This is an optimization exercise on Yosys and OpenROAD, whose aim is small area, not a production implementation.
RTL that was checked went through simulation tests only; none was proved equivalent to the original.
Some runs may be left out. An edit can pass the tests and still lose a function that they never use.
Only the layout flow was run in runs 8 and 9; the RTL was not checked for function there.

Run 1, critical path on the layout:
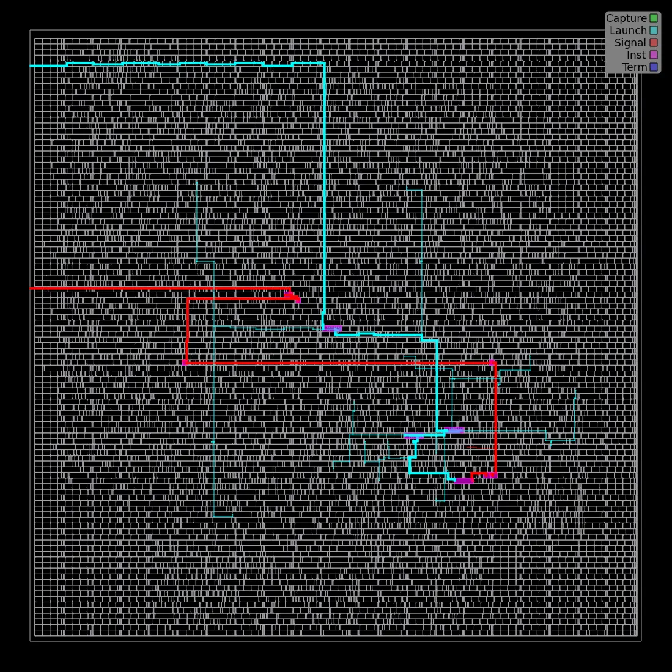
Run 1, clock network drawn from the DEF:
The bar under the picture is 100 um long.
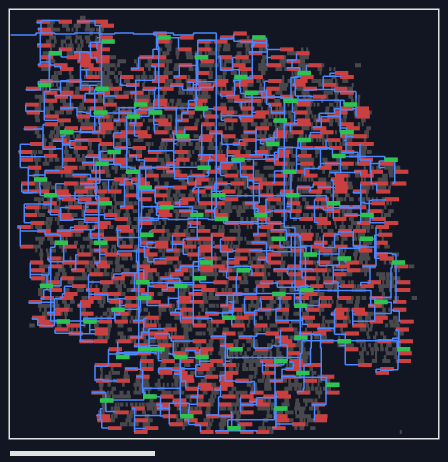
Run 1, met2 routing:
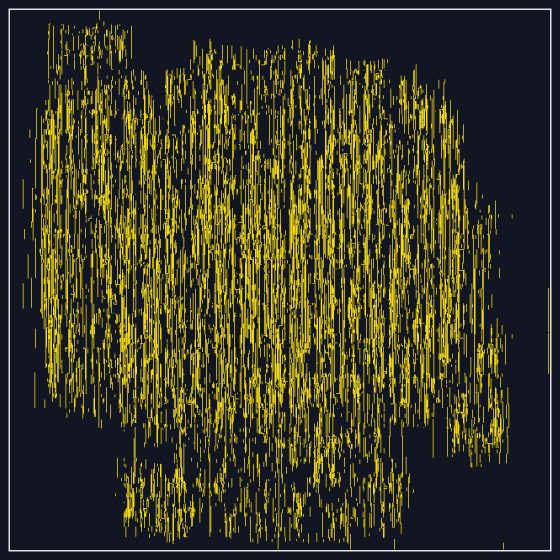
--- flow/design.v ---
`timescale 1ns / 1ps
module atomik_delta_acc #(
    parameter DELTA_WIDTH = 64       
)(
    input  wire                     clk,             
    input  wire                     rst_n,           
    input  wire [DELTA_WIDTH-1:0]   delta_in,        
    input  wire                     delta_valid,     
    input  wire [DELTA_WIDTH-1:0]   initial_state_in,    
    input  wire                     load_initial,        
    output wire [DELTA_WIDTH-1:0]   initial_state_out,       
    output wire [DELTA_WIDTH-1:0]   delta_accumulator_out,   
    output wire                     accumulator_zero     
);
    reg [DELTA_WIDTH-1:0] initial_state;
    reg [DELTA_WIDTH-1:0] delta_accumulator;
    always @(posedge clk or negedge rst_n) begin
        if (!rst_n) begin
            initial_state     <= {DELTA_WIDTH{1'b0}};
            delta_accumulator <= {DELTA_WIDTH{1'b0}};
        end
        else begin
            if (load_initial) begin
                initial_state     <= initial_state_in;
                delta_accumulator <= {DELTA_WIDTH{1'b0}};   
            end
            if (delta_valid) begin
                delta_accumulator <= delta_accumulator ^ delta_in;
            end
        end
    end
    assign initial_state_out     = initial_state;
    assign delta_accumulator_out = delta_accumulator;
    assign accumulator_zero = ~(|delta_accumulator);
endmodule
`timescale 1ns / 1ps
module atomik_parallel_acc #(
    parameter DELTA_WIDTH = 64,      
    parameter N_BANKS     = 4,       
    parameter BANK_SEL_W  = (N_BANKS > 1) ? $clog2(N_BANKS) : 1   
)(
    input  wire                              clk,
    input  wire                              rst_n,
    input  wire [DELTA_WIDTH-1:0]            delta_in,
    input  wire                              delta_valid,
    input  wire [N_BANKS*DELTA_WIDTH-1:0]    delta_parallel_in,
    input  wire [N_BANKS-1:0]                delta_parallel_valid,
    input  wire                              parallel_mode,
    input  wire [DELTA_WIDTH-1:0]            initial_state_in,
    input  wire                              load_initial,
    output wire [DELTA_WIDTH-1:0]            current_state,
    output wire [DELTA_WIDTH-1:0]            merged_accumulator,
    output wire                              accumulator_zero,
    output wire [BANK_SEL_W-1:0]             current_bank,
    output wire [N_BANKS-1:0]                bank_active
);
    reg [DELTA_WIDTH-1:0] initial_state  ;
    reg [BANK_SEL_W-1:0] bank_sel;
    always @(posedge clk or negedge rst_n) begin
        if (!rst_n) begin
            initial_state <= {DELTA_WIDTH{1'b0}};
        end
        else if (load_initial) begin
            initial_state <= initial_state_in;
        end
    end
    always @(posedge clk or negedge rst_n) begin
        if (!rst_n) begin
            bank_sel <= {BANK_SEL_W{1'b0}};
        end
        else if (load_initial) begin
            bank_sel <= {BANK_SEL_W{1'b0}};
        end
        else if (!parallel_mode && delta_valid) begin
            if (bank_sel == N_BANKS - 1)
                bank_sel <= {BANK_SEL_W{1'b0}};
            else
                bank_sel <= bank_sel + 1'b1;
        end
    end
    wire [N_BANKS-1:0] bank_delta_valid;
    wire [DELTA_WIDTH-1:0] bank_delta_in [0:N_BANKS-1];
    genvar gi;
    generate
        for (gi = 0; gi < N_BANKS; gi = gi + 1) begin : bank_input_mux
            assign bank_delta_valid[gi] = parallel_mode
                ? delta_parallel_valid[gi]
                : (delta_valid && (bank_sel == gi));
            assign bank_delta_in[gi] = parallel_mode
                ? delta_parallel_in[(gi+1)*DELTA_WIDTH-1 -: DELTA_WIDTH]
                : delta_in;
        end
    endgenerate
    wire [DELTA_WIDTH-1:0] bank_acc [0:N_BANKS-1];
    generate
        for (gi = 0; gi < N_BANKS; gi = gi + 1) begin : banks
            atomik_delta_acc #(
                .DELTA_WIDTH(DELTA_WIDTH)
            ) u_bank (
                .clk                  (clk),
                .rst_n                (rst_n),
                .delta_in             (bank_delta_in[gi]),
                .delta_valid          (bank_delta_valid[gi]),
                .initial_state_in     ({DELTA_WIDTH{1'b0}}),
                .load_initial         (load_initial),
                .initial_state_out    (),   
                .delta_accumulator_out(bank_acc[gi]),
                .accumulator_zero     ()    
            );
        end
    endgenerate
    wire [DELTA_WIDTH-1:0] merge_node [0:2*N_BANKS-2];
    generate
        for (gi = 0; gi < N_BANKS; gi = gi + 1) begin : merge_leaf
            assign merge_node[gi] = bank_acc[gi];
        end
        for (gi = 0; gi < N_BANKS - 1; gi = gi + 1) begin : merge_inner
            assign merge_node[N_BANKS + gi] = merge_node[2*gi] ^ merge_node[2*gi + 1];
        end
    endgenerate
    wire [DELTA_WIDTH-1:0] merged_acc_comb  ;
    assign merged_acc_comb = merge_node[2*N_BANKS - 2];
    wire [DELTA_WIDTH-1:0] state_recon  ;
    assign state_recon        = initial_state ^ merged_acc_comb;
    assign current_state      = state_recon;
    assign merged_accumulator = merged_acc_comb;
    assign accumulator_zero   = ~(|merged_acc_comb);
    assign current_bank = bank_sel;
    assign bank_active  = bank_delta_valid;
endmodule
module atomik_top_parallel #(
    parameter integer SYS_CLK_HZ = 94_500_000,
    parameter integer BAUD_RATE  = 115200,
    parameter integer N_BANKS    = 4
)(
    input  wire       sys_clk,
    input  wire       sys_rst_n,
    input  wire       uart_rx,
    output wire       uart_tx,
    output wire [5:0] led
);
    wire clk_int;
    wire pll_lock;
    assign clk_int  = sys_clk;
    assign pll_lock = 1'b1;
    reg [15:0] por_cnt;
    always @(posedge sys_clk or negedge sys_rst_n) begin
        if (!sys_rst_n)
            por_cnt <= 16'd0;
        else if (por_cnt != 16'hFFFF)
            por_cnt <= por_cnt + 16'd1;
    end
    wire por_done = (por_cnt == 16'hFFFF);
    reg [2:0] rst_sync;
    always @(posedge clk_int or negedge sys_rst_n) begin
        if (!sys_rst_n)
            rst_sync <= 3'b000;
        else
            rst_sync <= {rst_sync[1:0], (por_done & pll_lock)};
    end
    wire internal_rst_n = rst_sync[2];
    reg [23:0] heartbeat_cnt;
    always @(posedge clk_int or negedge internal_rst_n) begin
        if (!internal_rst_n)
            heartbeat_cnt <= 24'd0;
        else
            heartbeat_cnt <= heartbeat_cnt + 24'd1;
    end
    localparam integer BAUD_DIV = SYS_CLK_HZ / BAUD_RATE;
    localparam integer HALF_BIT = BAUD_DIV / 2;
    reg [15:0] rx_baud_cnt;
    reg [3:0]  rx_bit_cnt;
    reg [7:0]  rx_shift;
    reg [7:0]  rx_data;
    reg        rx_valid;
    reg [1:0]  rx_state;
    reg [2:0]  rx_sync;
    wire rx_pin = rx_sync[2];
    always @(posedge clk_int or negedge internal_rst_n) begin
        if (!internal_rst_n)
            rx_sync <= 3'b111;
        else
            rx_sync <= {rx_sync[1:0], uart_rx};
    end
    localparam RX_IDLE  = 2'd0;
    localparam RX_START = 2'd1;
    localparam RX_DATA  = 2'd2;
    localparam RX_STOP  = 2'd3;
    always @(posedge clk_int or negedge internal_rst_n) begin
        if (!internal_rst_n) begin
            rx_state    <= RX_IDLE;
            rx_baud_cnt <= 16'd0;
            rx_bit_cnt  <= 4'd0;
            rx_shift    <= 8'd0;
            rx_data     <= 8'd0;
            rx_valid    <= 1'b0;
        end else begin
            rx_valid <= 1'b0;
            case (rx_state)
                RX_IDLE: begin
                    if (!rx_pin) begin
                        rx_state    <= RX_START;
                        rx_baud_cnt <= 16'd0;
                    end
                end
                RX_START: begin
                    if (rx_baud_cnt == HALF_BIT[15:0]) begin
                        if (!rx_pin) begin
                            rx_state    <= RX_DATA;
                            rx_baud_cnt <= 16'd0;
                            rx_bit_cnt  <= 4'd0;
                        end else begin
                            rx_state <= RX_IDLE;
                        end
                    end else begin
                        rx_baud_cnt <= rx_baud_cnt + 16'd1;
                    end
                end
                RX_DATA: begin
                    if (rx_baud_cnt == BAUD_DIV[15:0] - 1) begin
                        rx_baud_cnt <= 16'd0;
                        rx_shift    <= {rx_pin, rx_shift[7:1]};
                        if (rx_bit_cnt == 4'd7)
                            rx_state <= RX_STOP;
                        else
                            rx_bit_cnt <= rx_bit_cnt + 4'd1;
                    end else begin
                        rx_baud_cnt <= rx_baud_cnt + 16'd1;
                    end
                end
                RX_STOP: begin
                    if (rx_baud_cnt == BAUD_DIV[15:0] - 1) begin
                        rx_data  <= rx_shift;
                        rx_valid <= 1'b1;
                        rx_state <= RX_IDLE;
                    end else begin
                        rx_baud_cnt <= rx_baud_cnt + 16'd1;
                    end
                end
            endcase
        end
    end
    reg [15:0] tx_baud_cnt;
    reg [3:0]  tx_bit_cnt;
    reg [7:0]  tx_shift;
    reg        tx_busy;
    reg        tx_out;
    reg        tx_start;
    reg [7:0]  tx_data;
    assign uart_tx = tx_out;
    always @(posedge clk_int or negedge internal_rst_n) begin
        if (!internal_rst_n) begin
            tx_baud_cnt <= 16'd0;
            tx_bit_cnt  <= 4'd0;
            tx_shift    <= 8'hFF;
            tx_busy     <= 1'b0;
            tx_out      <= 1'b1;
        end else begin
            if (!tx_busy && tx_start) begin
                tx_shift    <= tx_data;
                tx_busy     <= 1'b1;
                tx_bit_cnt  <= 4'd0;
                tx_baud_cnt <= 16'd0;
                tx_out      <= 1'b0;
            end else if (tx_busy) begin
                if (tx_baud_cnt == BAUD_DIV[15:0] - 1) begin
                    tx_baud_cnt <= 16'd0;
                    tx_bit_cnt  <= tx_bit_cnt + 4'd1;
                    case (tx_bit_cnt)
                        4'd0, 4'd1, 4'd2, 4'd3, 4'd4, 4'd5, 4'd6, 4'd7: begin
                            tx_out   <= tx_shift[0];
                            tx_shift <= {1'b1, tx_shift[7:1]};
                        end
                        4'd8: tx_out <= 1'b1;
                        4'd9: begin
                            tx_busy <= 1'b0;
                            tx_out  <= 1'b1;
                        end
                        default: begin
                            tx_busy <= 1'b0;
                            tx_out  <= 1'b1;
                        end
                    endcase
                end else begin
                    tx_baud_cnt <= tx_baud_cnt + 16'd1;
                end
            end
        end
    end
    reg         par_delta_valid;
    reg  [63:0] par_delta_in;
    reg         par_load_initial;
    reg  [63:0] par_initial_state_in;
    wire [63:0] par_current_state;
    wire [63:0] par_merged_acc;
    wire        par_acc_zero;
    atomik_parallel_acc #(
        .DELTA_WIDTH (64),
        .N_BANKS     (N_BANKS)
    ) u_parallel_acc (
        .clk                  (clk_int),
        .rst_n                (internal_rst_n),
        .delta_in             (par_delta_in),
        .delta_valid          (par_delta_valid),
        .delta_parallel_in    ({N_BANKS*64{1'b0}}),
        .delta_parallel_valid ({N_BANKS{1'b0}}),
        .parallel_mode        (1'b0),    
        .initial_state_in     (par_initial_state_in),
        .load_initial         (par_load_initial),
        .current_state        (par_current_state),
        .merged_accumulator   (par_merged_acc),
        .accumulator_zero     (par_acc_zero),
        .current_bank         (),
        .bank_active          ()
    );
    localparam CMD_IDLE      = 4'd0;
    localparam CMD_LOAD      = 4'd1;
    localparam CMD_ACCUM     = 4'd2;
    localparam CMD_READ      = 4'd3;
    localparam CMD_READ_WAIT = 4'd4;
    localparam CMD_STATUS    = 4'd5;
    localparam CMD_TX_START  = 4'd7;
    localparam CMD_TX_WAIT   = 4'd8;
    localparam CMD_TX_DONE   = 4'd9;
    reg [3:0]  cmd_state;
    reg [3:0]  byte_cnt;
    reg [63:0] cmd_buffer;
    reg [63:0] tx_buffer;
    reg [3:0]  tx_byte_cnt;
    reg [3:0]  tx_bytes_total;
    reg        cmd_active;
    always @(posedge clk_int or negedge internal_rst_n) begin
        if (!internal_rst_n) begin
            cmd_state            <= CMD_IDLE;
            byte_cnt             <= 4'd0;
            cmd_buffer           <= 64'd0;
            tx_buffer            <= 64'd0;
            tx_byte_cnt          <= 4'd0;
            tx_bytes_total       <= 4'd0;
            tx_start             <= 1'b0;
            tx_data              <= 8'd0;
            cmd_active           <= 1'b0;
            par_delta_valid      <= 1'b0;
            par_delta_in         <= 64'd0;
            par_load_initial     <= 1'b0;
            par_initial_state_in <= 64'd0;
        end else begin
            tx_start         <= 1'b0;
            par_delta_valid  <= 1'b0;
            par_load_initial <= 1'b0;
            case (cmd_state)
                CMD_IDLE: begin
                    cmd_active <= 1'b0;
                    if (rx_valid) begin
                        case (rx_data)
                            8'h4C: begin   
                                cmd_state  <= CMD_LOAD;
                                byte_cnt   <= 4'd0;
                                cmd_buffer <= 64'd0;
                                cmd_active <= 1'b1;
                            end
                            8'h41: begin   
                                cmd_state  <= CMD_ACCUM;
                                byte_cnt   <= 4'd0;
                                cmd_buffer <= 64'd0;
                                cmd_active <= 1'b1;
                            end
                            8'h52: begin   
                                cmd_state  <= CMD_READ;
                                cmd_active <= 1'b1;
                            end
                            8'h53: begin   
                                cmd_state  <= CMD_STATUS;
                                cmd_active <= 1'b1;
                            end
                            default: ;
                        endcase
                    end
                end
                CMD_LOAD: begin
                    if (rx_valid) begin
                        cmd_buffer <= {cmd_buffer[55:0], rx_data};
                        if (byte_cnt == 4'd7) begin
                            par_initial_state_in <= {cmd_buffer[55:0], rx_data};
                            par_load_initial     <= 1'b1;
                            cmd_state            <= CMD_IDLE;
                            cmd_active           <= 1'b0;
                        end else begin
                            byte_cnt <= byte_cnt + 4'd1;
                        end
                    end
                end
                CMD_ACCUM: begin
                    if (rx_valid) begin
                        cmd_buffer <= {cmd_buffer[55:0], rx_data};
                        if (byte_cnt == 4'd7) begin
                            par_delta_in    <= {cmd_buffer[55:0], rx_data};
                            par_delta_valid <= 1'b1;
                            cmd_state       <= CMD_IDLE;
                            cmd_active      <= 1'b0;
                        end else begin
                            byte_cnt <= byte_cnt + 4'd1;
                        end
                    end
                end
                CMD_READ: begin
                    cmd_state <= CMD_READ_WAIT;
                end
                CMD_READ_WAIT: begin
                    tx_buffer      <= par_current_state;
                    tx_byte_cnt    <= 4'd0;
                    tx_bytes_total <= 4'd8;
                    cmd_state      <= CMD_TX_START;
                end
                CMD_STATUS: begin
                    tx_buffer      <= {par_acc_zero, 63'd0};
                    tx_byte_cnt    <= 4'd0;
                    tx_bytes_total <= 4'd1;
                    cmd_state      <= CMD_TX_START;
                end
                CMD_TX_START: begin
                    if (tx_byte_cnt < tx_bytes_total) begin
                        tx_data     <= tx_buffer[63:56];
                        tx_buffer   <= {tx_buffer[55:0], 8'd0};
                        tx_start    <= 1'b1;
                        tx_byte_cnt <= tx_byte_cnt + 4'd1;
                        cmd_state   <= CMD_TX_WAIT;
                    end else begin
                        cmd_state <= CMD_IDLE;
                    end
                end
                CMD_TX_WAIT: begin
                    if (tx_busy)
                        cmd_state <= CMD_TX_DONE;
                end
                CMD_TX_DONE: begin
                    if (!tx_busy) begin
                        if (tx_byte_cnt < tx_bytes_total)
                            cmd_state <= CMD_TX_START;
                        else
                            cmd_state <= CMD_IDLE;
                    end
                end
                default: cmd_state <= CMD_IDLE;
            endcase
        end
    end
    reg [19:0] rx_activity;
    always @(posedge clk_int or negedge internal_rst_n) begin
        if (!internal_rst_n)
            rx_activity <= 20'd0;
        else if (rx_valid)
            rx_activity <= 20'hFFFFF;
        else if (rx_activity != 20'd0)
            rx_activity <= rx_activity - 20'd1;
    end
    assign led[5] = ~pll_lock;
    assign led[4] = ~heartbeat_cnt[23];
    assign led[3] = ~cmd_active;
    assign led[2] = ~par_acc_zero;
    assign led[1] = ~tx_busy;
    assign led[0] = ~(rx_activity != 20'd0);
endmodule
--- flow/run.sh ---
#!/bin/bash
# synth_recipe.tcl (not shown) runs the flow's synth.tcl, then flattens the netlist and writes it again
# the make line also repeats each setting of config.mk as NAME=value (left out here)
make -C /OpenROAD-flow-scripts/flow DESIGN_CONFIG=/design/flow/config.mk WORK_HOME=/design/flow/orfs CLKGATE_MAP_FILE= SYNTH_SCRIPT=/design/flow/synth_recipe.tcl finish
--- flow/config.mk ---
export PLATFORM = sky130hd
export DESIGN_NAME = atomik_top_parallel
export DESIGN_NICKNAME = atomik_top_parallel
export VERILOG_FILES = /design/flow/design.v
export SDC_FILE = /design/flow/constraint.sdc
export NUM_CORES = 4
export LEC_CHECK = 0
export CAP_MARGIN = 20
export CORE_MARGIN = 2
export CORE_UTILIZATION = 40
export PLACE_DENSITY = 0.6
export SLEW_MARGIN = 20
--- flow/constraint.sdc ---
create_clock -name core_clock -period 10.0 [get_ports {sys_clk}]
set_input_delay 2.0000 -clock core_clock [delete_from_list [all_inputs] [get_ports {sys_clk}]]
set_output_delay 2.0000 -clock core_clock [all_outputs]
set_load 0.01 [all_outputs]
==> out/results.txt, run 1 <==
mux contribution to synthesized area = 4.84%
CP peak stage delay = 790 ps
clock tree buffer depth = 3
pin count of the biggest net entering global routing = 165
Hold Startpoint = rst_sync[0]
top-area cell type share of the netlist area = 53.1%
status = no timing/DRC/antenna violations
CTS tree = yes
max-slew violation count = 0
final hold violation count = 0
CP endpoint kind = primary output
Chip Width = 295 um
Die ar. = 0.0871 mm^2
worst setup path class = flip-flop to primary output
num rows = 106
initial antenna violation count = 0
DR pass1 iterations = 5
Final Cycle Share = 56.3%
WL per Instance = 19.0 um
GRT Util Overall = 20.9%
CTS Hold Buffers Added = 0
hold_ws = 346 ps
area post-placement = 0.0348 mm^2
Resized Gates After CTS = 0
Setup Fix Bufs, Post-CTS = 0
vias in the first global route = 24475
Netlist cell types = 64
routability congestion estimate from global placement = 0.770
Initial Util = 40.4%
Crit-path slowest cell = nor4_1
most frequent cells in the layout = nand2_1, dfrtp_1, o21ai_0, xnor2_1, nor2_1
post-synthesis simple-gate area fraction = 16.5%
post-route ant nets = 0
area of the core = 0.0838 mm^2
cell count after synthesis = 3621
Worst slew margin = 23.1%
Clk pin slew, worst setup/hold paths = 60 ps
num ports = 10
Cell Chain, Critical Path = xnor2_1 -> xnor2_1 -> nand4_1 -> nor4_1 -> nand4_1 -> clkdlybuf4s50_1
routed vias/inst = 5.33
grt total ovfl = 0
vias post-DR = 25067
# diodes = 0
Avg Synthesized Cell Area = 9.36 um^2
Synth Net Count = 3643
peak fanout along the critical path = 3
total CTS buffers = 83
layout cells sized above 1 = 9.71%
final setup fails = 0
# port buffers = 8
Area growth syn-to-layout = 10.9%
ys async rst share = 100%
Clock Sinks = 731
DRT iter0 DRCs = 2263
Startpoint Class = flip-flop
largest family of logic cells by synthesized area = simple AND/OR/NAND/NOR gates
Yosys top cell by area = dfrtp_1
CTS HTree Levels = 3
Post-synth EDFFs = 0
Post-DP HPWL = 49500 um
Post-Layout Inst Area = 0.0376 mm^2
synthesized flop and latch total = 731
synthesized cell area = 0.0339 mm^2
CP arrival = 3630 ps
drt drc = 0
Synth Area in XOR/XNOR = 7.60%
maximum clock rate = 0.177 GHz
R2R Path Start = tx_byte_cnt[0]
predominant post-synthesis flop cell = dfrtp_1
sequential fraction of the synthesis area = 54.0%
global-route wire length before repair = 143000 um
Clock Latency Late Sink = 650 ps
post-synthesis adder-cell area fraction = 0.702%
worst hold path type = flip-flop to flip-flop
Die H = 295 um
max-cap viol count = 0
clk root buf = clkbuf_16
RSZ-0062 raised after global routing = no
synth top area cells = dfrtp_1, nand2_1, o21ai_0
most common cell after layout, fill and taps aside = nand2_1
Worst Tran Pin Value = 1150 ps
Final Skew = 35.6 ps
dpl ws = 5090 ps
total wire length = 89500 um
YS warnings = 3
required time worst endpoint = 8000 ps
nets = 3521
Synth Area in Compound Gates = 13.0%
Back to the opening pictures, 'critical path on the layout':
Final Critical Period: 5630 ps
Finished Layout Cells: 4699
setup_tns: 0 ps
Finished Core Util: 44.8%
setup ws final: 4370 ps

Back to the opening pictures, 'clock network drawn from the DEF':
[blue] clock wires | length: 9730 um
[green] cells driving clock nets | count: 83
[red] flip-flops | count: 731
flops lie: widely spread

Back to the opening pictures, 'met2 routing':
longest straight run: 109 um
nets with wire on the layer: 2620
wire length on this layer: 41.5 mm
share of all routed wire: 46%

==> run 1: layer usage <==
layer / track usage, % / vias up / wire length (um)
met2: 33.6 / 602 / 41500
li1: - / 11878 / -
met3: 3.04 / 136 / 4810
met5: 0 / - / 0
met1: 29.4 / 12451 / 41300
met4: 6.17 / 0 / 1920
==> run 1: kinds of logic after synthesis <==
group | after synthesis
simple gates | 1331
compound gates | 807
flops | 731
xor+xnor | 294
buf+inv | 291
mux | 147
fa+ha+maj | 19
other cells | 1
==> run 1: area by class of cell <==
type / count / area [um^2]
clock buffers: 119 / 2360
clock inverters: 32 / 432
fillers: 7999 / 46200
inverters: 40 / 150
multi-input cells: 2599 / 14500
flip-flops and latches: 731 / 18300
well taps: 1134 / 1420
repair buffers: 44 / 395
==> run 1: per-stage QoR <==
step | instances | utilization [%]
2_1_floorplan | 3621 | -
3_3_place_gp | 4548 | 41.5
3_5_place_dp | 4548 | 41.5
4_1_cts | 4699 | 44.8
5_1_grt | 4699 | 44.8
6_report | 4699 | 44.8
==> run 1: flip-flops by register name, indices dropped and copies added (netlist names), 8 cells and up, named ones only <==
name                                           cells
tx_buffer                                         64
u_parallel_acc.initial_state                      64
rx_shift                                           8
tx_shift                                           8
par_initial_state_in                              64
por_cnt                                           16
tx_data                                            8
u_parallel_acc.banks.u_bank.delta_accumulator    256
rx_baud_cnt                                       16
cmd_buffer                                        56
heartbeat_cnt                                     24
tx_baud_cnt                                       16
par_delta_in                                      64
rx_data                                            8
rx_activity                                       20
==> run 1: final timing paths <==
check | cells after the start | endpoint | slack (ps)
setup / recovery | 6 | led[2] | 4370
hold / removal | 0 | rst_sync[1] | 350
setup reg to reg | 9 | tx_data[5] | 6800
hold reg to reg | 0 | rst_sync[1] | 350
max in group asynchronous | 2 | par_delta_in[2] | 7300
min in group asynchronous | 0 | u_parallel_acc.bank_sel[0] | 420
==> run 1: critical path: cells and delay by family, from the launching register on <==
family	cells	cell delay, ps
flops	1	400
buf+inv	1	640
simple gates	3	1430
xor+xnor	2	500
==> run 1: cells in the mapped netlist, types with 28 or more instances <==
master,n
clkbuf_1,205
nand2_1,961
nor2_1,144
a221o_1,28
o21ai_0,636
nand3_1,39
xor2_1,70
buf_1,28
a31oi_1,37
xnor2_1,224
mux2_2,135
a21oi_1,51
inv_1,40
dfrtp_1,719
Run 1, metal 1:
The bar under the picture is 100 um long. Cells faint in the background.
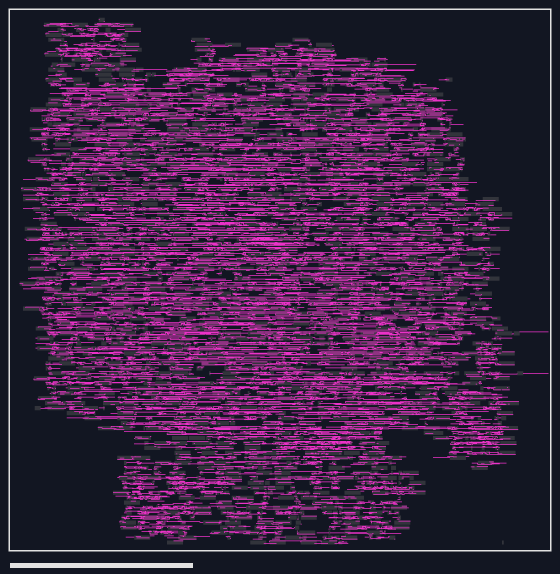

--- run 2 (changed files replaced; the others as in run 1) ---
==> flow/design.v <==
module atomik_top_parallel #(
    parameter integer SYS_CLK_HZ = 94_500_000,
    parameter integer BAUD_RATE  = 115200,
    parameter integer N_BANKS    = 4
)(
    input  wire       sys_clk,
    input  wire       sys_rst_n,
    input  wire       uart_rx,
    output wire       uart_tx,
    output wire [5:0] led
);
    localparam integer BAUD_DIV = SYS_CLK_HZ / BAUD_RATE;    
    localparam integer HALF_BIT = BAUD_DIV / 2;              
    wire clk = sys_clk;
    wire rst_n = sys_rst_n;
    localparam [22:0] HB_INIT = 23'h0AFD85;
    reg [22:0] hb;
    reg        por_done;
    reg        hb_top;
    wire       hb_low0 = ~|hb[21:0];
    always @(posedge clk or negedge rst_n) begin
        if (!rst_n) begin
            hb       <= HB_INIT;
            por_done <= 1'b0;
            hb_top   <= 1'b0;
        end else begin
            hb <= {hb[21:0], hb[22] ^ hb[17] ^ hb_low0};
            if (hb_low0 & ~hb[22]) begin
                if (por_done)
                    hb_top <= ~hb_top;
                else
                    por_done <= 1'b1;
            end
        end
    end
    reg [2:0] rx_sync;
    always @(posedge clk or negedge rst_n) begin
        if (!rst_n)
            rx_sync <= 3'b111;
        else
            rx_sync <= {rx_sync[1:0], uart_rx | ~por_done};
    end
    wire rx_pin = rx_sync[2];
    localparam RX_IDLE  = 2'd0;
    localparam RX_START = 2'd1;
    localparam RX_DATA  = 2'd2;
    localparam RX_STOP  = 2'd3;
    reg [1:0] rx_state;
    reg       rx_valid;
    reg [9:0] rx_cnt;
    reg [2:0] rx_bit;       
    reg [7:0] rx_shift;
    wire rx_sample = (rx_state == RX_DATA) && (rx_cnt == BAUD_DIV - 1);
    always @(posedge clk or negedge rst_n) begin
        if (!rst_n) begin
            rx_state <= RX_IDLE;
            rx_valid <= 1'b0;
        end else begin
            rx_valid <= 1'b0;
            case (rx_state)
                RX_IDLE:  if (!rx_pin) rx_state <= RX_START;
                RX_START: if (rx_cnt == HALF_BIT) rx_state <= rx_pin ? RX_IDLE : RX_DATA;
                RX_DATA:  if (rx_sample && rx_bit == 3'd6) rx_state <= RX_STOP;
                RX_STOP:  if (rx_cnt == BAUD_DIV - 1) begin
                              rx_valid <= 1'b1;
                              rx_state <= RX_IDLE;
                          end
            endcase
        end
    end
    always @(posedge clk) begin
        case (rx_state)
            RX_IDLE:  rx_cnt <= 10'd0;
            RX_START: if (rx_cnt == HALF_BIT) begin
                          rx_cnt <= 10'd0;
                          rx_bit <= 3'd7;
                      end else
                          rx_cnt <= rx_cnt + 10'd1;
            default:  if (rx_cnt == BAUD_DIV - 1)
                          rx_cnt <= 10'd0;
                      else
                          rx_cnt <= rx_cnt + 10'd1;
        endcase
        if (rx_sample) begin
            rx_shift <= {rx_pin, rx_shift[7:1]};
            rx_bit   <= rx_bit + 3'd1;
        end
    end
    localparam CMD_IDLE      = 4'd0;
    localparam CMD_LOAD      = 4'd1;
    localparam CMD_ACCUM     = 4'd2;
    localparam CMD_READ      = 4'd3;
    localparam CMD_READ_WAIT = 4'd4;
    localparam CMD_STATUS    = 4'd5;
    localparam CMD_TX_START  = 4'd7;
    localparam CMD_TX_WAIT   = 4'd8;
    localparam CMD_TX_DONE   = 4'd9;
    reg [3:0] cmd_state;
    reg       cmd_active;
    reg [2:0] byte_cnt;      
    reg       is_status;
    reg       tx_start;
    reg       upd;           
    reg       init_valid;    
    reg       acc_nz;        
    reg       nz;            
    reg       tx_busy;
    wire in_load  = (cmd_state == CMD_LOAD);
    wire in_accum = (cmd_state == CMD_ACCUM);
    reg  [5:0] ph;
    reg  [3:0] tx_bitn;      
    wire [2:0] tx_bit = tx_bitn[2:0];
    wire [2:0] slot_bit = (in_load | in_accum) ? rx_bit : tx_bit[2:0];
    wire       match    = (ph == {byte_cnt, slot_bit});
    reg wpend;
    always @(posedge clk)
        wpend <= rx_sample | (wpend & ~match);
    wire wr_i = wpend & match & in_load;
    wire wr_d = wpend & match & in_accum;
    reg [63:0] ring_i;
    reg [63:0] ring_d;
    wire d_new = (ring_d[63] & acc_nz) ^ rx_shift[7];
    always @(posedge clk) begin
        ph     <= ph + 6'd1;
        ring_i <= {ring_i[62:0], wr_i ? rx_shift[7] : ring_i[63]};
        ring_d <= {ring_d[62:0], wr_d ? d_new : ring_d[63]};
    end
    wire rd_bit = (ring_i[63] & init_valid) ^ (ring_d[63] & acc_nz);
    always @(posedge clk) begin
        if (cmd_state == CMD_IDLE)
            nz <= 1'b0;
        else if (wr_d)
            nz <= nz | d_new;
    end
    always @(posedge clk or negedge rst_n) begin
        if (!rst_n) begin
            cmd_state  <= CMD_IDLE;
            cmd_active <= 1'b0;
            tx_start   <= 1'b0;
            upd        <= 1'b0;
            init_valid <= 1'b0;
            acc_nz     <= 1'b0;
        end else begin
            tx_start <= 1'b0;
            upd      <= 1'b0;
            if (upd)
                acc_nz <= nz;
            case (cmd_state)
                CMD_IDLE: begin
                    cmd_active <= 1'b0;
                    if (rx_valid) begin
                        case (rx_shift)
                            8'h4C: begin cmd_state <= CMD_LOAD;   cmd_active <= 1'b1; end
                            8'h41: begin cmd_state <= CMD_ACCUM;  cmd_active <= 1'b1; end
                            8'h52: begin cmd_state <= CMD_READ;   cmd_active <= 1'b1; end
                            8'h53: begin cmd_state <= CMD_STATUS; cmd_active <= 1'b1; end
                            default: ;
                        endcase
                    end
                end
                CMD_LOAD, CMD_ACCUM: begin
                    if (rx_valid && byte_cnt == 3'd7) begin
                        cmd_state  <= CMD_IDLE;
                        cmd_active <= 1'b0;
                        upd        <= 1'b1;
                        if (in_load) init_valid <= 1'b1;
                    end
                end
                CMD_READ:      cmd_state <= CMD_READ_WAIT;
                CMD_READ_WAIT: cmd_state <= CMD_TX_START;
                CMD_STATUS:    cmd_state <= CMD_TX_START;
                CMD_TX_START: begin
                    tx_start  <= 1'b1;
                    cmd_state <= CMD_TX_WAIT;
                end
                CMD_TX_WAIT: if (tx_busy) cmd_state <= CMD_TX_DONE;
                CMD_TX_DONE: if (!tx_busy)
                                 cmd_state <= (!is_status && byte_cnt != 3'd7) ? CMD_TX_START : CMD_IDLE;
                default: cmd_state <= CMD_IDLE;
            endcase
        end
    end
    always @(posedge clk) begin
        case (cmd_state)
            CMD_IDLE:            byte_cnt <= 3'd0;
            CMD_LOAD, CMD_ACCUM: if (rx_valid) byte_cnt <= byte_cnt + 3'd1;
            CMD_TX_DONE:         if (!tx_busy) byte_cnt <= byte_cnt + 3'd1;
            default: ;
        endcase
        if (cmd_state == CMD_READ_WAIT) is_status <= 1'b0;
        if (cmd_state == CMD_STATUS)    is_status <= 1'b1;
    end
    reg [9:0] tx_cnt;
    reg       tx_out;
    reg       nb;            
    always @(posedge clk)
        if (match) nb <= rd_bit;
    wire tx_data_bit = is_status ? ((tx_bitn[2:0] == 3'd7) & ~acc_nz) : nb;
    always @(posedge clk or negedge rst_n) begin
        if (!rst_n) begin
            tx_busy <= 1'b0;
            tx_out  <= 1'b1;
        end else if (!tx_busy) begin
            if (tx_start) begin
                tx_busy <= 1'b1;
                tx_out  <= 1'b0;
            end
        end else if (tx_cnt == BAUD_DIV - 1) begin
            tx_out <= tx_bitn[3] ? 1'b1 : tx_data_bit;
            if (tx_bitn[3] & tx_bitn[0]) tx_busy <= 1'b0;
        end
    end
    always @(posedge clk) begin
        if (!tx_busy) begin
            tx_cnt  <= 10'd0;
            tx_bitn <= 4'd0;
        end else if (tx_cnt == BAUD_DIV - 1) begin
            tx_cnt  <= 10'd0;
            tx_bitn <= tx_bitn + 4'd1;
        end else
            tx_cnt <= tx_cnt + 10'd1;
    end
    assign uart_tx = tx_out;
    reg [19:0] act;
    wire act_low0 = ~|act[18:0];
    always @(posedge clk or negedge rst_n) begin
        if (!rst_n)
            act <= 20'd0;
        else if (rx_valid)
            act <= 20'd1;
        else
            act <= {act[18:0], act[19] ^ act[16] ^ (act[19] & act_low0)};
    end
    assign led[5] = 1'b0;
    assign led[4] = ~hb_top;
    assign led[3] = ~cmd_active;
    assign led[2] = acc_nz;
    assign led[1] = ~tx_busy;
    assign led[0] = act_low0 & ~act[19];
endmodule
Run 2, metal 1:
The bar under the picture is 50 um long. Cells faint in the background.
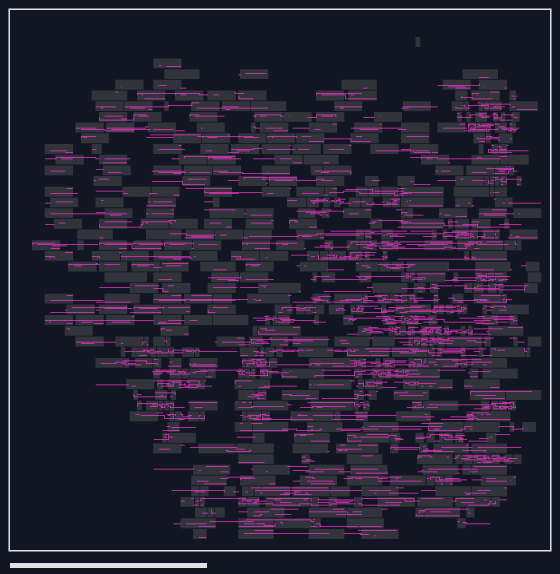
main direction: horizontal
share of all routed wire: 48%
longest straight run: 27.6 um
wire length on this layer: 5000 um

==> out/results.txt, run 2 <==
status = no timing/DRC/antenna violations
final hold violation count = 0
Die H = 137 um
Avg Synthesized Cell Area = 13.4 um^2
placed insts = 756
drt drc = 0
peak fanout along the critical path = 3
# port buffers = 8
total CTS buffers = 22
CTS tree = yes
synthesized flop and latch total = 238
Finished Core Util = 47.1%
clock tree buffer depth = 3
Setup Fix Bufs, Post-CTS = 0
Netlist cell types = 60
setup_tns = 0 ps
WL per Instance = 13.0 um
Yosys top cell by area = dfxtp_1
top-area cell type share of the netlist area = 45.3%
Crit-path slowest cell = clkdlybuf4s50_1
sequential fraction of the synthesis area = 73.8%
Clk pin slew, worst setup/hold paths = 60 ps
YS warnings = 1
worst setup path class = flip-flop to primary output
Cell Chain, Critical Path = nor4_1 -> nand4_1 -> or4_1 -> nor2_1 -> clkdlybuf4s50_1
final setup fails = 0
nets = 572
most instantiated library cell after synthesis = dfxtp_1
max-cap viol count = 0
grt total ovfl = 0
vias post-DR = 3701
maximum clock rate = 0.225 GHz
Worst Tran Pin Value = 806 ps
CTS HTree Levels = 1
clk root buf = clkbuf_16
Synth Net Count = 548
pin count of the biggest net entering global routing = 63
RSZ-0062 raised after global routing = no
vias in the first global route = 3725
num ports = 10
layout cells sized above 1 = 11.8%
max-slew violation count = 0
Startpoint Class = flip-flop
CP endpoint kind = primary output
setup ws final = 5560 ps
DR pass1 iterations = 4
CP peak stage delay = 530 ps
Area growth syn-to-layout = 14.9%
post-route ant nets = 0
Die ar. = 0.0189 mm^2
Final Cycle Share = 44.4%
most frequent cells after synthesis = dfxtp_1, nor2_1, dfrtp_1, nor2b_1, nand2_1
most common cell after layout, fill and taps aside = dfxtp_1
cell count after synthesis = 531
synth top area cells = dfxtp_1, dfrtp_1, edfxtp_1
Chip Width = 137 um
synthesized cell area = 0.00711 mm^2
Finished Layout Cells = 795
Worst slew margin = 46.2%
worst hold path type = flip-flop to flip-flop
top flop regs = ring_d x64, ring_i x64, hb x23
routability congestion estimate from global placement = 0.789
# diodes = 0
GRT Util Overall = 11.9%
Initial Util = 41.0%
Post-DP HPWL = 6520 um
initial antenna violation count = 0
filler instances = 1483
ys async rst share = 26.1%
total wire length = 10400 um
predominant post-synthesis flop cell = dfxtp_1
Final Critical Period = 4440 ps
Resized Gates After CTS = 0
Clock Sinks = 238
Clock Latency Late Sink = 500 ps
DRT iter0 DRCs = 154
global-route wire length before repair = 18100 um
routed vias/inst = 4.66
CTS Hold Buffers Added = 0
most frequent cells in the layout = dfxtp_1, nor2_1, dfrtp_1, nor2b_1, clkbuf_16
CP arrival = 2440 ps
dpl ws = 6060 ps
required time worst endpoint = 8000 ps
Final Skew = 9.12 ps
area of the core = 0.0174 mm^2
Post-synth EDFFs = 15
Run 2, placement view:
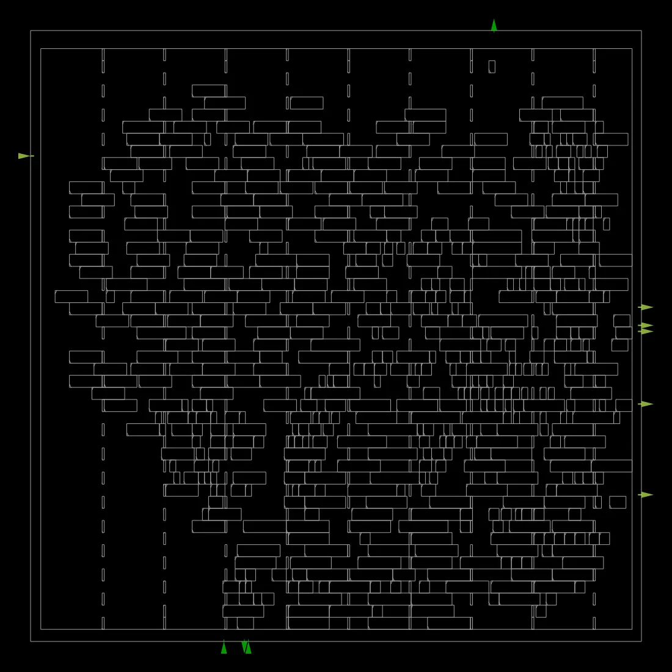
sequential cells: 238
tap cells: 225
num rows: 48

==> run 2: metrics by stage <==
stage	cell area (um^2)	hold WS [ps]
2_1_floorplan	7110	310
3_3_place_gp	7420	313
3_5_place_dp	7420	312
4_1_cts	8170	323
5_1_grt	8170	331
6_report	8170	320
==> run 2: metal layers <==
metal | part of all wire, % | global-route usage, %
met5 | 0 | 0
met1 | 48 | 16.5
met2 | 45 | 18.4
met3 | 4.5 | 2.87
met4 | 2.3 | 3.89
==> run 2: worst max-delay path: cells and delay by family, from the launching register on <==
family	cells	cell delay, ps
buffers and inverters	1	530
flip-flops	1	370
AND/OR/NAND/NOR	4	1030
==> run 2: area by class of cell <==
cell class              count  area [um^2]  area share, %
flip-flops and latches    238         5250           64.2
multi-input cells         266         1740           21.3
clock buffers              31          667           8.16
well taps                 225          282           3.45
clock inverters             8         86.3           1.06
repair buffers              9         82.6           1.01
inverters                  18         67.6          0.827
==> run 2: cell families after synthesis <==
logic type / after synthesis / synth area share [%]
other cells: 1 / 0.0527
mux: 6 / 0.880
compound gates: 40 / 3.77
xor+xnor: 35 / 4.31
simple gates: 170 / 13.0
flops: 238 / 73.8
buf+inv: 27 / 1.76
fa+ha+maj: 14 / 2.46
==> run 2: final timing paths <==
| check | slack (ps) | start | endpoint | cells after the start |
|---|---|---|---|---|
| max | 5560 | act[14] | led[0] | 5 |
| min | 320 | ring_d[23] | ring_d[24] | 0 |
| max reg2reg | 7870 | rx_cnt[0] | rx_bit[0] | 5 |
| min reg2reg | 320 | ring_d[23] | ring_d[24] | 0 |
| max in group asynchronous | 7870 | sys_rst_n | acc_nz | 2 |
| min in group asynchronous | 1650 | sys_rst_n | hb_top | 2 |
Run 2, met2 routing:
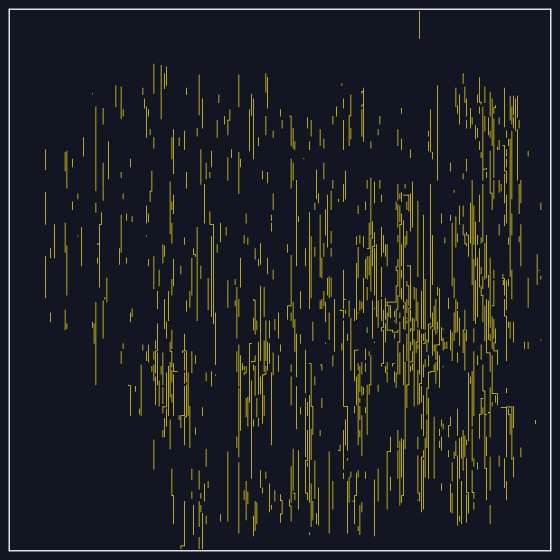

## Run 3: files that changed since run 2, shown whole
==> flow/design.v <==
module atomik_top_parallel #(
    parameter integer SYS_CLK_HZ = 94_500_000,
    parameter integer BAUD_RATE  = 115200,
    parameter integer N_BANKS    = 4
)(
    input  wire       sys_clk,
    input  wire       sys_rst_n,
    input  wire       uart_rx,
    output wire       uart_tx,
    output wire [5:0] led
);
    wire clk   = sys_clk;
    wire rst_n = sys_rst_n;
    localparam [22:0] HB_INIT = 23'h0AFD85;
    reg [22:0] hb;
    reg        por_done;
    reg        hb_top;
    wire       hb_low0 = ~|hb[21:0];
    always @(posedge clk or negedge rst_n) begin
        if (!rst_n) begin
            hb       <= HB_INIT;
            por_done <= 1'b0;
            hb_top   <= 1'b0;
        end else begin
            hb <= {hb[21:0], hb[22] ^ hb[17] ^ hb_low0};
            if (hb_low0 & ~hb[22]) begin
                if (por_done)
                    hb_top <= ~hb_top;
                else
                    por_done <= 1'b1;
            end
        end
    end
    localparam [9:0] RX_HALF = 10'h268;
    localparam [9:0] RX_FULL = 10'h248;
    localparam [9:0] RX_END  = 10'h377;
    reg [2:0] rx_sync;
    always @(posedge clk or negedge rst_n) begin
        if (!rst_n)
            rx_sync <= 3'b111;
        else
            rx_sync <= {rx_sync[1:0], uart_rx | ~por_done};
    end
    wire rx_pin = rx_sync[2];
    localparam RX_IDLE  = 2'd0;
    localparam RX_START = 2'd1;
    localparam RX_DATA  = 2'd2;
    localparam RX_STOP  = 2'd3;
    reg [1:0] rx_state;
    reg       rx_valid;
    reg [9:0] rx_cnt;
    reg [2:0] rx_bit;       
    reg       rx_b;         
    reg       c0, c1, c_ok;  
    wire rx_end    = (rx_cnt == RX_END);
    wire rx_sample = (rx_state == RX_DATA) && rx_end;
    always @(posedge clk or negedge rst_n) begin
        if (!rst_n) begin
            rx_state <= RX_IDLE;
            rx_valid <= 1'b0;
        end else begin
            rx_valid <= 1'b0;
            case (rx_state)
                RX_IDLE:  if (!rx_pin) rx_state <= RX_START;
                RX_START: if (rx_end) rx_state <= rx_pin ? RX_IDLE : RX_DATA;
                RX_DATA:  if (rx_end && rx_bit == 3'd6) rx_state <= RX_STOP;
                RX_STOP:  if (rx_end) begin
                              rx_valid <= 1'b1;
                              rx_state <= RX_IDLE;
                          end
            endcase
        end
    end
    wire [2:0] k = rx_bit + 3'd1;
    wire exp_bit = ((k == 3'd2 || k == 3'd3) & ~c0 & ~c1) | ((k == 3'd4) & c1) | (k == 3'd6);
    always @(posedge clk) begin
        if (rx_state == RX_IDLE)
            rx_cnt <= RX_HALF;
        else if (rx_end)
            rx_cnt <= RX_FULL;
        else
            rx_cnt <= {rx_cnt[8:0], ~(rx_cnt[9] ^ rx_cnt[6])};
        if (rx_state == RX_START && rx_end)
            rx_bit <= 3'd7;
        if (rx_sample) begin
            rx_b   <= rx_pin;
            rx_bit <= k;
            if (k == 3'd0) c0 <= rx_pin;
            if (k == 3'd1) c1 <= rx_pin;
            c_ok <= (k[2:1] == 2'b00) | (c_ok & (rx_pin == exp_bit));
        end
    end
    wire rx_is_L = c_ok & ~c0 & ~c1;
    wire rx_is_A = c_ok &  c0 & ~c1;
    wire rx_is_R = c_ok & ~c0 &  c1;
    wire rx_is_S = c_ok &  c0 &  c1;
    localparam CMD_IDLE      = 4'd0;
    localparam CMD_LOAD      = 4'd1;
    localparam CMD_ACCUM     = 4'd2;
    localparam CMD_READ      = 4'd3;
    localparam CMD_READ_WAIT = 4'd4;
    localparam CMD_STATUS    = 4'd5;
    localparam CMD_TX_START  = 4'd7;
    localparam CMD_TX_WAIT   = 4'd8;
    localparam CMD_TX_DONE   = 4'd9;
    reg [3:0] cmd_state;
    reg       cmd_active;
    reg [2:0] byte_cnt;      
    reg       is_status;
    reg       init_valid;    
    reg       acc_nz;        
    reg       nz;            
    reg       tx_busy;
    reg [3:0] tx_bitn;       
    wire in_idle  = (cmd_state == CMD_IDLE);
    wire in_load  = (cmd_state == CMD_LOAD);
    wire in_accum = (cmd_state == CMD_ACCUM);
    wire tx_start = (cmd_state == CMD_TX_WAIT) & ~tx_busy;
    reg  [5:0] ph;
    wire [2:0] slot_bit = (in_load | in_accum) ? rx_bit : tx_bitn[2:0];
    wire       match    = (ph == {byte_cnt, slot_bit});
    reg wpend;
    always @(posedge clk)
        wpend <= rx_sample | (wpend & ~match);
    wire wr_i = wpend & match & in_load;
    wire wr_d = wpend & match & in_accum;
    reg [63:0] ring_i;
    reg [63:0] ring_d;
    wire d_new = (ring_d[63] & acc_nz) ^ rx_b;
    always @(posedge clk) begin
        ph     <= {ph[4:0], ph[5] ^ ph[4] ^ ~|ph[4:0]};
        ring_i <= {ring_i[62:0], wr_i ? rx_b  : ring_i[63]};
        ring_d <= {ring_d[62:0], wr_d ? d_new : ring_d[63]};
    end
    wire rd_bit = (ring_i[63] & init_valid) ^ (ring_d[63] & acc_nz);
    always @(posedge clk or negedge rst_n) begin
        if (!rst_n) begin
            cmd_state  <= CMD_IDLE;
            cmd_active <= 1'b0;
            init_valid <= 1'b0;
            acc_nz     <= 1'b0;
            nz         <= 1'b0;
        end else begin
            if (in_idle)
                acc_nz <= nz;
            if (wr_d)
                nz <= nz | d_new;
            case (cmd_state)
                CMD_IDLE: begin
                    cmd_active <= 1'b0;
                    if (rx_valid) begin
                        if (rx_is_L) begin
                            cmd_state  <= CMD_LOAD;
                            init_valid <= 1'b1;
                            nz         <= 1'b0;
                        end
                        if (rx_is_A) begin
                            cmd_state  <= CMD_ACCUM;
                            nz         <= 1'b0;
                        end
                        if (rx_is_R) cmd_state <= CMD_READ;
                        if (rx_is_S) cmd_state <= CMD_STATUS;
                        if (c_ok)    cmd_active <= 1'b1;
                    end
                end
                CMD_LOAD, CMD_ACCUM: begin
                    if (rx_valid && byte_cnt == 3'd7) begin
                        cmd_state  <= CMD_IDLE;
                        cmd_active <= 1'b0;
                    end
                end
                CMD_READ:      cmd_state <= CMD_READ_WAIT;
                CMD_READ_WAIT: cmd_state <= CMD_TX_START;
                CMD_STATUS:    cmd_state <= CMD_TX_START;
                CMD_TX_START:  cmd_state <= CMD_TX_WAIT;
                CMD_TX_WAIT:   if (tx_busy) cmd_state <= CMD_TX_DONE;
                CMD_TX_DONE:   if (!tx_busy)
                                   cmd_state <= (!is_status && byte_cnt != 3'd7) ? CMD_TX_START : CMD_IDLE;
                default:       cmd_state <= CMD_IDLE;
            endcase
        end
    end
    always @(posedge clk) begin
        case (cmd_state)
            CMD_IDLE:            byte_cnt <= 3'd0;
            CMD_LOAD, CMD_ACCUM: if (rx_valid) byte_cnt <= byte_cnt + 3'd1;
            CMD_TX_DONE:         if (!tx_busy) byte_cnt <= byte_cnt + 3'd1;
            default: ;
        endcase
        if (cmd_state == CMD_READ_WAIT) is_status <= 1'b0;
        if (cmd_state == CMD_STATUS)    is_status <= 1'b1;
    end
    localparam [9:0] TX_END = 10'h084;
    reg [9:0] tx_cnt;
    reg       tx_out;
    reg       nb;            
    wire tx_end = (tx_cnt == TX_END);
    always @(posedge clk)
        if (match) nb <= rd_bit;
    wire tx_data_bit = is_status ? ((tx_bitn[2:0] == 3'd7) & ~acc_nz) : nb;
    always @(posedge clk or negedge rst_n) begin
        if (!rst_n) begin
            tx_busy <= 1'b0;
            tx_out  <= 1'b1;
        end else if (!tx_busy) begin
            if (tx_start) begin
                tx_busy <= 1'b1;
                tx_out  <= 1'b0;
            end
        end else if (tx_end) begin
            tx_out <= tx_bitn[3] ? 1'b1 : tx_data_bit;
            if (tx_bitn[3] & tx_bitn[0]) tx_busy <= 1'b0;
        end
    end
    always @(posedge clk) begin
        if (!tx_busy || tx_end)
            tx_cnt <= 10'd0;
        else
            tx_cnt <= {tx_cnt[8:0], ~(tx_cnt[9] ^ tx_cnt[6])};
        if (!tx_busy)
            tx_bitn <= 4'd0;
        else if (tx_end)
            tx_bitn <= tx_bitn + 4'd1;
    end
    assign uart_tx = tx_out;
    reg [19:0] act;
    reg        act_on;
    wire act_low0 = ~|act[18:0];
    always @(posedge clk) begin
        if (rx_valid)
            act <= 20'd1;
        else
            act <= {act[18:0], act[19] ^ act[16] ^ (act[19] & act_low0)};
    end
    always @(posedge clk or negedge rst_n) begin
        if (!rst_n)
            act_on <= 1'b0;
        else if (rx_valid)
            act_on <= 1'b1;
    end
    assign led[5] = 1'b0;
    assign led[4] = ~hb_top;
    assign led[3] = ~cmd_active;
    assign led[2] = acc_nz;
    assign led[1] = ~tx_busy;
    assign led[0] = ~act_on | (act_low0 & ~act[19]);
endmodule
==> flow/config.mk <==
export PLATFORM = sky130hd
export DESIGN_NAME = atomik_top_parallel
export DESIGN_NICKNAME = atomik_top_parallel
export VERILOG_FILES = /design/flow/design.v
export SDC_FILE = /design/flow/constraint.sdc
export NUM_CORES = 4
export LEC_CHECK = 0
export CAP_MARGIN = 20
export CORE_MARGIN = 2
export CORE_UTILIZATION = 40
export CTS_BUF_LIST = sky130_fd_sc_hd__clkbuf_4
export PLACE_DENSITY = 0.6
export SLEW_MARGIN = 20
Run 3, met2 routing:
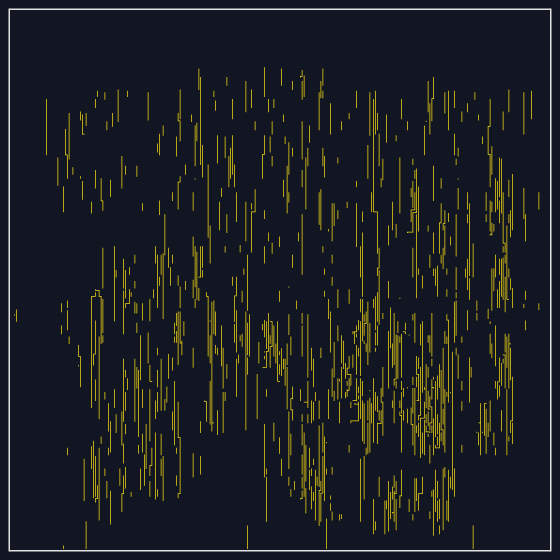
wire length on this layer: 4150 um
share of all routed wire: 43%
main direction: vertical
longest straight run: 33.7 um
nets with wire on the layer: 472

==> out/results.txt, run 3 <==
status = no timing/DRC/antenna violations
Clock Latency Late Sink = 620 ps
synthesized cell area = 0.00658 mm^2
CP endpoint kind = primary output
total CTS buffers = 55
clk root buf = clkbuf_4
Startpoint Class = flip-flop
synth top area cells = dfxtp_1, dfrtp_1, dfstp_2
top-area cell type share of the netlist area = 54.8%
Area growth syn-to-layout = 15.2%
routed vias/inst = 4.42
area post-placement = 0.00686 mm^2
final hold violation count = 0
mux contribution to synthesized area = 1.14%
initial antenna violation count = 1
GRT Util Overall = 11.8%
most frequent cells after synthesis = dfxtp_1, dfrtp_1, nand2_1, nor2_1, nor2b_1
peak fanout along the critical path = 2
max-slew violation count = 0
CTS tree = yes
pin count of the biggest net entering global routing = 43
ys async rst share = 18.0%
post-synthesis adder-cell area fraction = 1.71%
routability congestion estimate from global placement = 0.842
required time worst endpoint = 8000 ps
area of the core = 0.0160 mm^2
Final Cycle Share = 42.5%
vias post-DR = 3509
drt drc = 0
Hold Startpoint = ring_d[60]
Die ar. = 0.0175 mm^2
cell count after synthesis = 481
Worst Tran Pin Value = 939 ps
Post-Layout Inst Area = 0.00758 mm^2
Synth Area in Compound Gates = 4.57%
Avg Synthesized Cell Area = 13.7 um^2
Clk pin slew, worst setup/hold paths = 70 ps
CTS HTree Levels = 2
placed insts = 692
Post-synth EDFFs = 11
R2R Path Start = rx_bit[0]
DRT iter0 DRCs = 213
Die H = 132 um
maximum clock rate = 0.236 GHz
Worst slew margin = 37.4%
max-cap viol count = 0
most frequent cells in the layout = dfxtp_1, clkbuf_4, nand2_1, dfrtp_1, nor2_1
final setup fails = 0
Post-DP HPWL = 5810 um
global-route wire length before repair = 17100 um
sequential fraction of the synthesis area = 76.1%
largest family of logic cells by synthesized area = simple AND/OR/NAND/NOR gates
worst setup path class = flip-flop to primary output
Netlist cell types = 58
Yosys top cell by area = dfxtp_1
# port buffers = 8
post-synthesis simple-gate area fraction = 11.8%
post-route ant nets = 0
clock tree buffer depth = 3
RSZ-0062 raised after global routing = no
top flop regs = ring_d x64, ring_i x64, hb x23
worst hold path type = flip-flop to flip-flop
Chip Width = 132 um
Initial Util = 41.1%
synthesized flop and latch total = 233
num rows = 46
grt total ovfl = 0
most common cell after layout, fill and taps aside = dfxtp_1
Synth Net Count = 493
Final Skew = 28.9 ps
nets = 545
vias in the first global route = 3725
WL per Instance = 12.2 um
YS warnings = 1
most instantiated library cell after synthesis = dfxtp_1
Clock Sinks = 233
crit path from = act[2]
CP arrival = 2250 ps
Resized Gates After CTS = 0
predominant post-synthesis flop cell = dfxtp_1
CTS Hold Buffers Added = 0
DR pass1 iterations = 4
num ports = 10
layout cells sized above 1 = 19.9%
Setup Fix Bufs, Post-CTS = 0
total wire length = 9700 um
setup_tns = 0 ps
Synth Area in XOR/XNOR = 2.91%
Run 3, critical path on the layout:
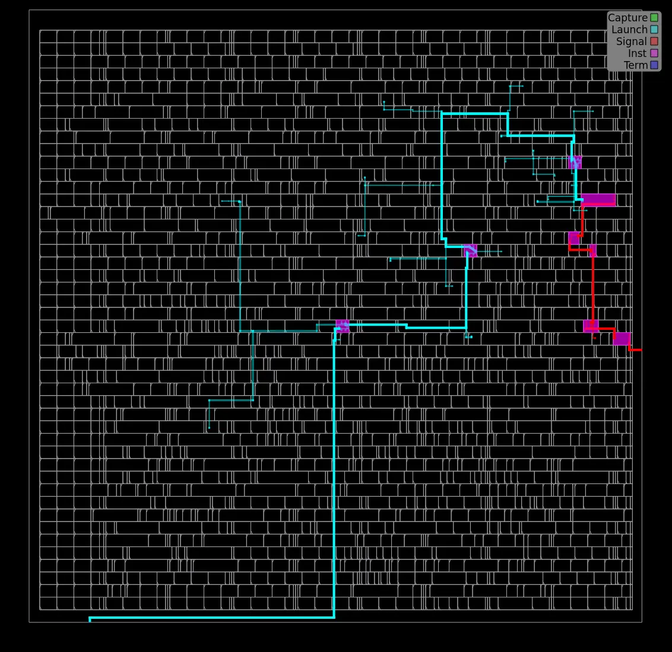
Finished Core Util: 47.4%
Finished Layout Cells: 794
setup ws final: 5750 ps
Final Critical Period: 4250 ps

run 3: cell types whose count changed in the layout (fill, tap and decap cells not counted), moves of 13 or more:
cell / before / now
xor2_1: 17 / 4
clkbuf_4: 0 / 82
dfrtp_1: 46 / 26
nor2_1: 48 / 24
dfxtp_1: 161 / 180
clkinv_1: 0 / 15
clkbuf_16: 24 / 0
run 3: path summary, 6_finish.rpt:
kind	end	slack, ps	cells past startpoint
worst max-delay path	led[0]	5750	4
worst min-delay path	ring_d[61]	320	0
worst max register to register	c_ok	7890	6
worst min register to register	ring_d[61]	320	0
max in group asynchronous	cmd_state[2]	7870	1
min in group asynchronous	hb[4]	1520	1
run 3: worst max-delay path, cell delays in order (launching register included):
cell             delay [ps]
dfxtp_1                 310
nor4_1                  280
nand2_1                 120
o41ai_1                 330
clkdlybuf4s50_1         590
run 3: per-stage QoR:
| step | hold WS (ps) | setup slack, ps |
|---|---|---|
| 4_1_cts | 309 | 5650 |
| 2_1_floorplan | 310 | 6800 |
| 3_5_place_dp | 312 | 6360 |
| 3_3_place_gp | 311 | 6400 |
| 6_report | 319 | 5750 |
| 5_1_grt | 324 | 5500 |
run 3: logic make-up (layout without fill, tap and decap cells):
group	Yosys count	in the layout
AO/OA/AOI/OAI	43	43
XOR/XNOR	21	21
adder cells (fa/ha/maj)	9	9
buffers and inverters	26	122
flip-flops	233	233
multiplexers	7	7
other	1	2
AND/OR/NAND/NOR	141	141
run 3: layer usage:
metal  routed length, um  GRT usage [%]
met5                   0              0
met4                 175           6.63
met3                 499           4.08
met2                4150           16.6
met1                4880           15.9
run 3: cell type report:
class / count / area (um^2)
Antenna cell: 1 / 2.50
Clock buffer: 82 / 616
Clock inverter: 19 / 104
Fill cell: 1494 / 8420
Inverter: 13 / 48.8
Multi-Input combinational cell: 222 / 1460
Sequential cell: 233 / 5000
Tap cell: 216 / 270
Timing Repair Buffer: 8 / 75.1
Run 3, clock network drawn from the DEF:
The bar under the picture is 50 um long.
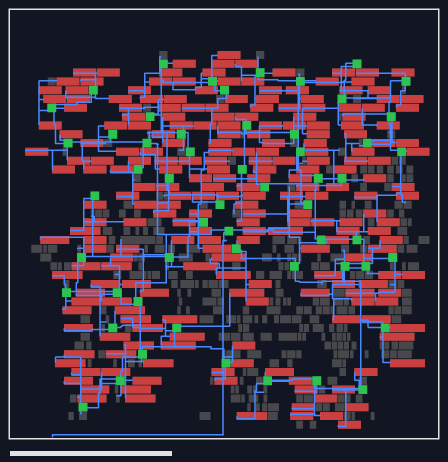

==> inputs of run 4 (changes only) <==
--- a/flow/config.mk
+++ b/flow/config.mk
@@ -8,6 +8,5 @@
 export CAP_MARGIN = 20
 export CORE_MARGIN = 2
 export CORE_UTILIZATION = 40
-export CTS_BUF_LIST = sky130_fd_sc_hd__clkbuf_4
 export PLACE_DENSITY = 0.6
 export SLEW_MARGIN = 20
Run 4, clock network drawn from the DEF:
The bar under the picture is 50 um long.
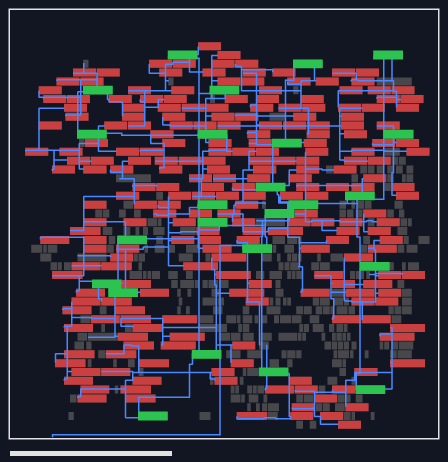
[red] flip-flops | count: 233
[blue] clock wires | length: 2490 um
[green] cells driving clock nets | count: 24
routed clock nets: 25
flops lie: widely spread

Run 4, placement view:
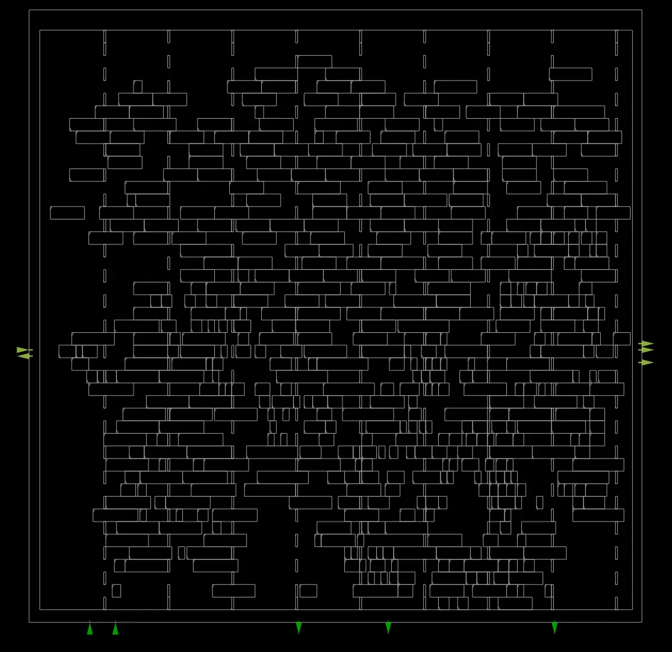
sequential cells: 233
Finished Layout Cells: 736
tap cells: 216

==> out/results.txt, run 4 <==
peak fanout along the critical path = 2
YS warnings = 1
routed vias/inst = 4.48
top flop regs = ring_d x64, ring_i x64, hb x23
routing usage on met1 = 16.3%
synth top area cells = dfxtp_1, dfrtp_1, dfstp_2
CTS tree = yes
clk root buf = clkbuf_16
cell count after synthesis = 481
crit path from = act[14]
num ports = 10
RSZ-0062 raised after global routing = no
worst setup path class = flip-flop to primary output
maximum clock rate = 0.242 GHz
worst hold path type = flip-flop to flip-flop
GRT busiest layer = met2
final setup fails = 0
layout cells sized above 1 = 13.7%
clock tree buffer depth = 3
post-route ant nets = 0
synthesized flop and latch total = 233
nets = 514
Post-Layout Inst Area = 0.00772 mm^2
predominant post-synthesis flop cell = dfxtp_1
# port buffers = 8
Setup crit end = led[0]
status = no timing/DRC/antenna violations
met2 Use GR = 16.9%
GRT Util Overall = 11.5%
Worst Tran Pin Value = 938 ps
num rows = 46
Avg Synthesized Cell Area = 13.7 um^2
CP endpoint kind = primary output
Clock Latency Late Sink = 490 ps
CP arrival = 2130 ps
top-area cell type share of the netlist area = 54.8%
Area growth syn-to-layout = 17.4%
routability congestion estimate from global placement = 0.842
area post-placement = 0.00686 mm^2
Post-DP HPWL = 5810 um
area of the core = 0.0160 mm^2
Chip Width = 132 um
Worst slew margin = 37.5%
max-slew violation count = 0
R2R Path End = c_ok
Die H = 132 um
global-route wire length before repair = 16800 um
Resized Gates After CTS = 0
met3 Resource Use GR = 2.35%
total CTS buffers = 24
setup slack, reg-to-reg = 7940 ps
grt total ovfl = 0
Final Cycle Share = 41.3%
WL per Instance = 13.0 um
CTS HTree Levels = 1
most instantiated library cell after synthesis = dfxtp_1
Final Critical Period = 4130 ps
sequential fraction of the synthesis area = 76.1%
Final Skew = 8.25 ps
most frequent cells after synthesis = dfxtp_1, dfrtp_1, nand2_1, nor2_1, nor2b_1
max-cap viol count = 0
setup_tns = 0 ps
most frequent cells in the layout = dfxtp_1, clkbuf_16, nand2_1, dfrtp_1, nor2_1
ys async rst share = 18.0%
R2R Path Start = rx_bit[0]
final hold violation count = 0
DRT iter0 DRCs = 215
required time worst endpoint = 8000 ps
DR pass1 iterations = 4
pin count of the biggest net entering global routing = 43
initial antenna violation count = 0
-- run 4: how the worst min path moves through the flow --
stage / cells past startpoint / from / slack [ps] / to
floorplan: 0 / ring_d[9] / 310 / ring_d[10]
global placement: 0 / ring_i[45] / 310 / ring_i[46]
detailed placement: 0 / ring_d[18] / 310 / ring_d[19]
CTS: 0 / ring_d[26] / 320 / ring_d[27]
global route: 0 / ring_d[20] / 330 / ring_d[21]
finish: 0 / ring_d[26] / 320 / ring_d[27]
-- run 4: layout make-up --
cell class	instances	area, um^2
Clock inverter	11	113
Inverter	13	48.8
Sequential cell	233	5000
Multi-Input combinational cell	222	1460
Clock buffer	33	749
Tap cell	216	270
Timing Repair Buffer	8	75.1
Fill cell	1448	8280
-- run 4: per-stage QoR --
stage / hold slack (ps) / utilization, % / worst slack (ps) / std cells
floorplan: 310 / - / 6800 / 481
global placement: 311 / 42.9 / 6400 / 692
detailed placement: 312 / 42.9 / 6360 / 692
CTS: 320 / 48.2 / 5830 / 736
global route: 331 / 48.2 / 5680 / 736
finish: 317 / 48.2 / 5870 / 736
-- run 4: kinds of logic after synthesis --
family / Yosys count / synth area share [%]
other: 1 / 0.0570
XOR/XNOR: 21 / 2.91
adder cells (fa/ha/maj): 9 / 1.71
AO/OA/AOI/OAI: 43 / 4.57
flip-flops: 233 / 76.1
multiplexers: 7 / 1.14
buffers and inverters: 26 / 1.73
AND/OR/NAND/NOR: 141 / 11.8
-- run 4: worst max-delay path, cell delays in order (launching register included) --
cell and delay, ps:
dfxtp_1 310, or3_1 380, o41ai_1 360, clkdlybuf4s50_1 590
-- run 4: layer usage --
metal  up-vias  part of all wire (%)
met4         0                   3.6
met2        51                    41
met5         -                     0
met1      1560                    51
li1       1662                     -
met3        23                   3.9
Run 4, met2 routing:
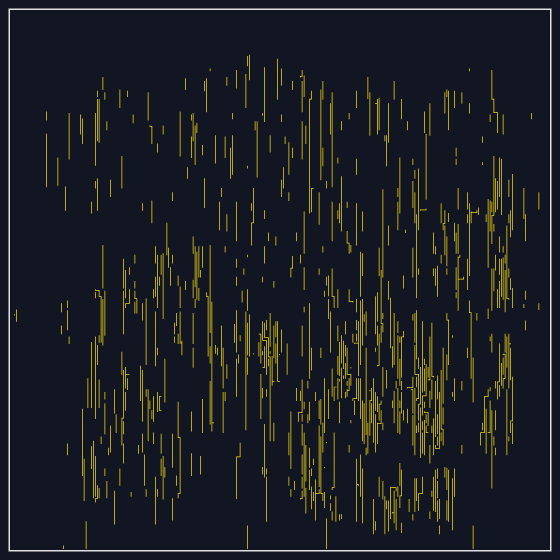

==> inputs of run 5 (changes only) <==
--- a/flow/config.mk
+++ b/flow/config.mk
@@ -7,6 +7,9 @@
 export LEC_CHECK = 0
 export CAP_MARGIN = 20
 export CORE_MARGIN = 2
-export CORE_UTILIZATION = 40
-export PLACE_DENSITY = 0.6
+export CORE_UTILIZATION = 70
+export CTS_BUF_LIST = sky130_fd_sc_hd__clkbuf_8
+export CTS_CLUSTER_DIAMETER = 60
+export CTS_CLUSTER_SIZE = 18
+export PLACE_DENSITY = 0.85
 export SLEW_MARGIN = 20
Run 5, met2 routing:
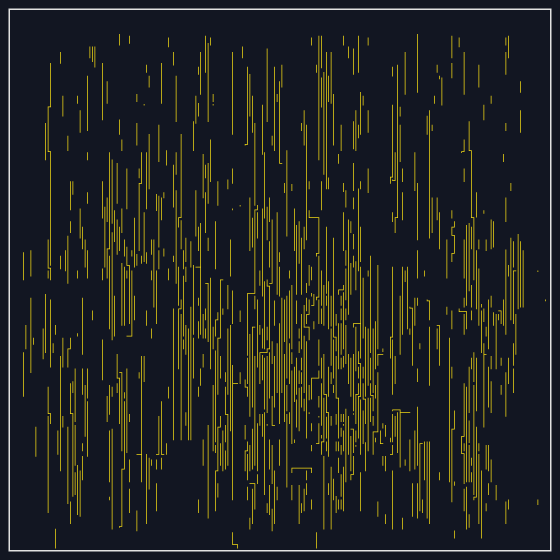
main direction: vertical
nets with wire on the layer: 453
wire length on this layer: 4490 um

==> out/results.txt, run 5 <==
status = no timing/DRC/antenna violations
met3 Resource Use GR = 3.68%
Avg Synthesized Cell Area = 13.7 um^2
Yosys top cell by area = dfxtp_1
Buf/Inv on CP = 1
WL per Instance = 15.6 um
GRT Util Overall = 20.0%
most frequent cells in the layout = dfxtp_1, nand2_1, dfrtp_1, nor2_1, nor2b_1
number of cells on the critical path = 4
Reg2Reg Depth = 6
vias in the first global route = 3291
Die H = 101 um
Die ar. = 0.0102 mm^2
R2R Path End = c_ok
Setup Fix Bufs, Post-CTS = 0
CTS HTree Levels = 1
worst hold path type = flip-flop to flip-flop
placed insts = 587
grt total ovfl = 0
Area growth syn-to-layout = 6.83%
Initial Util = 71.5%
CP peak stage delay = 590 ps
num ports = 10
Clk pin slew, worst setup/hold paths = 110 ps
synth top area cells = dfxtp_1, dfrtp_1, dfstp_2
routed vias/inst = 5.45
Post-DP HPWL = 6060 um
peak fanout along the critical path = 2
final setup fails = 0
Crit-path slowest cell = clkdlybuf4s50_1
maximum clock rate = 0.240 GHz
total CTS buffers = 17
clock tree buffer depth = 3
max-slew violation count = 0
layout cells sized above 1 = 9.78%
setup slack, reg-to-reg = 7890 ps
# port buffers = 8
crit path from = act[10]
routability congestion estimate from global placement = 0.821
max-cap viol count = 0
Setup crit end = led[0]
nets = 507
drt drc = 0
Synth Net Count = 493
top-area cell type share of the netlist area = 54.8%
met2 Use GR = 30.6%
Post-synth EDFFs = 11
CTS tree = yes
# diodes = 0
DRT iter0 DRCs = 115
DR pass1 iterations = 4
Final Cycle Share = 41.7%
RSZ-0062 raised after global routing = no
Chip Width = 101 um
CP endpoint kind = primary output
most instantiated library cell after synthesis = dfxtp_1
synthesized cell area = 0.00658 mm^2
cell count after synthesis = 481
setup_tns = 0 ps
YS warnings = 1
initial antenna violation count = 0
synthesized flop and latch total = 233
CP top delay family = buffers and inverters
Final Skew = 28.2 ps
area of the core = 0.00920 mm^2
routing usage on met1 = 28.3%
Worst slew margin = 37.6%
Startpoint Class = flip-flop
Clock Latency Late Sink = 490 ps
Worst Tran Pin Value = 927 ps
final hold violation count = 0
Netlist cell types = 58
sequential fraction of the synthesis area = 76.1%
GRT busiest layer = met2
CP arrival = 2170 ps
required time worst endpoint = 8000 ps
post-route ant nets = 0
R2R Path Start = rx_bit[0]
CTS Hold Buffers Added = 0
Clock Sinks = 233
clk root buf = clkbuf_8
Resized Gates After CTS = 0
most frequent cells after synthesis = dfxtp_1, dfrtp_1, nand2_1, nor2_1, nor2b_1
total wire length = 9550 um
Cell Chain, Critical Path = nor4_1 -> nand2_1 -> o41ai_1 -> clkdlybuf4s50_1
vias post-DR = 3338
worst setup path class = flip-flop to primary output
ys async rst share = 18.0%
pin count of the biggest net entering global routing = 43
num rows = 35
top flop regs = ring_d x64, ring_i x64, hb x23
predominant post-synthesis flop cell = dfxtp_1
global-route wire length before repair = 16000 um
most common cell after layout, fill and taps aside = dfxtp_1
Run 5, critical path on the layout:
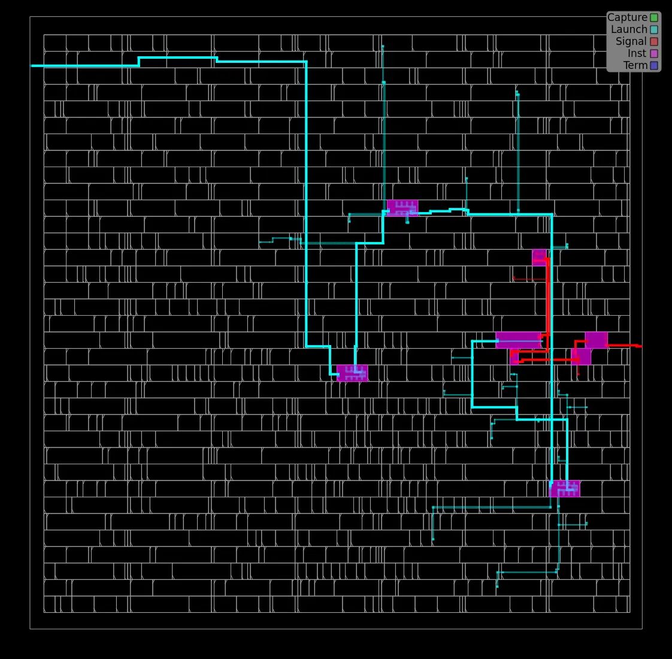
Final Critical Period: 4170 ps
Finished Layout Cells: 612
setup ws final: 5830 ps

-- run 5: changes by cell type in the layout (fill, tap and decap cells not counted), sizes merged --
cell,previous run,this run
bufinv,2,1
clkinv,8,0
clkbuf,33,17
inv,14,20
-- run 5: how the worst min path moves through the flow --
stage	startpoint	endpoint	slack, ps	cells past startpoint
after CTS	ring_i[9]	ring_i[10]	340	0
after detailed placement	ring_d[62]	ring_d[63]	310	0
after floorplan	ring_d[9]	ring_d[10]	310	0
after global placement	ring_i[42]	ring_i[43]	310	0
after global routing	ring_i[55]	ring_i[56]	340	0
final	ring_i[9]	ring_i[10]	320	0
-- run 5: final cells by class --
cell class                      count  area [um^2]
Fill cell                         531         2170
Inverter                           13         48.8
Multi-Input combinational cell    222         1460
Sequential cell                   233         5000
Clock inverter                      8         66.3
Tap cell                          111          139
Clock buffer                       17          234
Timing Repair Buffer                8         75.1
-- run 5: worst register-to-register path, stage by stage, from the launching register on --
cell and delay [ps]:
edfxtp_1 500, ha_1 260, xnor2_1 380, a21oi_1 130, o32ai_1 320, xnor2_1 120, a22o_1 180
-- run 5: kinds of logic (layout without fill, tap and decap cells) --
family	Yosys count	count (layout)	synth area share, %
adder cells (fa/ha/maj)	9	9	1.71
multiplexers	7	7	1.14
flip-flops	233	233	76.1
buffers and inverters	26	46	1.73
XOR/XNOR	21	21	2.91
other	1	1	0.0570
AO/OA/AOI/OAI	43	43	4.57
AND/OR/NAND/NOR	141	141	11.8
-- run 5: metal layers --
metal | vias to the layer above | routed length [um]
met5 | - | 0
met4 | 0 | 313
met3 | 26 | 313
met2 | 66 | 4490
met1 | 1616 | 4440
li1 | 1630 | -
-- run 5: per-stage QoR --
stage          instance area, um^2  util, %  hold slack (ps)  setup slack (ps)
6_report                      7030     76.4              324              5830
5_1_grt                       7030     76.4              340              5720
4_1_cts                       7030     76.4              335              5820
3_5_place_dp                  6730     73.1              312              6370
3_3_place_gp                  6730     73.1              312              6410
2_1_floorplan                 6580        -              310              6800
Run 5, clock network drawn from the DEF:
The bar under the picture is 20 um long.
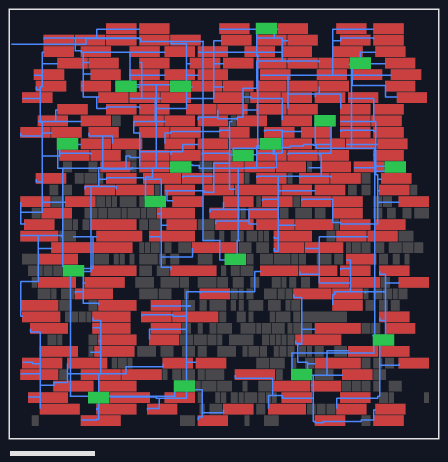

--- run 6 (changed files replaced; the others as in run 5) ---
==> flow/design.v <==
module atomik_top_parallel #(
    parameter integer SYS_CLK_HZ = 94_500_000,
    parameter integer BAUD_RATE  = 115200,
    parameter integer N_BANKS    = 4
)(
    input  wire       sys_clk,
    input  wire       sys_rst_n,
    input  wire       uart_rx,
    output wire       uart_tx,
    output wire [5:0] led
);
    wire clk   = sys_clk;
    wire rst_n = sys_rst_n;
    localparam [22:0] HB_INIT = 23'h0AFD85;
    reg [22:0] hb;
    reg        por_done;
    reg        hb_top;
    wire       hb_low0 = ~|hb[21:0];
    always @(posedge clk or negedge rst_n) begin
        if (!rst_n) begin
            hb       <= HB_INIT;
            por_done <= 1'b0;
            hb_top   <= 1'b0;
        end else begin
            hb <= {hb[21:0], hb[22] ^ hb[17] ^ hb_low0};
            if (hb_low0 & ~hb[22]) begin
                if (por_done)
                    hb_top <= ~hb_top;
                else
                    por_done <= 1'b1;
            end
        end
    end
    localparam [9:0] RX_HALF = 10'h268;
    localparam [9:0] RX_FULL = 10'h248;
    localparam [9:0] RX_END  = 10'h377;
    reg [2:0] rx_sync;
    always @(posedge clk)
        rx_sync <= {rx_sync[1:0], uart_rx | ~por_done};
    wire rx_pin = rx_sync[2];
    localparam RX_IDLE  = 2'd0;
    localparam RX_START = 2'd1;
    localparam RX_DATA  = 2'd2;
    localparam RX_STOP  = 2'd3;
    reg [1:0] rx_state;
    reg       rx_valid;
    reg [9:0] rx_cnt;
    reg [2:0] rx_bit;       
    reg       rx_b;         
    reg       c0, c1, c_ok;  
    wire rx_end    = (rx_cnt == RX_END);
    wire rx_sample = (rx_state == RX_DATA) && rx_end;
    always @(posedge clk or negedge rst_n) begin
        if (!rst_n) begin
            rx_state <= RX_IDLE;
            rx_valid <= 1'b0;
        end else begin
            rx_valid <= 1'b0;
            case (rx_state)
                RX_IDLE:  if (!rx_pin) rx_state <= RX_START;
                RX_START: if (rx_end) rx_state <= rx_pin ? RX_IDLE : RX_DATA;
                RX_DATA:  if (rx_end && rx_bit == 3'd6) rx_state <= RX_STOP;
                RX_STOP:  if (rx_end) begin
                              rx_valid <= 1'b1;
                              rx_state <= RX_IDLE;
                          end
            endcase
        end
    end
    wire [2:0] k = rx_bit + 3'd1;
    wire exp_bit = ((k == 3'd2 || k == 3'd3) & ~c0 & ~c1) | ((k == 3'd4) & c1) | (k == 3'd6);
    always @(posedge clk) begin
        if (rx_state == RX_IDLE)
            rx_cnt <= RX_HALF;
        else if (rx_end)
            rx_cnt <= RX_FULL;
        else
            rx_cnt <= {rx_cnt[8:0], ~(rx_cnt[9] ^ rx_cnt[6])};
        if (rx_state == RX_START && rx_end)
            rx_bit <= 3'd7;
        if (rx_sample) begin
            rx_b   <= rx_pin;
            rx_bit <= k;
            if (k == 3'd0) c0 <= rx_pin;
            if (k == 3'd1) c1 <= rx_pin;
            c_ok <= (k[2:1] == 2'b00) | (c_ok & (rx_pin == exp_bit));
        end
    end
    wire rx_is_L = c_ok & ~c0 & ~c1;
    wire rx_is_A = c_ok &  c0 & ~c1;
    wire rx_is_R = c_ok & ~c0 &  c1;
    wire rx_is_S = c_ok &  c0 &  c1;
    localparam [1:0] M_IDLE  = 2'b00;
    localparam [1:0] M_LOAD  = 2'b01;
    localparam [1:0] M_ACCUM = 2'b11;
    localparam [1:0] M_RESP  = 2'b10;
    localparam [9:0] TX_END = 10'h084;    
    localparam [9:0] TX_G2  = 10'h221;
    localparam [9:0] TX_G3  = 10'h110;
    reg [1:0] mode;
    reg       cmd_active;
    reg [2:0] byte_cnt;      
    reg       is_status;
    reg       init_valid;    
    reg       acc_nz;        
    reg       nz;            
    reg       tx_busy;
    reg       tx_out;
    reg [3:0] tx_bitn;
    reg [9:0] tx_cnt;
    reg       nb;            
    wire in_idle  = (mode == M_IDLE);
    wire in_load  = (mode == M_LOAD);
    wire in_accum = (mode == M_ACCUM);
    wire in_resp  = (mode == M_RESP);
    wire in_pay   = mode[0];
    wire accept   = in_idle & rx_valid & c_ok;
    wire tx_end   = (tx_cnt == TX_END);
    wire tx_tick  = in_resp & tx_busy & tx_end;                  
    wire tx_go    = in_resp & ~tx_busy & tx_bitn[1] & tx_end;    
    wire resp_fin = in_resp & (tx_bitn == 4'd10) & (byte_cnt == 3'd0);
    reg  [5:0] ph;
    wire [2:0] slot_bit = in_pay ? rx_bit : tx_bitn[2:0];
    wire       match    = (ph == {byte_cnt, slot_bit});
    reg wpend;
    always @(posedge clk)
        wpend <= rx_sample | (wpend & ~match);
    wire wr_i = wpend & match & in_load;
    wire wr_d = wpend & match & in_accum;
    reg [63:0] ring_i;
    reg [63:0] ring_d;
    wire d_new = (ring_d[63] & acc_nz) ^ rx_b;
    always @(posedge clk) begin
        ph     <= {ph[4:0], ph[5] ^ ph[4] ^ ~|ph[4:0]};
        ring_i <= {ring_i[62:0], wr_i ? rx_b  : ring_i[63]};
        ring_d <= {ring_d[62:0], wr_d ? d_new : ring_d[63]};
    end
    wire rd_bit = (ring_i[63] & init_valid) ^ (ring_d[63] & acc_nz);
    always @(posedge clk or negedge rst_n) begin
        if (!rst_n) begin
            mode       <= M_IDLE;
            cmd_active <= 1'b0;
            init_valid <= 1'b0;
            acc_nz     <= 1'b0;
            nz         <= 1'b0;
        end else begin
            if (!in_pay)
                acc_nz <= nz;
            if (wr_d)
                nz <= nz | d_new;
            if (in_idle) begin
                cmd_active <= c_ok & rx_valid;
                if (rx_valid) begin
                    if (rx_is_L) begin
                        mode       <= M_LOAD;
                        init_valid <= 1'b1;
                        nz         <= 1'b0;
                    end
                    if (rx_is_A) begin
                        mode <= M_ACCUM;
                        nz   <= 1'b0;
                    end
                    if (rx_is_R | rx_is_S) mode <= M_RESP;
                end
            end
            if (in_pay && rx_valid && byte_cnt == 3'd7) begin
                mode       <= M_IDLE;
                cmd_active <= 1'b0;
            end
            if (resp_fin)
                mode <= M_IDLE;
        end
    end
    always @(posedge clk) begin
        if (in_idle) begin
            byte_cnt  <= {3{c0 & c1}};      
            is_status <= c0 & c1;
        end else if ((in_pay & rx_valid) | (tx_tick & tx_bitn[3] & tx_bitn[0]))
            byte_cnt <= byte_cnt + 3'd1;
    end
    always @(posedge clk)
        if (match) nb <= rd_bit;
    wire tx_data_bit = is_status ? ((tx_bitn[2:0] == 3'd7) & ~acc_nz) : nb;
    always @(posedge clk or negedge rst_n) begin
        if (!rst_n) begin
            tx_busy <= 1'b0;
            tx_out  <= 1'b1;
        end else if (tx_go) begin
            tx_busy <= 1'b1;
            tx_out  <= 1'b0;
        end else if (tx_tick) begin
            tx_out <= tx_bitn[3] ? 1'b1 : tx_data_bit;
            if (tx_bitn[3] & tx_bitn[0]) tx_busy <= 1'b0;
        end
    end
    always @(posedge clk) begin
        if (accept)
            tx_cnt <= c1 & ~c0 ? TX_G3 : TX_G2;
        else if (tx_tick & tx_bitn[3] & tx_bitn[0])
            tx_cnt <= TX_G2;
        else if (tx_end)
            tx_cnt <= 10'd0;
        else
            tx_cnt <= {tx_cnt[8:0], ~(tx_cnt[9] ^ tx_cnt[6])};
        if (accept)
            tx_bitn <= 4'd15;
        else if (tx_go)
            tx_bitn <= 4'd0;
        else if (tx_tick)
            tx_bitn <= tx_bitn + 4'd1;
    end
    assign uart_tx = tx_out;
    reg [19:0] act;
    reg        act_on;
    wire act_low0 = ~|act[18:0];
    always @(posedge clk) begin
        if (rx_valid)
            act <= 20'd1;
        else
            act <= {act[18:0], act[19] ^ act[16] ^ (act[19] & act_low0)};
    end
    always @(posedge clk or negedge rst_n) begin
        if (!rst_n)
            act_on <= 1'b0;
        else if (rx_valid)
            act_on <= 1'b1;
    end
    assign led[5] = 1'b0;
    assign led[4] = ~hb_top;
    assign led[3] = ~cmd_active;
    assign led[2] = acc_nz;
    assign led[1] = ~tx_busy;
    assign led[0] = ~act_on | (act_low0 & ~act[19]);
endmodule
Run 6, clock network drawn from the DEF:
The bar under the picture is 20 um long.
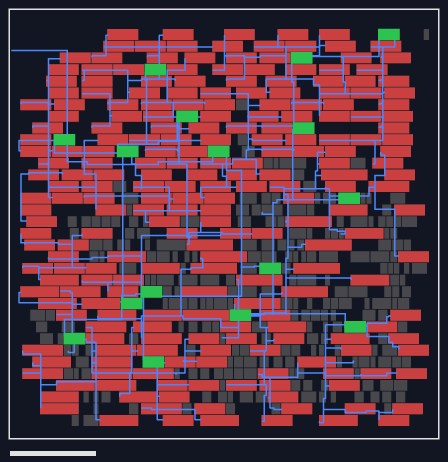
[blue] clock wires | length: 1930 um
[red] flip-flops | count: 231
[green] cells driving clock nets | count: 16
flops lie: widely spread
Final Skew: 19.5 ps
Clock Latency Late Sink: 490 ps

Run 6, metal 1:
The bar under the picture is 20 um long. Cells faint in the background.
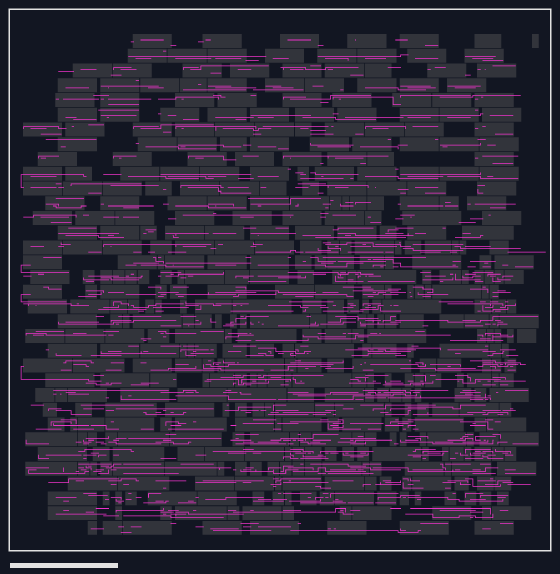
longest straight run: 25.3 um
wire length on this layer: 4320 um
nets with wire on the layer: 469
main direction: horizontal
routing usage on met1: 27.3%
total wire length: 9170 um
vias post-DR: 3151

==> out/results.txt, run 6 <==
DRT iter0 DRCs = 132
sequential fraction of the synthesis area = 77.4%
synthesized cell area = 0.00639 mm^2
Post-DP HPWL = 5950 um
pin count of the biggest net entering global routing = 38
most common cell after layout, fill and taps aside = dfxtp_1
ys async rst share = 16.0%
top-area cell type share of the netlist area = 57.0%
layout cells sized above 1 = 9.81%
maximum clock rate = 0.231 GHz
worst setup path class = flip-flop to primary output
max-slew violation count = 0
predominant post-synthesis flop cell = dfxtp_1
required time worst endpoint = 8000 ps
YS warnings = 1
drt drc = 0
most frequent cells in the layout = dfxtp_1, dfrtp_1, nand2_1, nor2b_1, inv_1
Clock Sinks = 231
most instantiated library cell after synthesis = dfxtp_1
num rows = 34
Die ar. = 0.00991 mm^2
grt total ovfl = 0
Final Cycle Share = 43.3%
routability congestion estimate from global placement = 0.813
vias in the first global route = 3324
filler instances = 511
WL per Instance = 15.6 um
worst hold path type = flip-flop to flip-flop
synthesized flop and latch total = 231
final hold violation count = 0
CP arrival = 2330 ps
CP endpoint kind = primary output
top flop regs = ring_d x64, ring_i x64, hb x23
clk root buf = clkbuf_8
Yosys top cell by area = dfxtp_1
num ports = 10
synth top area cells = dfxtp_1, dfrtp_1, edfxtp_1
Avg Synthesized Cell Area = 14.0 um^2
Setup Fix Bufs, Post-CTS = 0
most frequent cells after synthesis = dfxtp_1, dfrtp_1, nand2_1, nor2b_1, nor2_1
Post-synth EDFFs = 12
Startpoint Class = flip-flop
Synth Net Count = 470
status = no timing/DRC/antenna violations
GRT Util Overall = 19.7%
# port buffers = 8
Resized Gates After CTS = 0
register area = 0.00495 mm^2
CTS tree = yes
post-route ant nets = 0
CTS Hold Buffers Added = 0
Die H = 99.5 um
Final Critical Period = 4330 ps
clock tree buffer depth = 3
cell count after synthesis = 456
routed vias/inst = 5.37
Initial Util = 72.6%
nets = 488
Area growth syn-to-layout = 6.70%
setup_tns = 0 ps
dpl ws = 6270 ps
Chip Width = 99.5 um
Worst slew margin = 45.8%
setup ws final = 5670 ps
DR pass1 iterations = 4
Netlist cell types = 47
final setup fails = 0
total CTS buffers = 16
peak fanout along the critical path = 2
RSZ-0062 raised after global routing = no
# diodes = 0
max-cap viol count = 0
area of the core = 0.00881 mm^2
global-route wire length before repair = 15600 um
Worst Tran Pin Value = 813 ps
Clk pin slew, worst setup/hold paths = 110 ps
CTS HTree Levels = 1
initial antenna violation count = 0
multi-input gate area in the final layout = 0.00135 mm^2
[run 6: cell count changes after synthesis, moves of 5 or more]
cell / change
nand2_1: -5
nand4_1: +5
nor2_1: -5
nor3_1: -5
o21ai_0: +8
xnor2_1: -9
xor2_1: +5
[run 6: critical path, cell delays in order, from the launching register on]
cell	delay (ps)
dfxtp_1	330
or3_1	380
o41ai_1	490
clkdlybuf4s50_1	650
[run 6: area by class of cell]
| class | instances | share of cell area [%] |
|---|---|---|
| Tap cell | 108 | 1.98 |
| Clock buffer | 17 | 3.43 |
| Inverter | 15 | 0.826 |
| Timing Repair Buffer | 8 | 1.10 |
| Multi-Input combinational cell | 202 | 19.8 |
| Sequential cell | 231 | 72.5 |
| Clock inverter | 6 | 0.349 |
[run 6: through the flow]
step	instances	hold slack (ps)	utilization (%)	cell area, um^2
2_1_floorplan	456	310	-	6390
3_3_place_gp	564	312	74.5	6560
3_5_place_dp	564	312	74.5	6560
4_1_cts	587	322	77.4	6820
5_1_grt	587	324	77.4	6820
6_report	587	318	77.4	6820
[run 6: cell families (layout without fill, tap and decap cells)]
logic type / count (synthesis) / after routing / share of synthesized area (%)
compound gates: 38 / 38 / 3.88
xor+xnor: 16 / 16 / 2.19
fa+ha+maj: 11 / 11 / 2.15
buf+inv: 23 / 46 / 1.51
flops: 231 / 231 / 77.4
mux: 8 / 8 / 1.33
other cells: 1 / 1 / 0.0587
simple gates: 128 / 128 / 11.5
[run 6: final timing paths]
path	slack, ps	from	end	depth (start not counted)
setup / recovery	5670	act[14]	led[0]	3
hold / removal	320	ring_d[60]	ring_d[61]	0
setup reg to reg	7940	mode[0]	byte_cnt[0]	4
hold reg to reg	320	ring_d[60]	ring_d[61]	0
max in group asynchronous	7890	sys_rst_n	por_done	1
min in group asynchronous	1600	sys_rst_n	hb[21]	1
[run 6: metal layers]
metal	share of wire [%]	vias to the layer above	track usage, %	routed length [um]
met3	3.6	29	3.51	332
met1	47	1508	27.3	4320
met2	46	62	31.5	4250
met4	2.9	0	7.59	267
met5	0	-	0	0
li1	-	1552	-	-
Run 6, met2 routing:
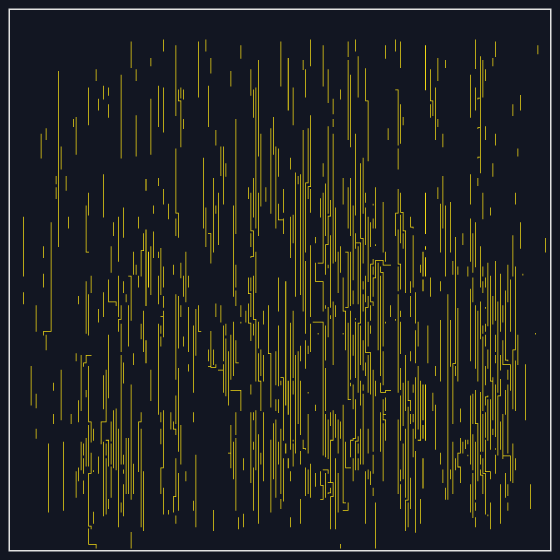

==> inputs of run 7 (changes only) <==
==> flow/flow/run.sh (new file) <==
#!/bin/bash
# Own flow: the standard layout, with CTS told not to add dummy loads
# and with the smallest buffer on the ports.  Full tool output: flow.log
# here, ORFS's per-step logs under orfs/logs.
set -euo pipefail
export CTS_ARGS="-sink_clustering_enable -repair_clock_nets -dont_use_dummy_load -buf_list sky130_fd_sc_hd__clkbuf_8 -sink_clustering_size 18 -sink_clustering_max_diameter 60"
export BUFFER_PORTS_ARGS="-buffer_cell sky130_fd_sc_hd__buf_1"
bash standard.sh > flow.log 2>&1
==> flow/standard.sh (new file) <==
#!/bin/bash
# synth_recipe.tcl (not shown) runs the flow's synth.tcl, then flattens the netlist and writes it again
# the make line also repeats each setting of config.mk as NAME=value (left out here)
make -C /OpenROAD-flow-scripts/flow DESIGN_CONFIG=/design/flow/config.mk WORK_HOME=/design/flow/orfs CLKGATE_MAP_FILE= SYNTH_SCRIPT=/design/flow/synth_recipe.tcl "${@:-finish}"
removed: flow/run.sh
Run 7, met2 routing:
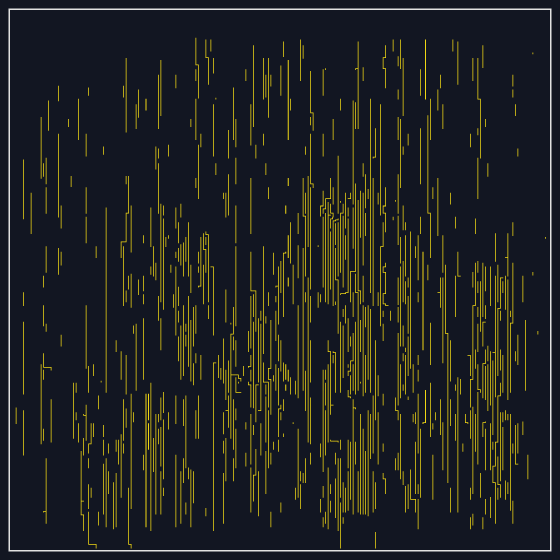
share of all routed wire: 46%
nets with wire on the layer: 438
main direction: vertical
longest straight run: 35.7 um
wire length on this layer: 4130 um

==> out/results.txt, run 7 <==
routed vias/inst = 5.42
num rows = 34
nets = 488
Chip Width = 99.5 um
vias in the first global route = 3173
clk root buf = clkbuf_8
ys async rst share = 16.0%
Final Skew = 25.0 ps
Yosys top cell by area = dfxtp_1
global-route wire length before repair = 15400 um
post-route ant nets = 0
sequential fraction of the synthesis area = 77.4%
RSZ-0062 raised after global routing = no
Clock Latency Late Sink = 480 ps
Post-synth EDFFs = 12
num ports = 10
synthesized cell area = 0.00639 mm^2
Die H = 99.5 um
Final Cycle Share = 38.1%
maximum clock rate = 0.262 GHz
routability congestion estimate from global placement = 0.817
WL per Instance = 15.4 um
Hold Startpoint = rx_sync[1]
YS warnings = 1
layout cells sized above 1 = 9.53%
CTS Hold Buffers Added = 0
status = no timing/DRC/antenna violations
initial antenna violation count = 0
CP arrival = 1810 ps
Setup Fix Bufs, Post-CTS = 0
Die ar. = 0.00991 mm^2
most instantiated library cell after synthesis = dfxtp_1
predominant post-synthesis flop cell = dfxtp_1
synth top area cells = dfxtp_1, dfrtp_1, edfxtp_1
Post-Layout Inst Area = 0.00674 mm^2
cell count after synthesis = 456
max-cap viol count = 0
CTS tree = yes
pin count of the biggest net entering global routing = 38
# port buffers = 8
final setup fails = 0
most common cell after layout, fill and taps aside = dfxtp_1
top-area cell type share of the netlist area = 57.0%
max-slew violation count = 0
peak fanout along the critical path = 2
clock tree buffer depth = 3
synthesized flop and latch total = 231
most frequent cells after synthesis = dfxtp_1, dfrtp_1, nand2_1, nor2b_1, nor2_1
Clk pin slew, worst setup/hold paths = 100 ps
Avg Synthesized Cell Area = 14.0 um^2
register area = 0.00495 mm^2
Worst Tran Pin Value = 879 ps
vias post-DR = 3141
filler instances = 517
Resized Gates After CTS = 0
GRT Util Overall = 19.4%
Initial Util = 72.6%
DRT iter0 DRCs = 227
Clock Sinks = 231
required time worst endpoint = 8000 ps
Worst slew margin = 41.4%
top flop regs = ring_d x64, ring_i x64, hb x23
crit path from = act[2]
worst setup path class = flip-flop to primary output
total wire length = 8950 um
final hold violation count = 0
worst hold path type = flip-flop to flip-flop
most frequent cells in the layout = dfxtp_1, dfrtp_1, nand2_1, nor2b_1, nor2_1
CP endpoint kind = primary output
Final Critical Period = 3810 ps
# diodes = 0
CTS HTree Levels = 1
area post-placement = 0.00652 mm^2
total CTS buffers = 16
grt total ovfl = 0
Post-DP HPWL = 5710 um
Synth Net Count = 470
R2R Path Start = mode[0]
setup_tns = 0 ps
area of the core = 0.00881 mm^2
Area growth syn-to-layout = 5.42%
drt drc = 0
Netlist cell types = 47
DR pass1 iterations = 4
multi-input gate area in the final layout = 0.00135 mm^2
Startpoint Class = flip-flop
Run 7, metal 1:
The bar under the picture is 20 um long. Cells faint in the background.
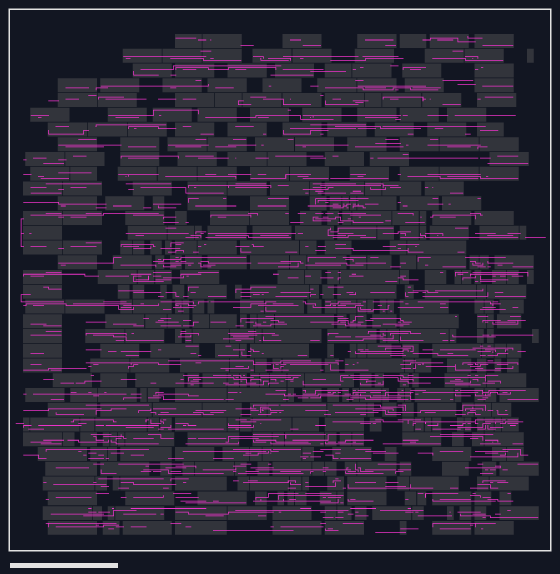
share of all routed wire: 47%
wire length on this layer: 4220 um
longest straight run: 20.7 um
nets with wire on the layer: 472
main direction: horizontal

run 7: path summary, 6_finish.rpt:
kind	to	slack (ps)	cells past startpoint
setup / recovery	led[0]	6190	4
hold / removal	rx_sync[2]	320	0
setup reg to reg	byte_cnt[0]	8030	4
hold reg to reg	rx_sync[2]	320	0
max in group asynchronous	hb[18]	7810	1
min in group asynchronous	hb[16]	1630	1
run 7: final cells by class:
| class | instances | share of cell area [%] |
|---|---|---|
| flip-flops and latches | 231 | 73.4 |
| multi-input cells | 202 | 20.0 |
| clock buffers | 16 | 3.27 |
| well taps | 108 | 2.01 |
| inverters | 15 | 0.836 |
| repair buffers | 8 | 0.464 |
run 7: metal layers:
metal  global-route usage [%]  part of all wire [%]  vias to the layer above
li1                         -                     -                     1549
met1                     28.0                    47                     1515
met2                     30.4                    46                       60
met3                     3.87                   4.6                       17
met4                     5.58                   2.1                        0
met5                        0                     0                        -
run 7: through the flow:
step                      hold WS, ps  cells  setup slack [ps]  util (%)
after floorplan                   310    456              6810         -
after global placement            312    564              6820      74.0
after detailed placement          312    564              6710      74.0
after CTS                         321    580              6180      76.5
after global routing              331    580              6120      76.5
final                             317    580              6190      76.5
run 7: cells by family (layout without fill, tap and decap cells):
kind of cell               count (synthesis)  count (layout)  share of synthesized area, %
and+or+nand+nor                          128             128                          11.5
adders and majority gates                 11              11                          2.15
buffers and inverters                     23              39                          1.51
other                                      1               1                        0.0587
muxes                                      8               8                          1.33
AOI/OAI and AO/OA                         38              38                          3.88
xor gates and xnor gates                  16              16                          2.19
DFF                                      231             231                          77.4
run 7: worst max-delay path, cell delays in order (launching register included):
cell     delay (ps)
dfxtp_1         340
nor4_1          340
nand2_1         140
o41ai_1         320
buf_1           190
Run 7, critical path on the layout:
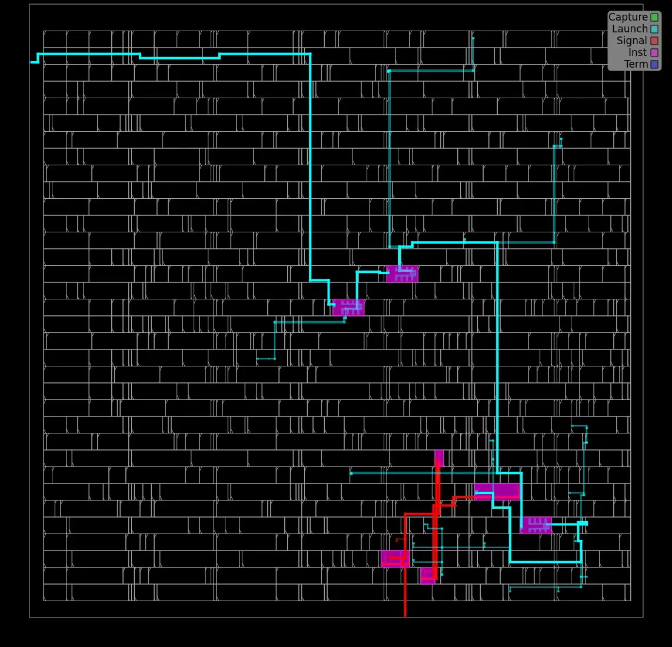

==> inputs of run 8 (changes only) <==
--- a/flow/design.v
+++ b/flow/design.v
@@ -116,9 +116,9 @@
     wire in_pay   = mode[0];
     wire accept   = in_idle & rx_valid & c_ok;
     wire tx_end   = (tx_cnt == TX_END);
-    wire tx_tick  = in_resp & tx_busy & tx_end;                  
-    wire tx_go    = in_resp & ~tx_busy & tx_bitn[1] & tx_end;    
-    wire resp_fin = in_resp & (tx_bitn == 4'd10) & (byte_cnt == 3'd0);
+    wire tx_last  = tx_bitn[3] & tx_bitn[0];                   
+    wire tx_tick  = in_resp & ~(tx_last & tx_bitn[1]) & tx_end;  
+    wire resp_fin = in_resp & (tx_last & tx_bitn[1]);           
     reg  [5:0] ph;
     wire [2:0] slot_bit = in_pay ? rx_bit : tx_bitn[2:0];
     wire       match    = (ph == {byte_cnt, slot_bit});
@@ -175,7 +175,7 @@
         if (in_idle) begin
             byte_cnt  <= {3{c0 & c1}};      
             is_status <= c0 & c1;
-        end else if ((in_pay & rx_valid) | (tx_tick & tx_bitn[3] & tx_bitn[0]))
+        end else if ((in_pay & rx_valid) | (tx_tick & tx_last))
             byte_cnt <= byte_cnt + 3'd1;
     end
     always @(posedge clk)
@@ -185,29 +185,30 @@
         if (!rst_n) begin
             tx_busy <= 1'b0;
             tx_out  <= 1'b1;
-        end else if (tx_go) begin
-            tx_busy <= 1'b1;
-            tx_out  <= 1'b0;
         end else if (tx_tick) begin
-            tx_out <= tx_bitn[3] ? 1'b1 : tx_data_bit;
-            if (tx_bitn[3] & tx_bitn[0]) tx_busy <= 1'b0;
+            tx_busy <= ~tx_last;
+            tx_out  <= tx_bitn[3] ? ~tx_bitn[1] : tx_data_bit;
         end
     end
     always @(posedge clk) begin
         if (accept)
             tx_cnt <= c1 & ~c0 ? TX_G3 : TX_G2;
-        else if (tx_tick & tx_bitn[3] & tx_bitn[0])
+        else if (tx_tick & tx_last)
             tx_cnt <= TX_G2;
         else if (tx_end)
             tx_cnt <= 10'd0;
         else
             tx_cnt <= {tx_cnt[8:0], ~(tx_cnt[9] ^ tx_cnt[6])};
         if (accept)
-            tx_bitn <= 4'd15;
-        else if (tx_go)
-            tx_bitn <= 4'd0;
-        else if (tx_tick)
-            tx_bitn <= tx_bitn + 4'd1;
+            tx_bitn <= 4'd10;
+        else if (tx_tick) begin
+            if (tx_bitn[3] & tx_bitn[1])
+                tx_bitn <= 4'd0;
+            else if (tx_last)
+                tx_bitn <= {3'b101, byte_cnt == 3'd7};
+            else
+                tx_bitn <= tx_bitn + 4'd1;
+        end
     end
     assign uart_tx = tx_out;
     reg [19:0] act;
==> flow/flow/run.sh (replaced) <==
#!/bin/bash
# Own flow: the standard layout, with CTS told not to add dummy loads
# and with the smallest buffer on the ports.  Full tool output: flow.log
# here, ORFS's per-step logs under orfs/logs.
set -euo pipefail
export CTS_ARGS="-sink_clustering_enable -repair_clock_nets -dont_use_dummy_load -buf_list sky130_fd_sc_hd__clkbuf_16 -sink_clustering_size 30 -sink_clustering_max_diameter 80"
export BUFFER_PORTS_ARGS="-buffer_cell sky130_fd_sc_hd__buf_1"
bash standard.sh > flow.log 2>&1
Run 8, critical path on the layout:
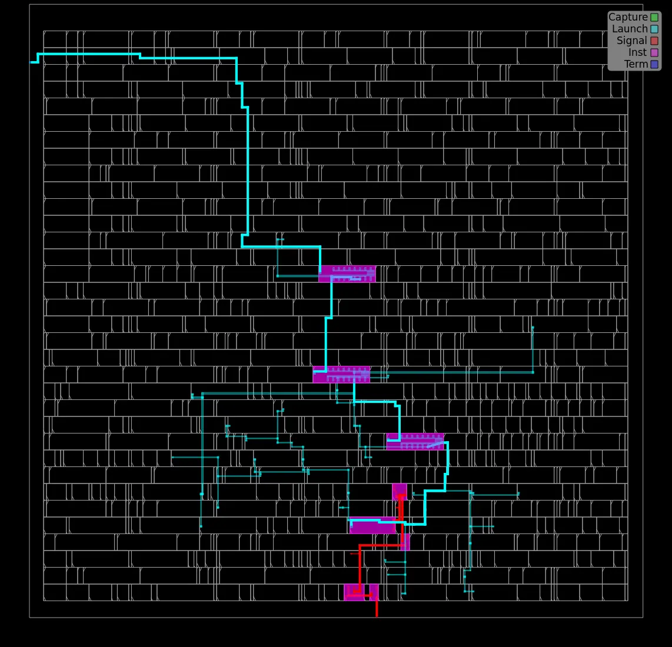
Finished Layout Cells: 573
Final Critical Period: 3680 ps
setup ws final: 6320 ps
Finished Core Util: 77.5%

==> out/results.txt, run 8 <==
GRT Util Overall = 20.7%
most frequent cells after synthesis = dfxtp_1, nor2b_1, dfrtp_1, nand2_1, nor2_1
Startpoint Class = flip-flop
R2R Path Start = rx_bit[0]
initial antenna violation count = 0
Chip Width = 99.5 um
Avg Synthesized Cell Area = 14.1 um^2
Synth Net Count = 466
layout cells sized above 1 = 9.46%
cell count after synthesis = 454
drt drc = 0
nets = 479
DRT iter0 DRCs = 171
global-route wire length before repair = 16300 um
maximum clock rate = 0.272 GHz
num ports = 10
status = no timing/DRC/antenna violations
Netlist cell types = 51
CP arrival = 1680 ps
max-cap viol count = 0
# port buffers = 8
worst setup path class = flip-flop to primary output
Worst Tran Pin Value = 903 ps
crit path from = act[2]
predominant post-synthesis flop cell = dfxtp_1
synthesized flop and latch total = 231
routed vias/inst = 5.48
filler instances = 506
Area growth syn-to-layout = 6.33%
Reg2Reg Depth = 5
pin count of the biggest net entering global routing = 38
top flop regs = ring_d x64, ring_i x64, hb x23
Clk pin slew, worst setup/hold paths = 100 ps
post-route ant nets = 0
most instantiated library cell after synthesis = dfxtp_1
DR pass1 iterations = 4
synthesized cell area = 0.00639 mm^2
max-slew violation count = 0
Setup crit end = led[0]
clock tree buffer depth = 3
YS warnings = 1
most common cell after layout, fill and taps aside = dfxtp_1
worst hold path type = flip-flop to flip-flop
Die H = 99.5 um
Post-DP HPWL = 5540 um
Final Skew = 21.1 ps
CTS HTree Levels = 1
Final Cycle Share = 36.8%
Post-synth EDFFs = 12
WL per Instance = 16.3 um
setup slack, reg-to-reg = 7930 ps
grt total ovfl = 0
peak fanout along the critical path = 2
Yosys top cell by area = dfxtp_1
routability congestion estimate from global placement = 0.792
hold_ws = 326 ps
Worst slew margin = 39.8%
Setup Fix Bufs, Post-CTS = 0
RSZ-0062 raised after global routing = no
clk root buf = clkbuf_16
ys async rst share = 16.0%
Die ar. = 0.00990 mm^2
Clock Latency Late Sink = 450 ps
setup_tns = 0 ps
synth top area cells = dfxtp_1, dfrtp_1, edfxtp_1
R2R Path End = c_ok
sequential fraction of the synthesis area = 77.4%
CP endpoint kind = primary output
total CTS buffers = 11
CTS Hold Buffers Added = 0
Run 8, placement view:
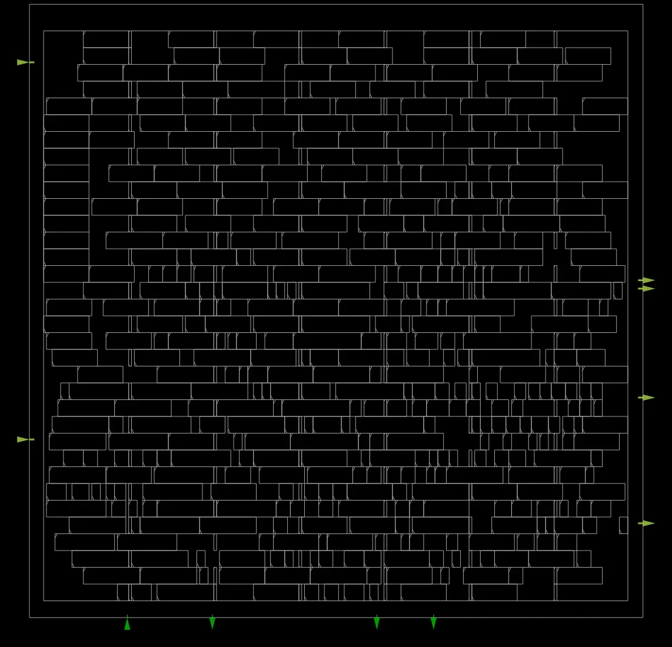
area of the core: 0.00876 mm^2
sequential cells: 231
num rows: 34

run 8: cell count changes in the layout (fill, tap and decap cells not counted), moves of 2 or more:
cell	previous run	this run
a21oi_1	6	11
a22oi_1	0	2
a31oi_1	4	1
and2_1	10	6
clkbuf_16	0	11
clkbuf_8	16	0
ha_1	11	9
inv_1	15	12
mux2_2	4	6
nand4_1	7	5
nor2_1	19	17
nor2b_1	21	25
nor4b_1	2	0
o31ai_1	0	2
run 8: per-stage QoR:
step	worst slack (ps)	area (um^2)	util, %	std cells
final	6320	6790	77.5	573
after global routing	6190	6790	77.5	573
after CTS	6320	6790	77.5	573
after detailed placement	6820	6520	74.3	562
after global placement	6820	6520	74.3	562
after floorplan	6810	6390	-	454
run 8: worst min path at each step:
stage,start,endpoint,slack [ps],cells past startpoint
2_1_floorplan,ring_d[9],ring_d[10],310,0
3_3_place_gp,ring_i[34],ring_i[35],310,0
3_5_place_dp,ring_i[28],ring_i[29],310,0
4_1_cts,ring_i[41],ring_i[42],330,0
5_1_grt,ring_i[41],ring_i[42],340,0
6_report,rx_sync[0],rx_sync[1],330,0
run 8: cell families after synthesis:
logic type                 after synthesis  synth area share [%]
muxes                                   10                  1.68
buffers and inverters                   21                  1.41
DFF                                    231                  77.4
xor gates and xnor gates                16                  2.19
and+or+nand+nor                        124                  11.2
adders and majority gates                9                  1.76
AOI/OAI and AO/OA                       42                  4.23
other                                    1                0.0587
run 8: critical path, stage by stage (launching register included):
cell     delay [ps]
dfxtp_1         320
nor4_1          290
nand2_1         120
o41ai_1         320
buf_1           180
run 8: layer usage:
layer  GRT usage [%]  wire length, um  vias up
met5               0                0        -
met4            6.43              231        0
met3            3.58              357       20
met2            32.7             4380       56
met1            30.0             4360     1519
li1                -                -     1543
run 8: final cells by class:
class	count	area, um^2	area share (%)
clock buffer	11	275	4.05
inverter	12	45.0	0.663
multi-input combinational	202	1350	19.9
sequential	231	4950	72.8
tap	108	135	1.99
timing repair buffer	9	38.8	0.571
Run 8, clock network drawn from the DEF:
The bar under the picture is 20 um long.
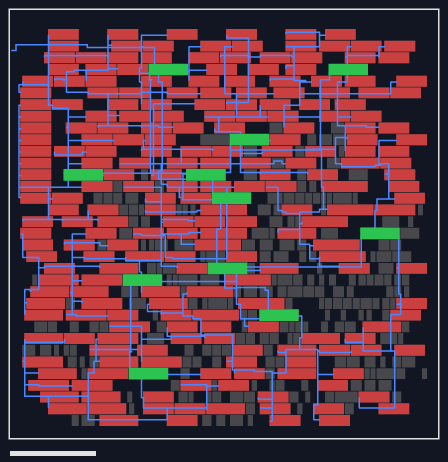

==> inputs of run 9 (changes only) <==
==> flow/flow/run.sh (replaced) <==
#!/bin/bash
# Own flow: the standard layout, with CTS told not to add dummy loads
# and with the smallest buffer on the ports.  Full tool output: flow.log
# here, ORFS's per-step logs under orfs/logs.
set -euo pipefail
export CTS_ARGS="-sink_clustering_enable -repair_clock_nets -dont_use_dummy_load -buf_list sky130_fd_sc_hd__clkbuf_4 -sink_clustering_size 9 -sink_clustering_max_diameter 40"
export BUFFER_PORTS_ARGS="-buffer_cell sky130_fd_sc_hd__buf_1"
bash standard.sh > flow.log 2>&1
Run 9, clock network drawn from the DEF:
The bar under the picture is 20 um long.
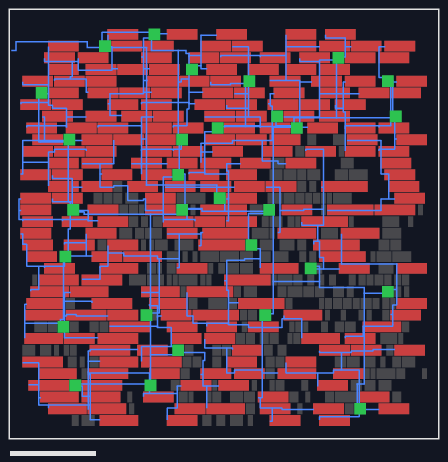
[blue] clock wires | length: 2020 um
[red] flip-flops | count: 231
[green] cells driving clock nets | count: 29
routed clock nets: 30
flops lie: widely spread
Clock Latency Late Sink: 580 ps
Final Skew: 24.1 ps

Run 9, met2 routing:
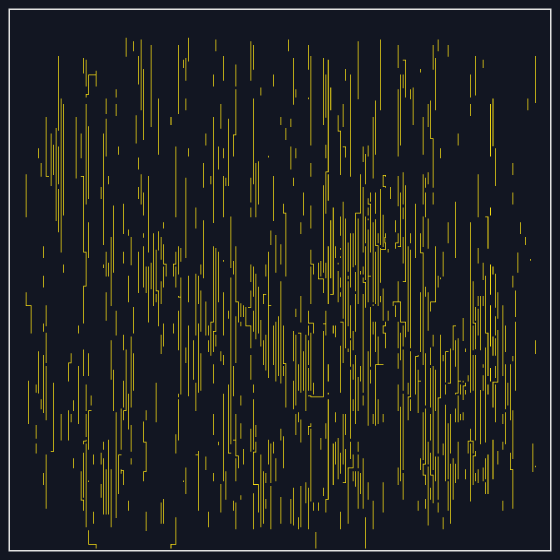
share of all routed wire: 46%
main direction: vertical
wire length on this layer: 3950 um
nets with wire on the layer: 440
longest straight run: 31.3 um
met2 Use GR: 29.4%
total wire length: 8600 um
vias post-DR: 3173

==> out/results.txt, run 9 <==
grt total ovfl = 0
synthesized flop and latch total = 231
met3 WL = 341 um
post-route ant nets = 0
CTS HTree Levels = 1
placed insts = 562
routed vias/inst = 5.37
top-area cell type share of the netlist area = 57.1%
vias in the first global route = 3310
Met1 Wirelength = 4090 um
worst hold path type = flip-flop to flip-flop
Netlist cell types = 51
Final Critical Period = 3800 ps
num rows = 34
Die H = 99.5 um
most frequent cells in the layout = dfxtp_1, clkbuf_4, nor2b_1, dfrtp_1, nand2_1
Yosys top cell by area = dfxtp_1
Chip Width = 99.5 um
dpl ws = 6820 ps
predominant post-synthesis flop cell = dfxtp_1
worst setup path class = flip-flop to primary output
Final Cycle Share = 38.0%
Initial Util = 72.9%
Clk pin slew, worst setup/hold paths = 90 ps
R2R Path Start = rx_bit[0]
synth top area cells = dfxtp_1, dfrtp_1, edfxtp_1
Cell Chain, Critical Path = or3_1 -> o41ai_1 -> buf_1
final setup fails = 0
YS warnings = 1
routability congestion estimate from global placement = 0.792
area of the core = 0.00876 mm^2
setup_tns = 0 ps
crit path from = act[14]
CP arrival = 1800 ps
top flop regs = ring_d x64, ring_i x64, hb x23
nets = 497
CP peak stage delay = 380 ps
Avg Synthesized Cell Area = 14.1 um^2
RSZ-0062 raised after global routing = no
Resized Gates After CTS = 0
Worst Tran Pin Value = 894 ps
Finished Layout Cells = 591
WL per Instance = 14.6 um
required time worst endpoint = 8000 ps
cell count after synthesis = 454
global-route wire length before repair = 15300 um
synthesized cell area = 0.00639 mm^2
final hold violation count = 0
Area growth syn-to-layout = 5.43%
ys async rst share = 16.0%
filler instances = 529
max-slew violation count = 0
clock tree buffer depth = 3
total CTS buffers = 29
Setup Fix Bufs, Post-CTS = 0
Worst slew margin = 40.4%
most frequent cells after synthesis = dfxtp_1, nor2b_1, dfrtp_1, nand2_1, nor2_1
register area = 0.00495 mm^2
setup ws final = 6200 ps
layout cells sized above 1 = 12.8%
Synth Net Count = 466
CP endpoint kind = primary output
# port buffers = 8
Reg2Reg Depth = 5
maximum clock rate = 0.263 GHz
clk root buf = clkbuf_4
num ports = 10
Post-DP HPWL = 5540 um
peak fanout along the critical path = 2
sequential fraction of the synthesis area = 77.4%
Die ar. = 0.00990 mm^2
DR pass1 iterations = 4
initial antenna violation count = 0
Post-synth EDFFs = 12
status = no timing/DRC/antenna violations
DRT iter0 DRCs = 164
DR top layer = met4
pin count of the biggest net entering global routing = 38
metal2 WL = 3950 um
GRT Util Overall = 19.2%
multi-input gate area in the final layout = 0.00135 mm^2
max-cap viol count = 0
Clock Sinks = 231
CTS Hold Buffers Added = 0
most instantiated library cell after synthesis = dfxtp_1
most common cell after layout, fill and taps aside = dfxtp_1
CTS tree = yes
Crit-path slowest cell = or3_1
# diodes = 0
drt drc = 0
Startpoint Class = flip-flop
worst hold path depth = 0
Hold Startpoint = ring_i[50]
run 9: path summary, 6_finish.rpt:
| path | to | slack, ps |
|---|---|---|
| min in group asynchronous | hb[5] | 1530 |
| worst min register to register | ring_i[51] | 330 |
| worst min-delay path | ring_i[51] | 330 |
| worst max-delay path | led[0] | 6200 |
| worst max register to register | c_ok | 8010 |
| max in group asynchronous | acc_nz | 7900 |
run 9: metrics by stage:
stage               util, %  hold slack (ps)  cell area [um^2]
floorplan                 -              310              6390
CTS                    76.8              318              6730
global placement       74.3              311              6520
global route           76.8              319              6730
detailed placement     74.3              312              6520
finish                 76.8              327              6730
run 9: critical path, delay by kind of cell (launching register included):
family,cells,cell delay (ps)
buf+inv,1,180
flops,1,310
compound gates,1,340
simple gates,1,380
run 9: logic make-up (layout without fill, tap and decap cells):
logic type	count (synthesis)	in the layout	synth area share, %
adders and majority gates	9	9	1.76
other	1	1	0.0587
xor gates and xnor gates	16	16	2.19
and+or+nand+nor	124	124	11.2
buffers and inverters	21	50	1.41
DFF	231	231	77.4
muxes	10	10	1.68
AOI/OAI and AO/OA	42	42	4.23
run 9: per-layer routing:
layer / vias up / global-route usage [%]
met1: 1501 / 28.4
met3: 22 / 3.51
met4: 0 / 5.90
met5: - / 0
li1: 1587 / -
met2: 63 / 29.4
run 9: layout make-up:
cell class                 count  share of cell area (%)
sequential                   231                    73.5
multi-input combinational    202                    20.1
timing repair buffer           9                   0.576
inverter                      12                   0.669
tap                          108                    2.01
clock buffer                  29                    3.23

==> notes/layouts.md <==
Pictures saved along the way, in no particular order.

Critical path on the layout.
(a)
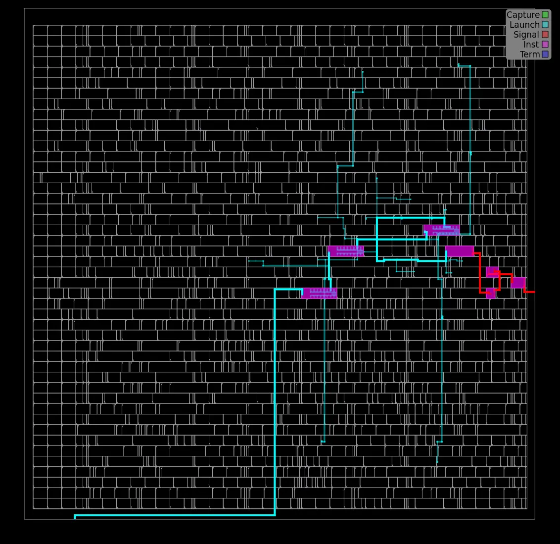
(b)
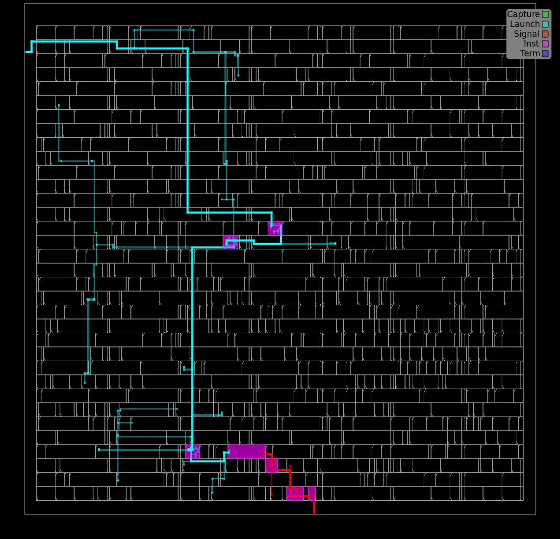
(c)
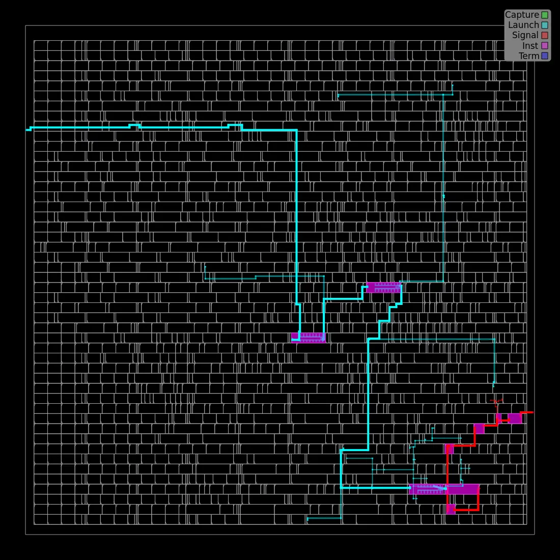
The one with the fewest cells is (b).
The one with the highest utilization is (b).
run 4 -> (a)
run 2 -> (c)
run 9 -> (b)


==> screenshots <==
Metal 1.
panel A
The bar under the picture is 20 um long. Cells faint in the background.
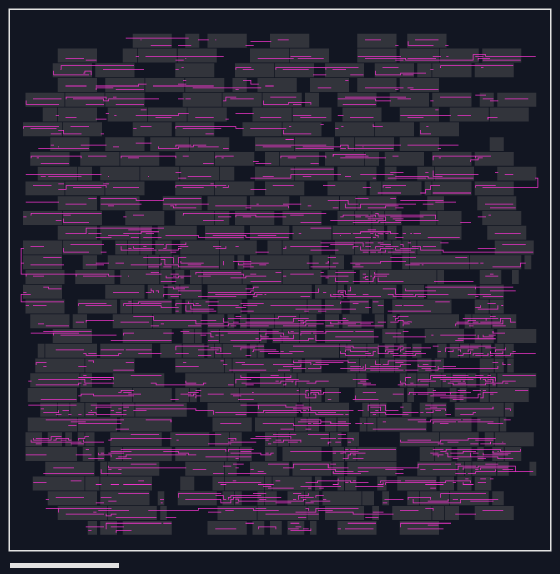
panel B
The bar under the picture is 50 um long. Cells faint in the background.
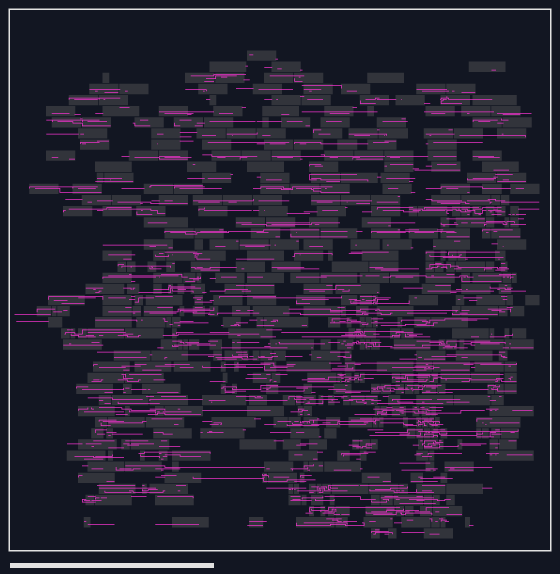
- largest die: panel B
- run 4 = panel B
- run 9 = panel A

Key to panel A:
nets with wire on the layer: 475
wire length on this layer: 4090 um
main direction: horizontal
longest straight run: 26.2 um
share of all routed wire: 48%

-- what the ideal ports hide --
The flow's constraints put no driver on any port. The routed layouts listed below were extracted and timed again, unchanged, in two steps. Step 1 (the two cells are an assumption about what drives the block):
set clk [get_ports {sys_clk}]
set_driving_cell -lib_cell sky130_fd_sc_hd__clkbuf_16 $clk
set_driving_cell -lib_cell sky130_fd_sc_hd__buf_2 [delete_from_list [all_inputs] $clk]
Step 2 moves the port delays by t, midway between the first and last clock arrival at a register: inputs arrive t later, outputs are due t later. That takes back most of the time a late clock gives input paths. Slacks: ideal ports / drivers / drivers and shift; pairs: ideal ports / drivers.
run | shift t [ns] | setup slack, ns | hold WS [ns]
run 1 | 0.697 | 4.365 / 4.298 / 4.995 | 0.346 / 0.346 / 0.346
run 2 | 0.542 | 5.564 / 5.520 / 6.062 | 0.320 / 0.320 / 0.320
run 3 | 0.641 | 5.755 / 5.723 / 6.364 | 0.319 / 0.319 / 0.319
run 4 | 0.526 | 5.867 / 5.828 / 6.355 | 0.317 / 0.317 / 0.317
run 5 | 0.514 | 5.833 / 5.797 / 6.311 | 0.324 / 0.324 / 0.324
run 6 | 0.510 | 5.675 / 5.646 / 6.157 | 0.318 / 0.318 / 0.318
run 7 | 0.495 | 6.185 / 6.154 / 6.650 | 0.317 / 0.317 / 0.317
run 8 | 0.475 | 6.321 / 6.287 / 6.761 | 0.326 / 0.326 / 0.326
run 9 | 0.600 | 6.201 / 6.172 / 6.772 | 0.327 / 0.327 / 0.327
After both steps every run listed still meets setup and hold.
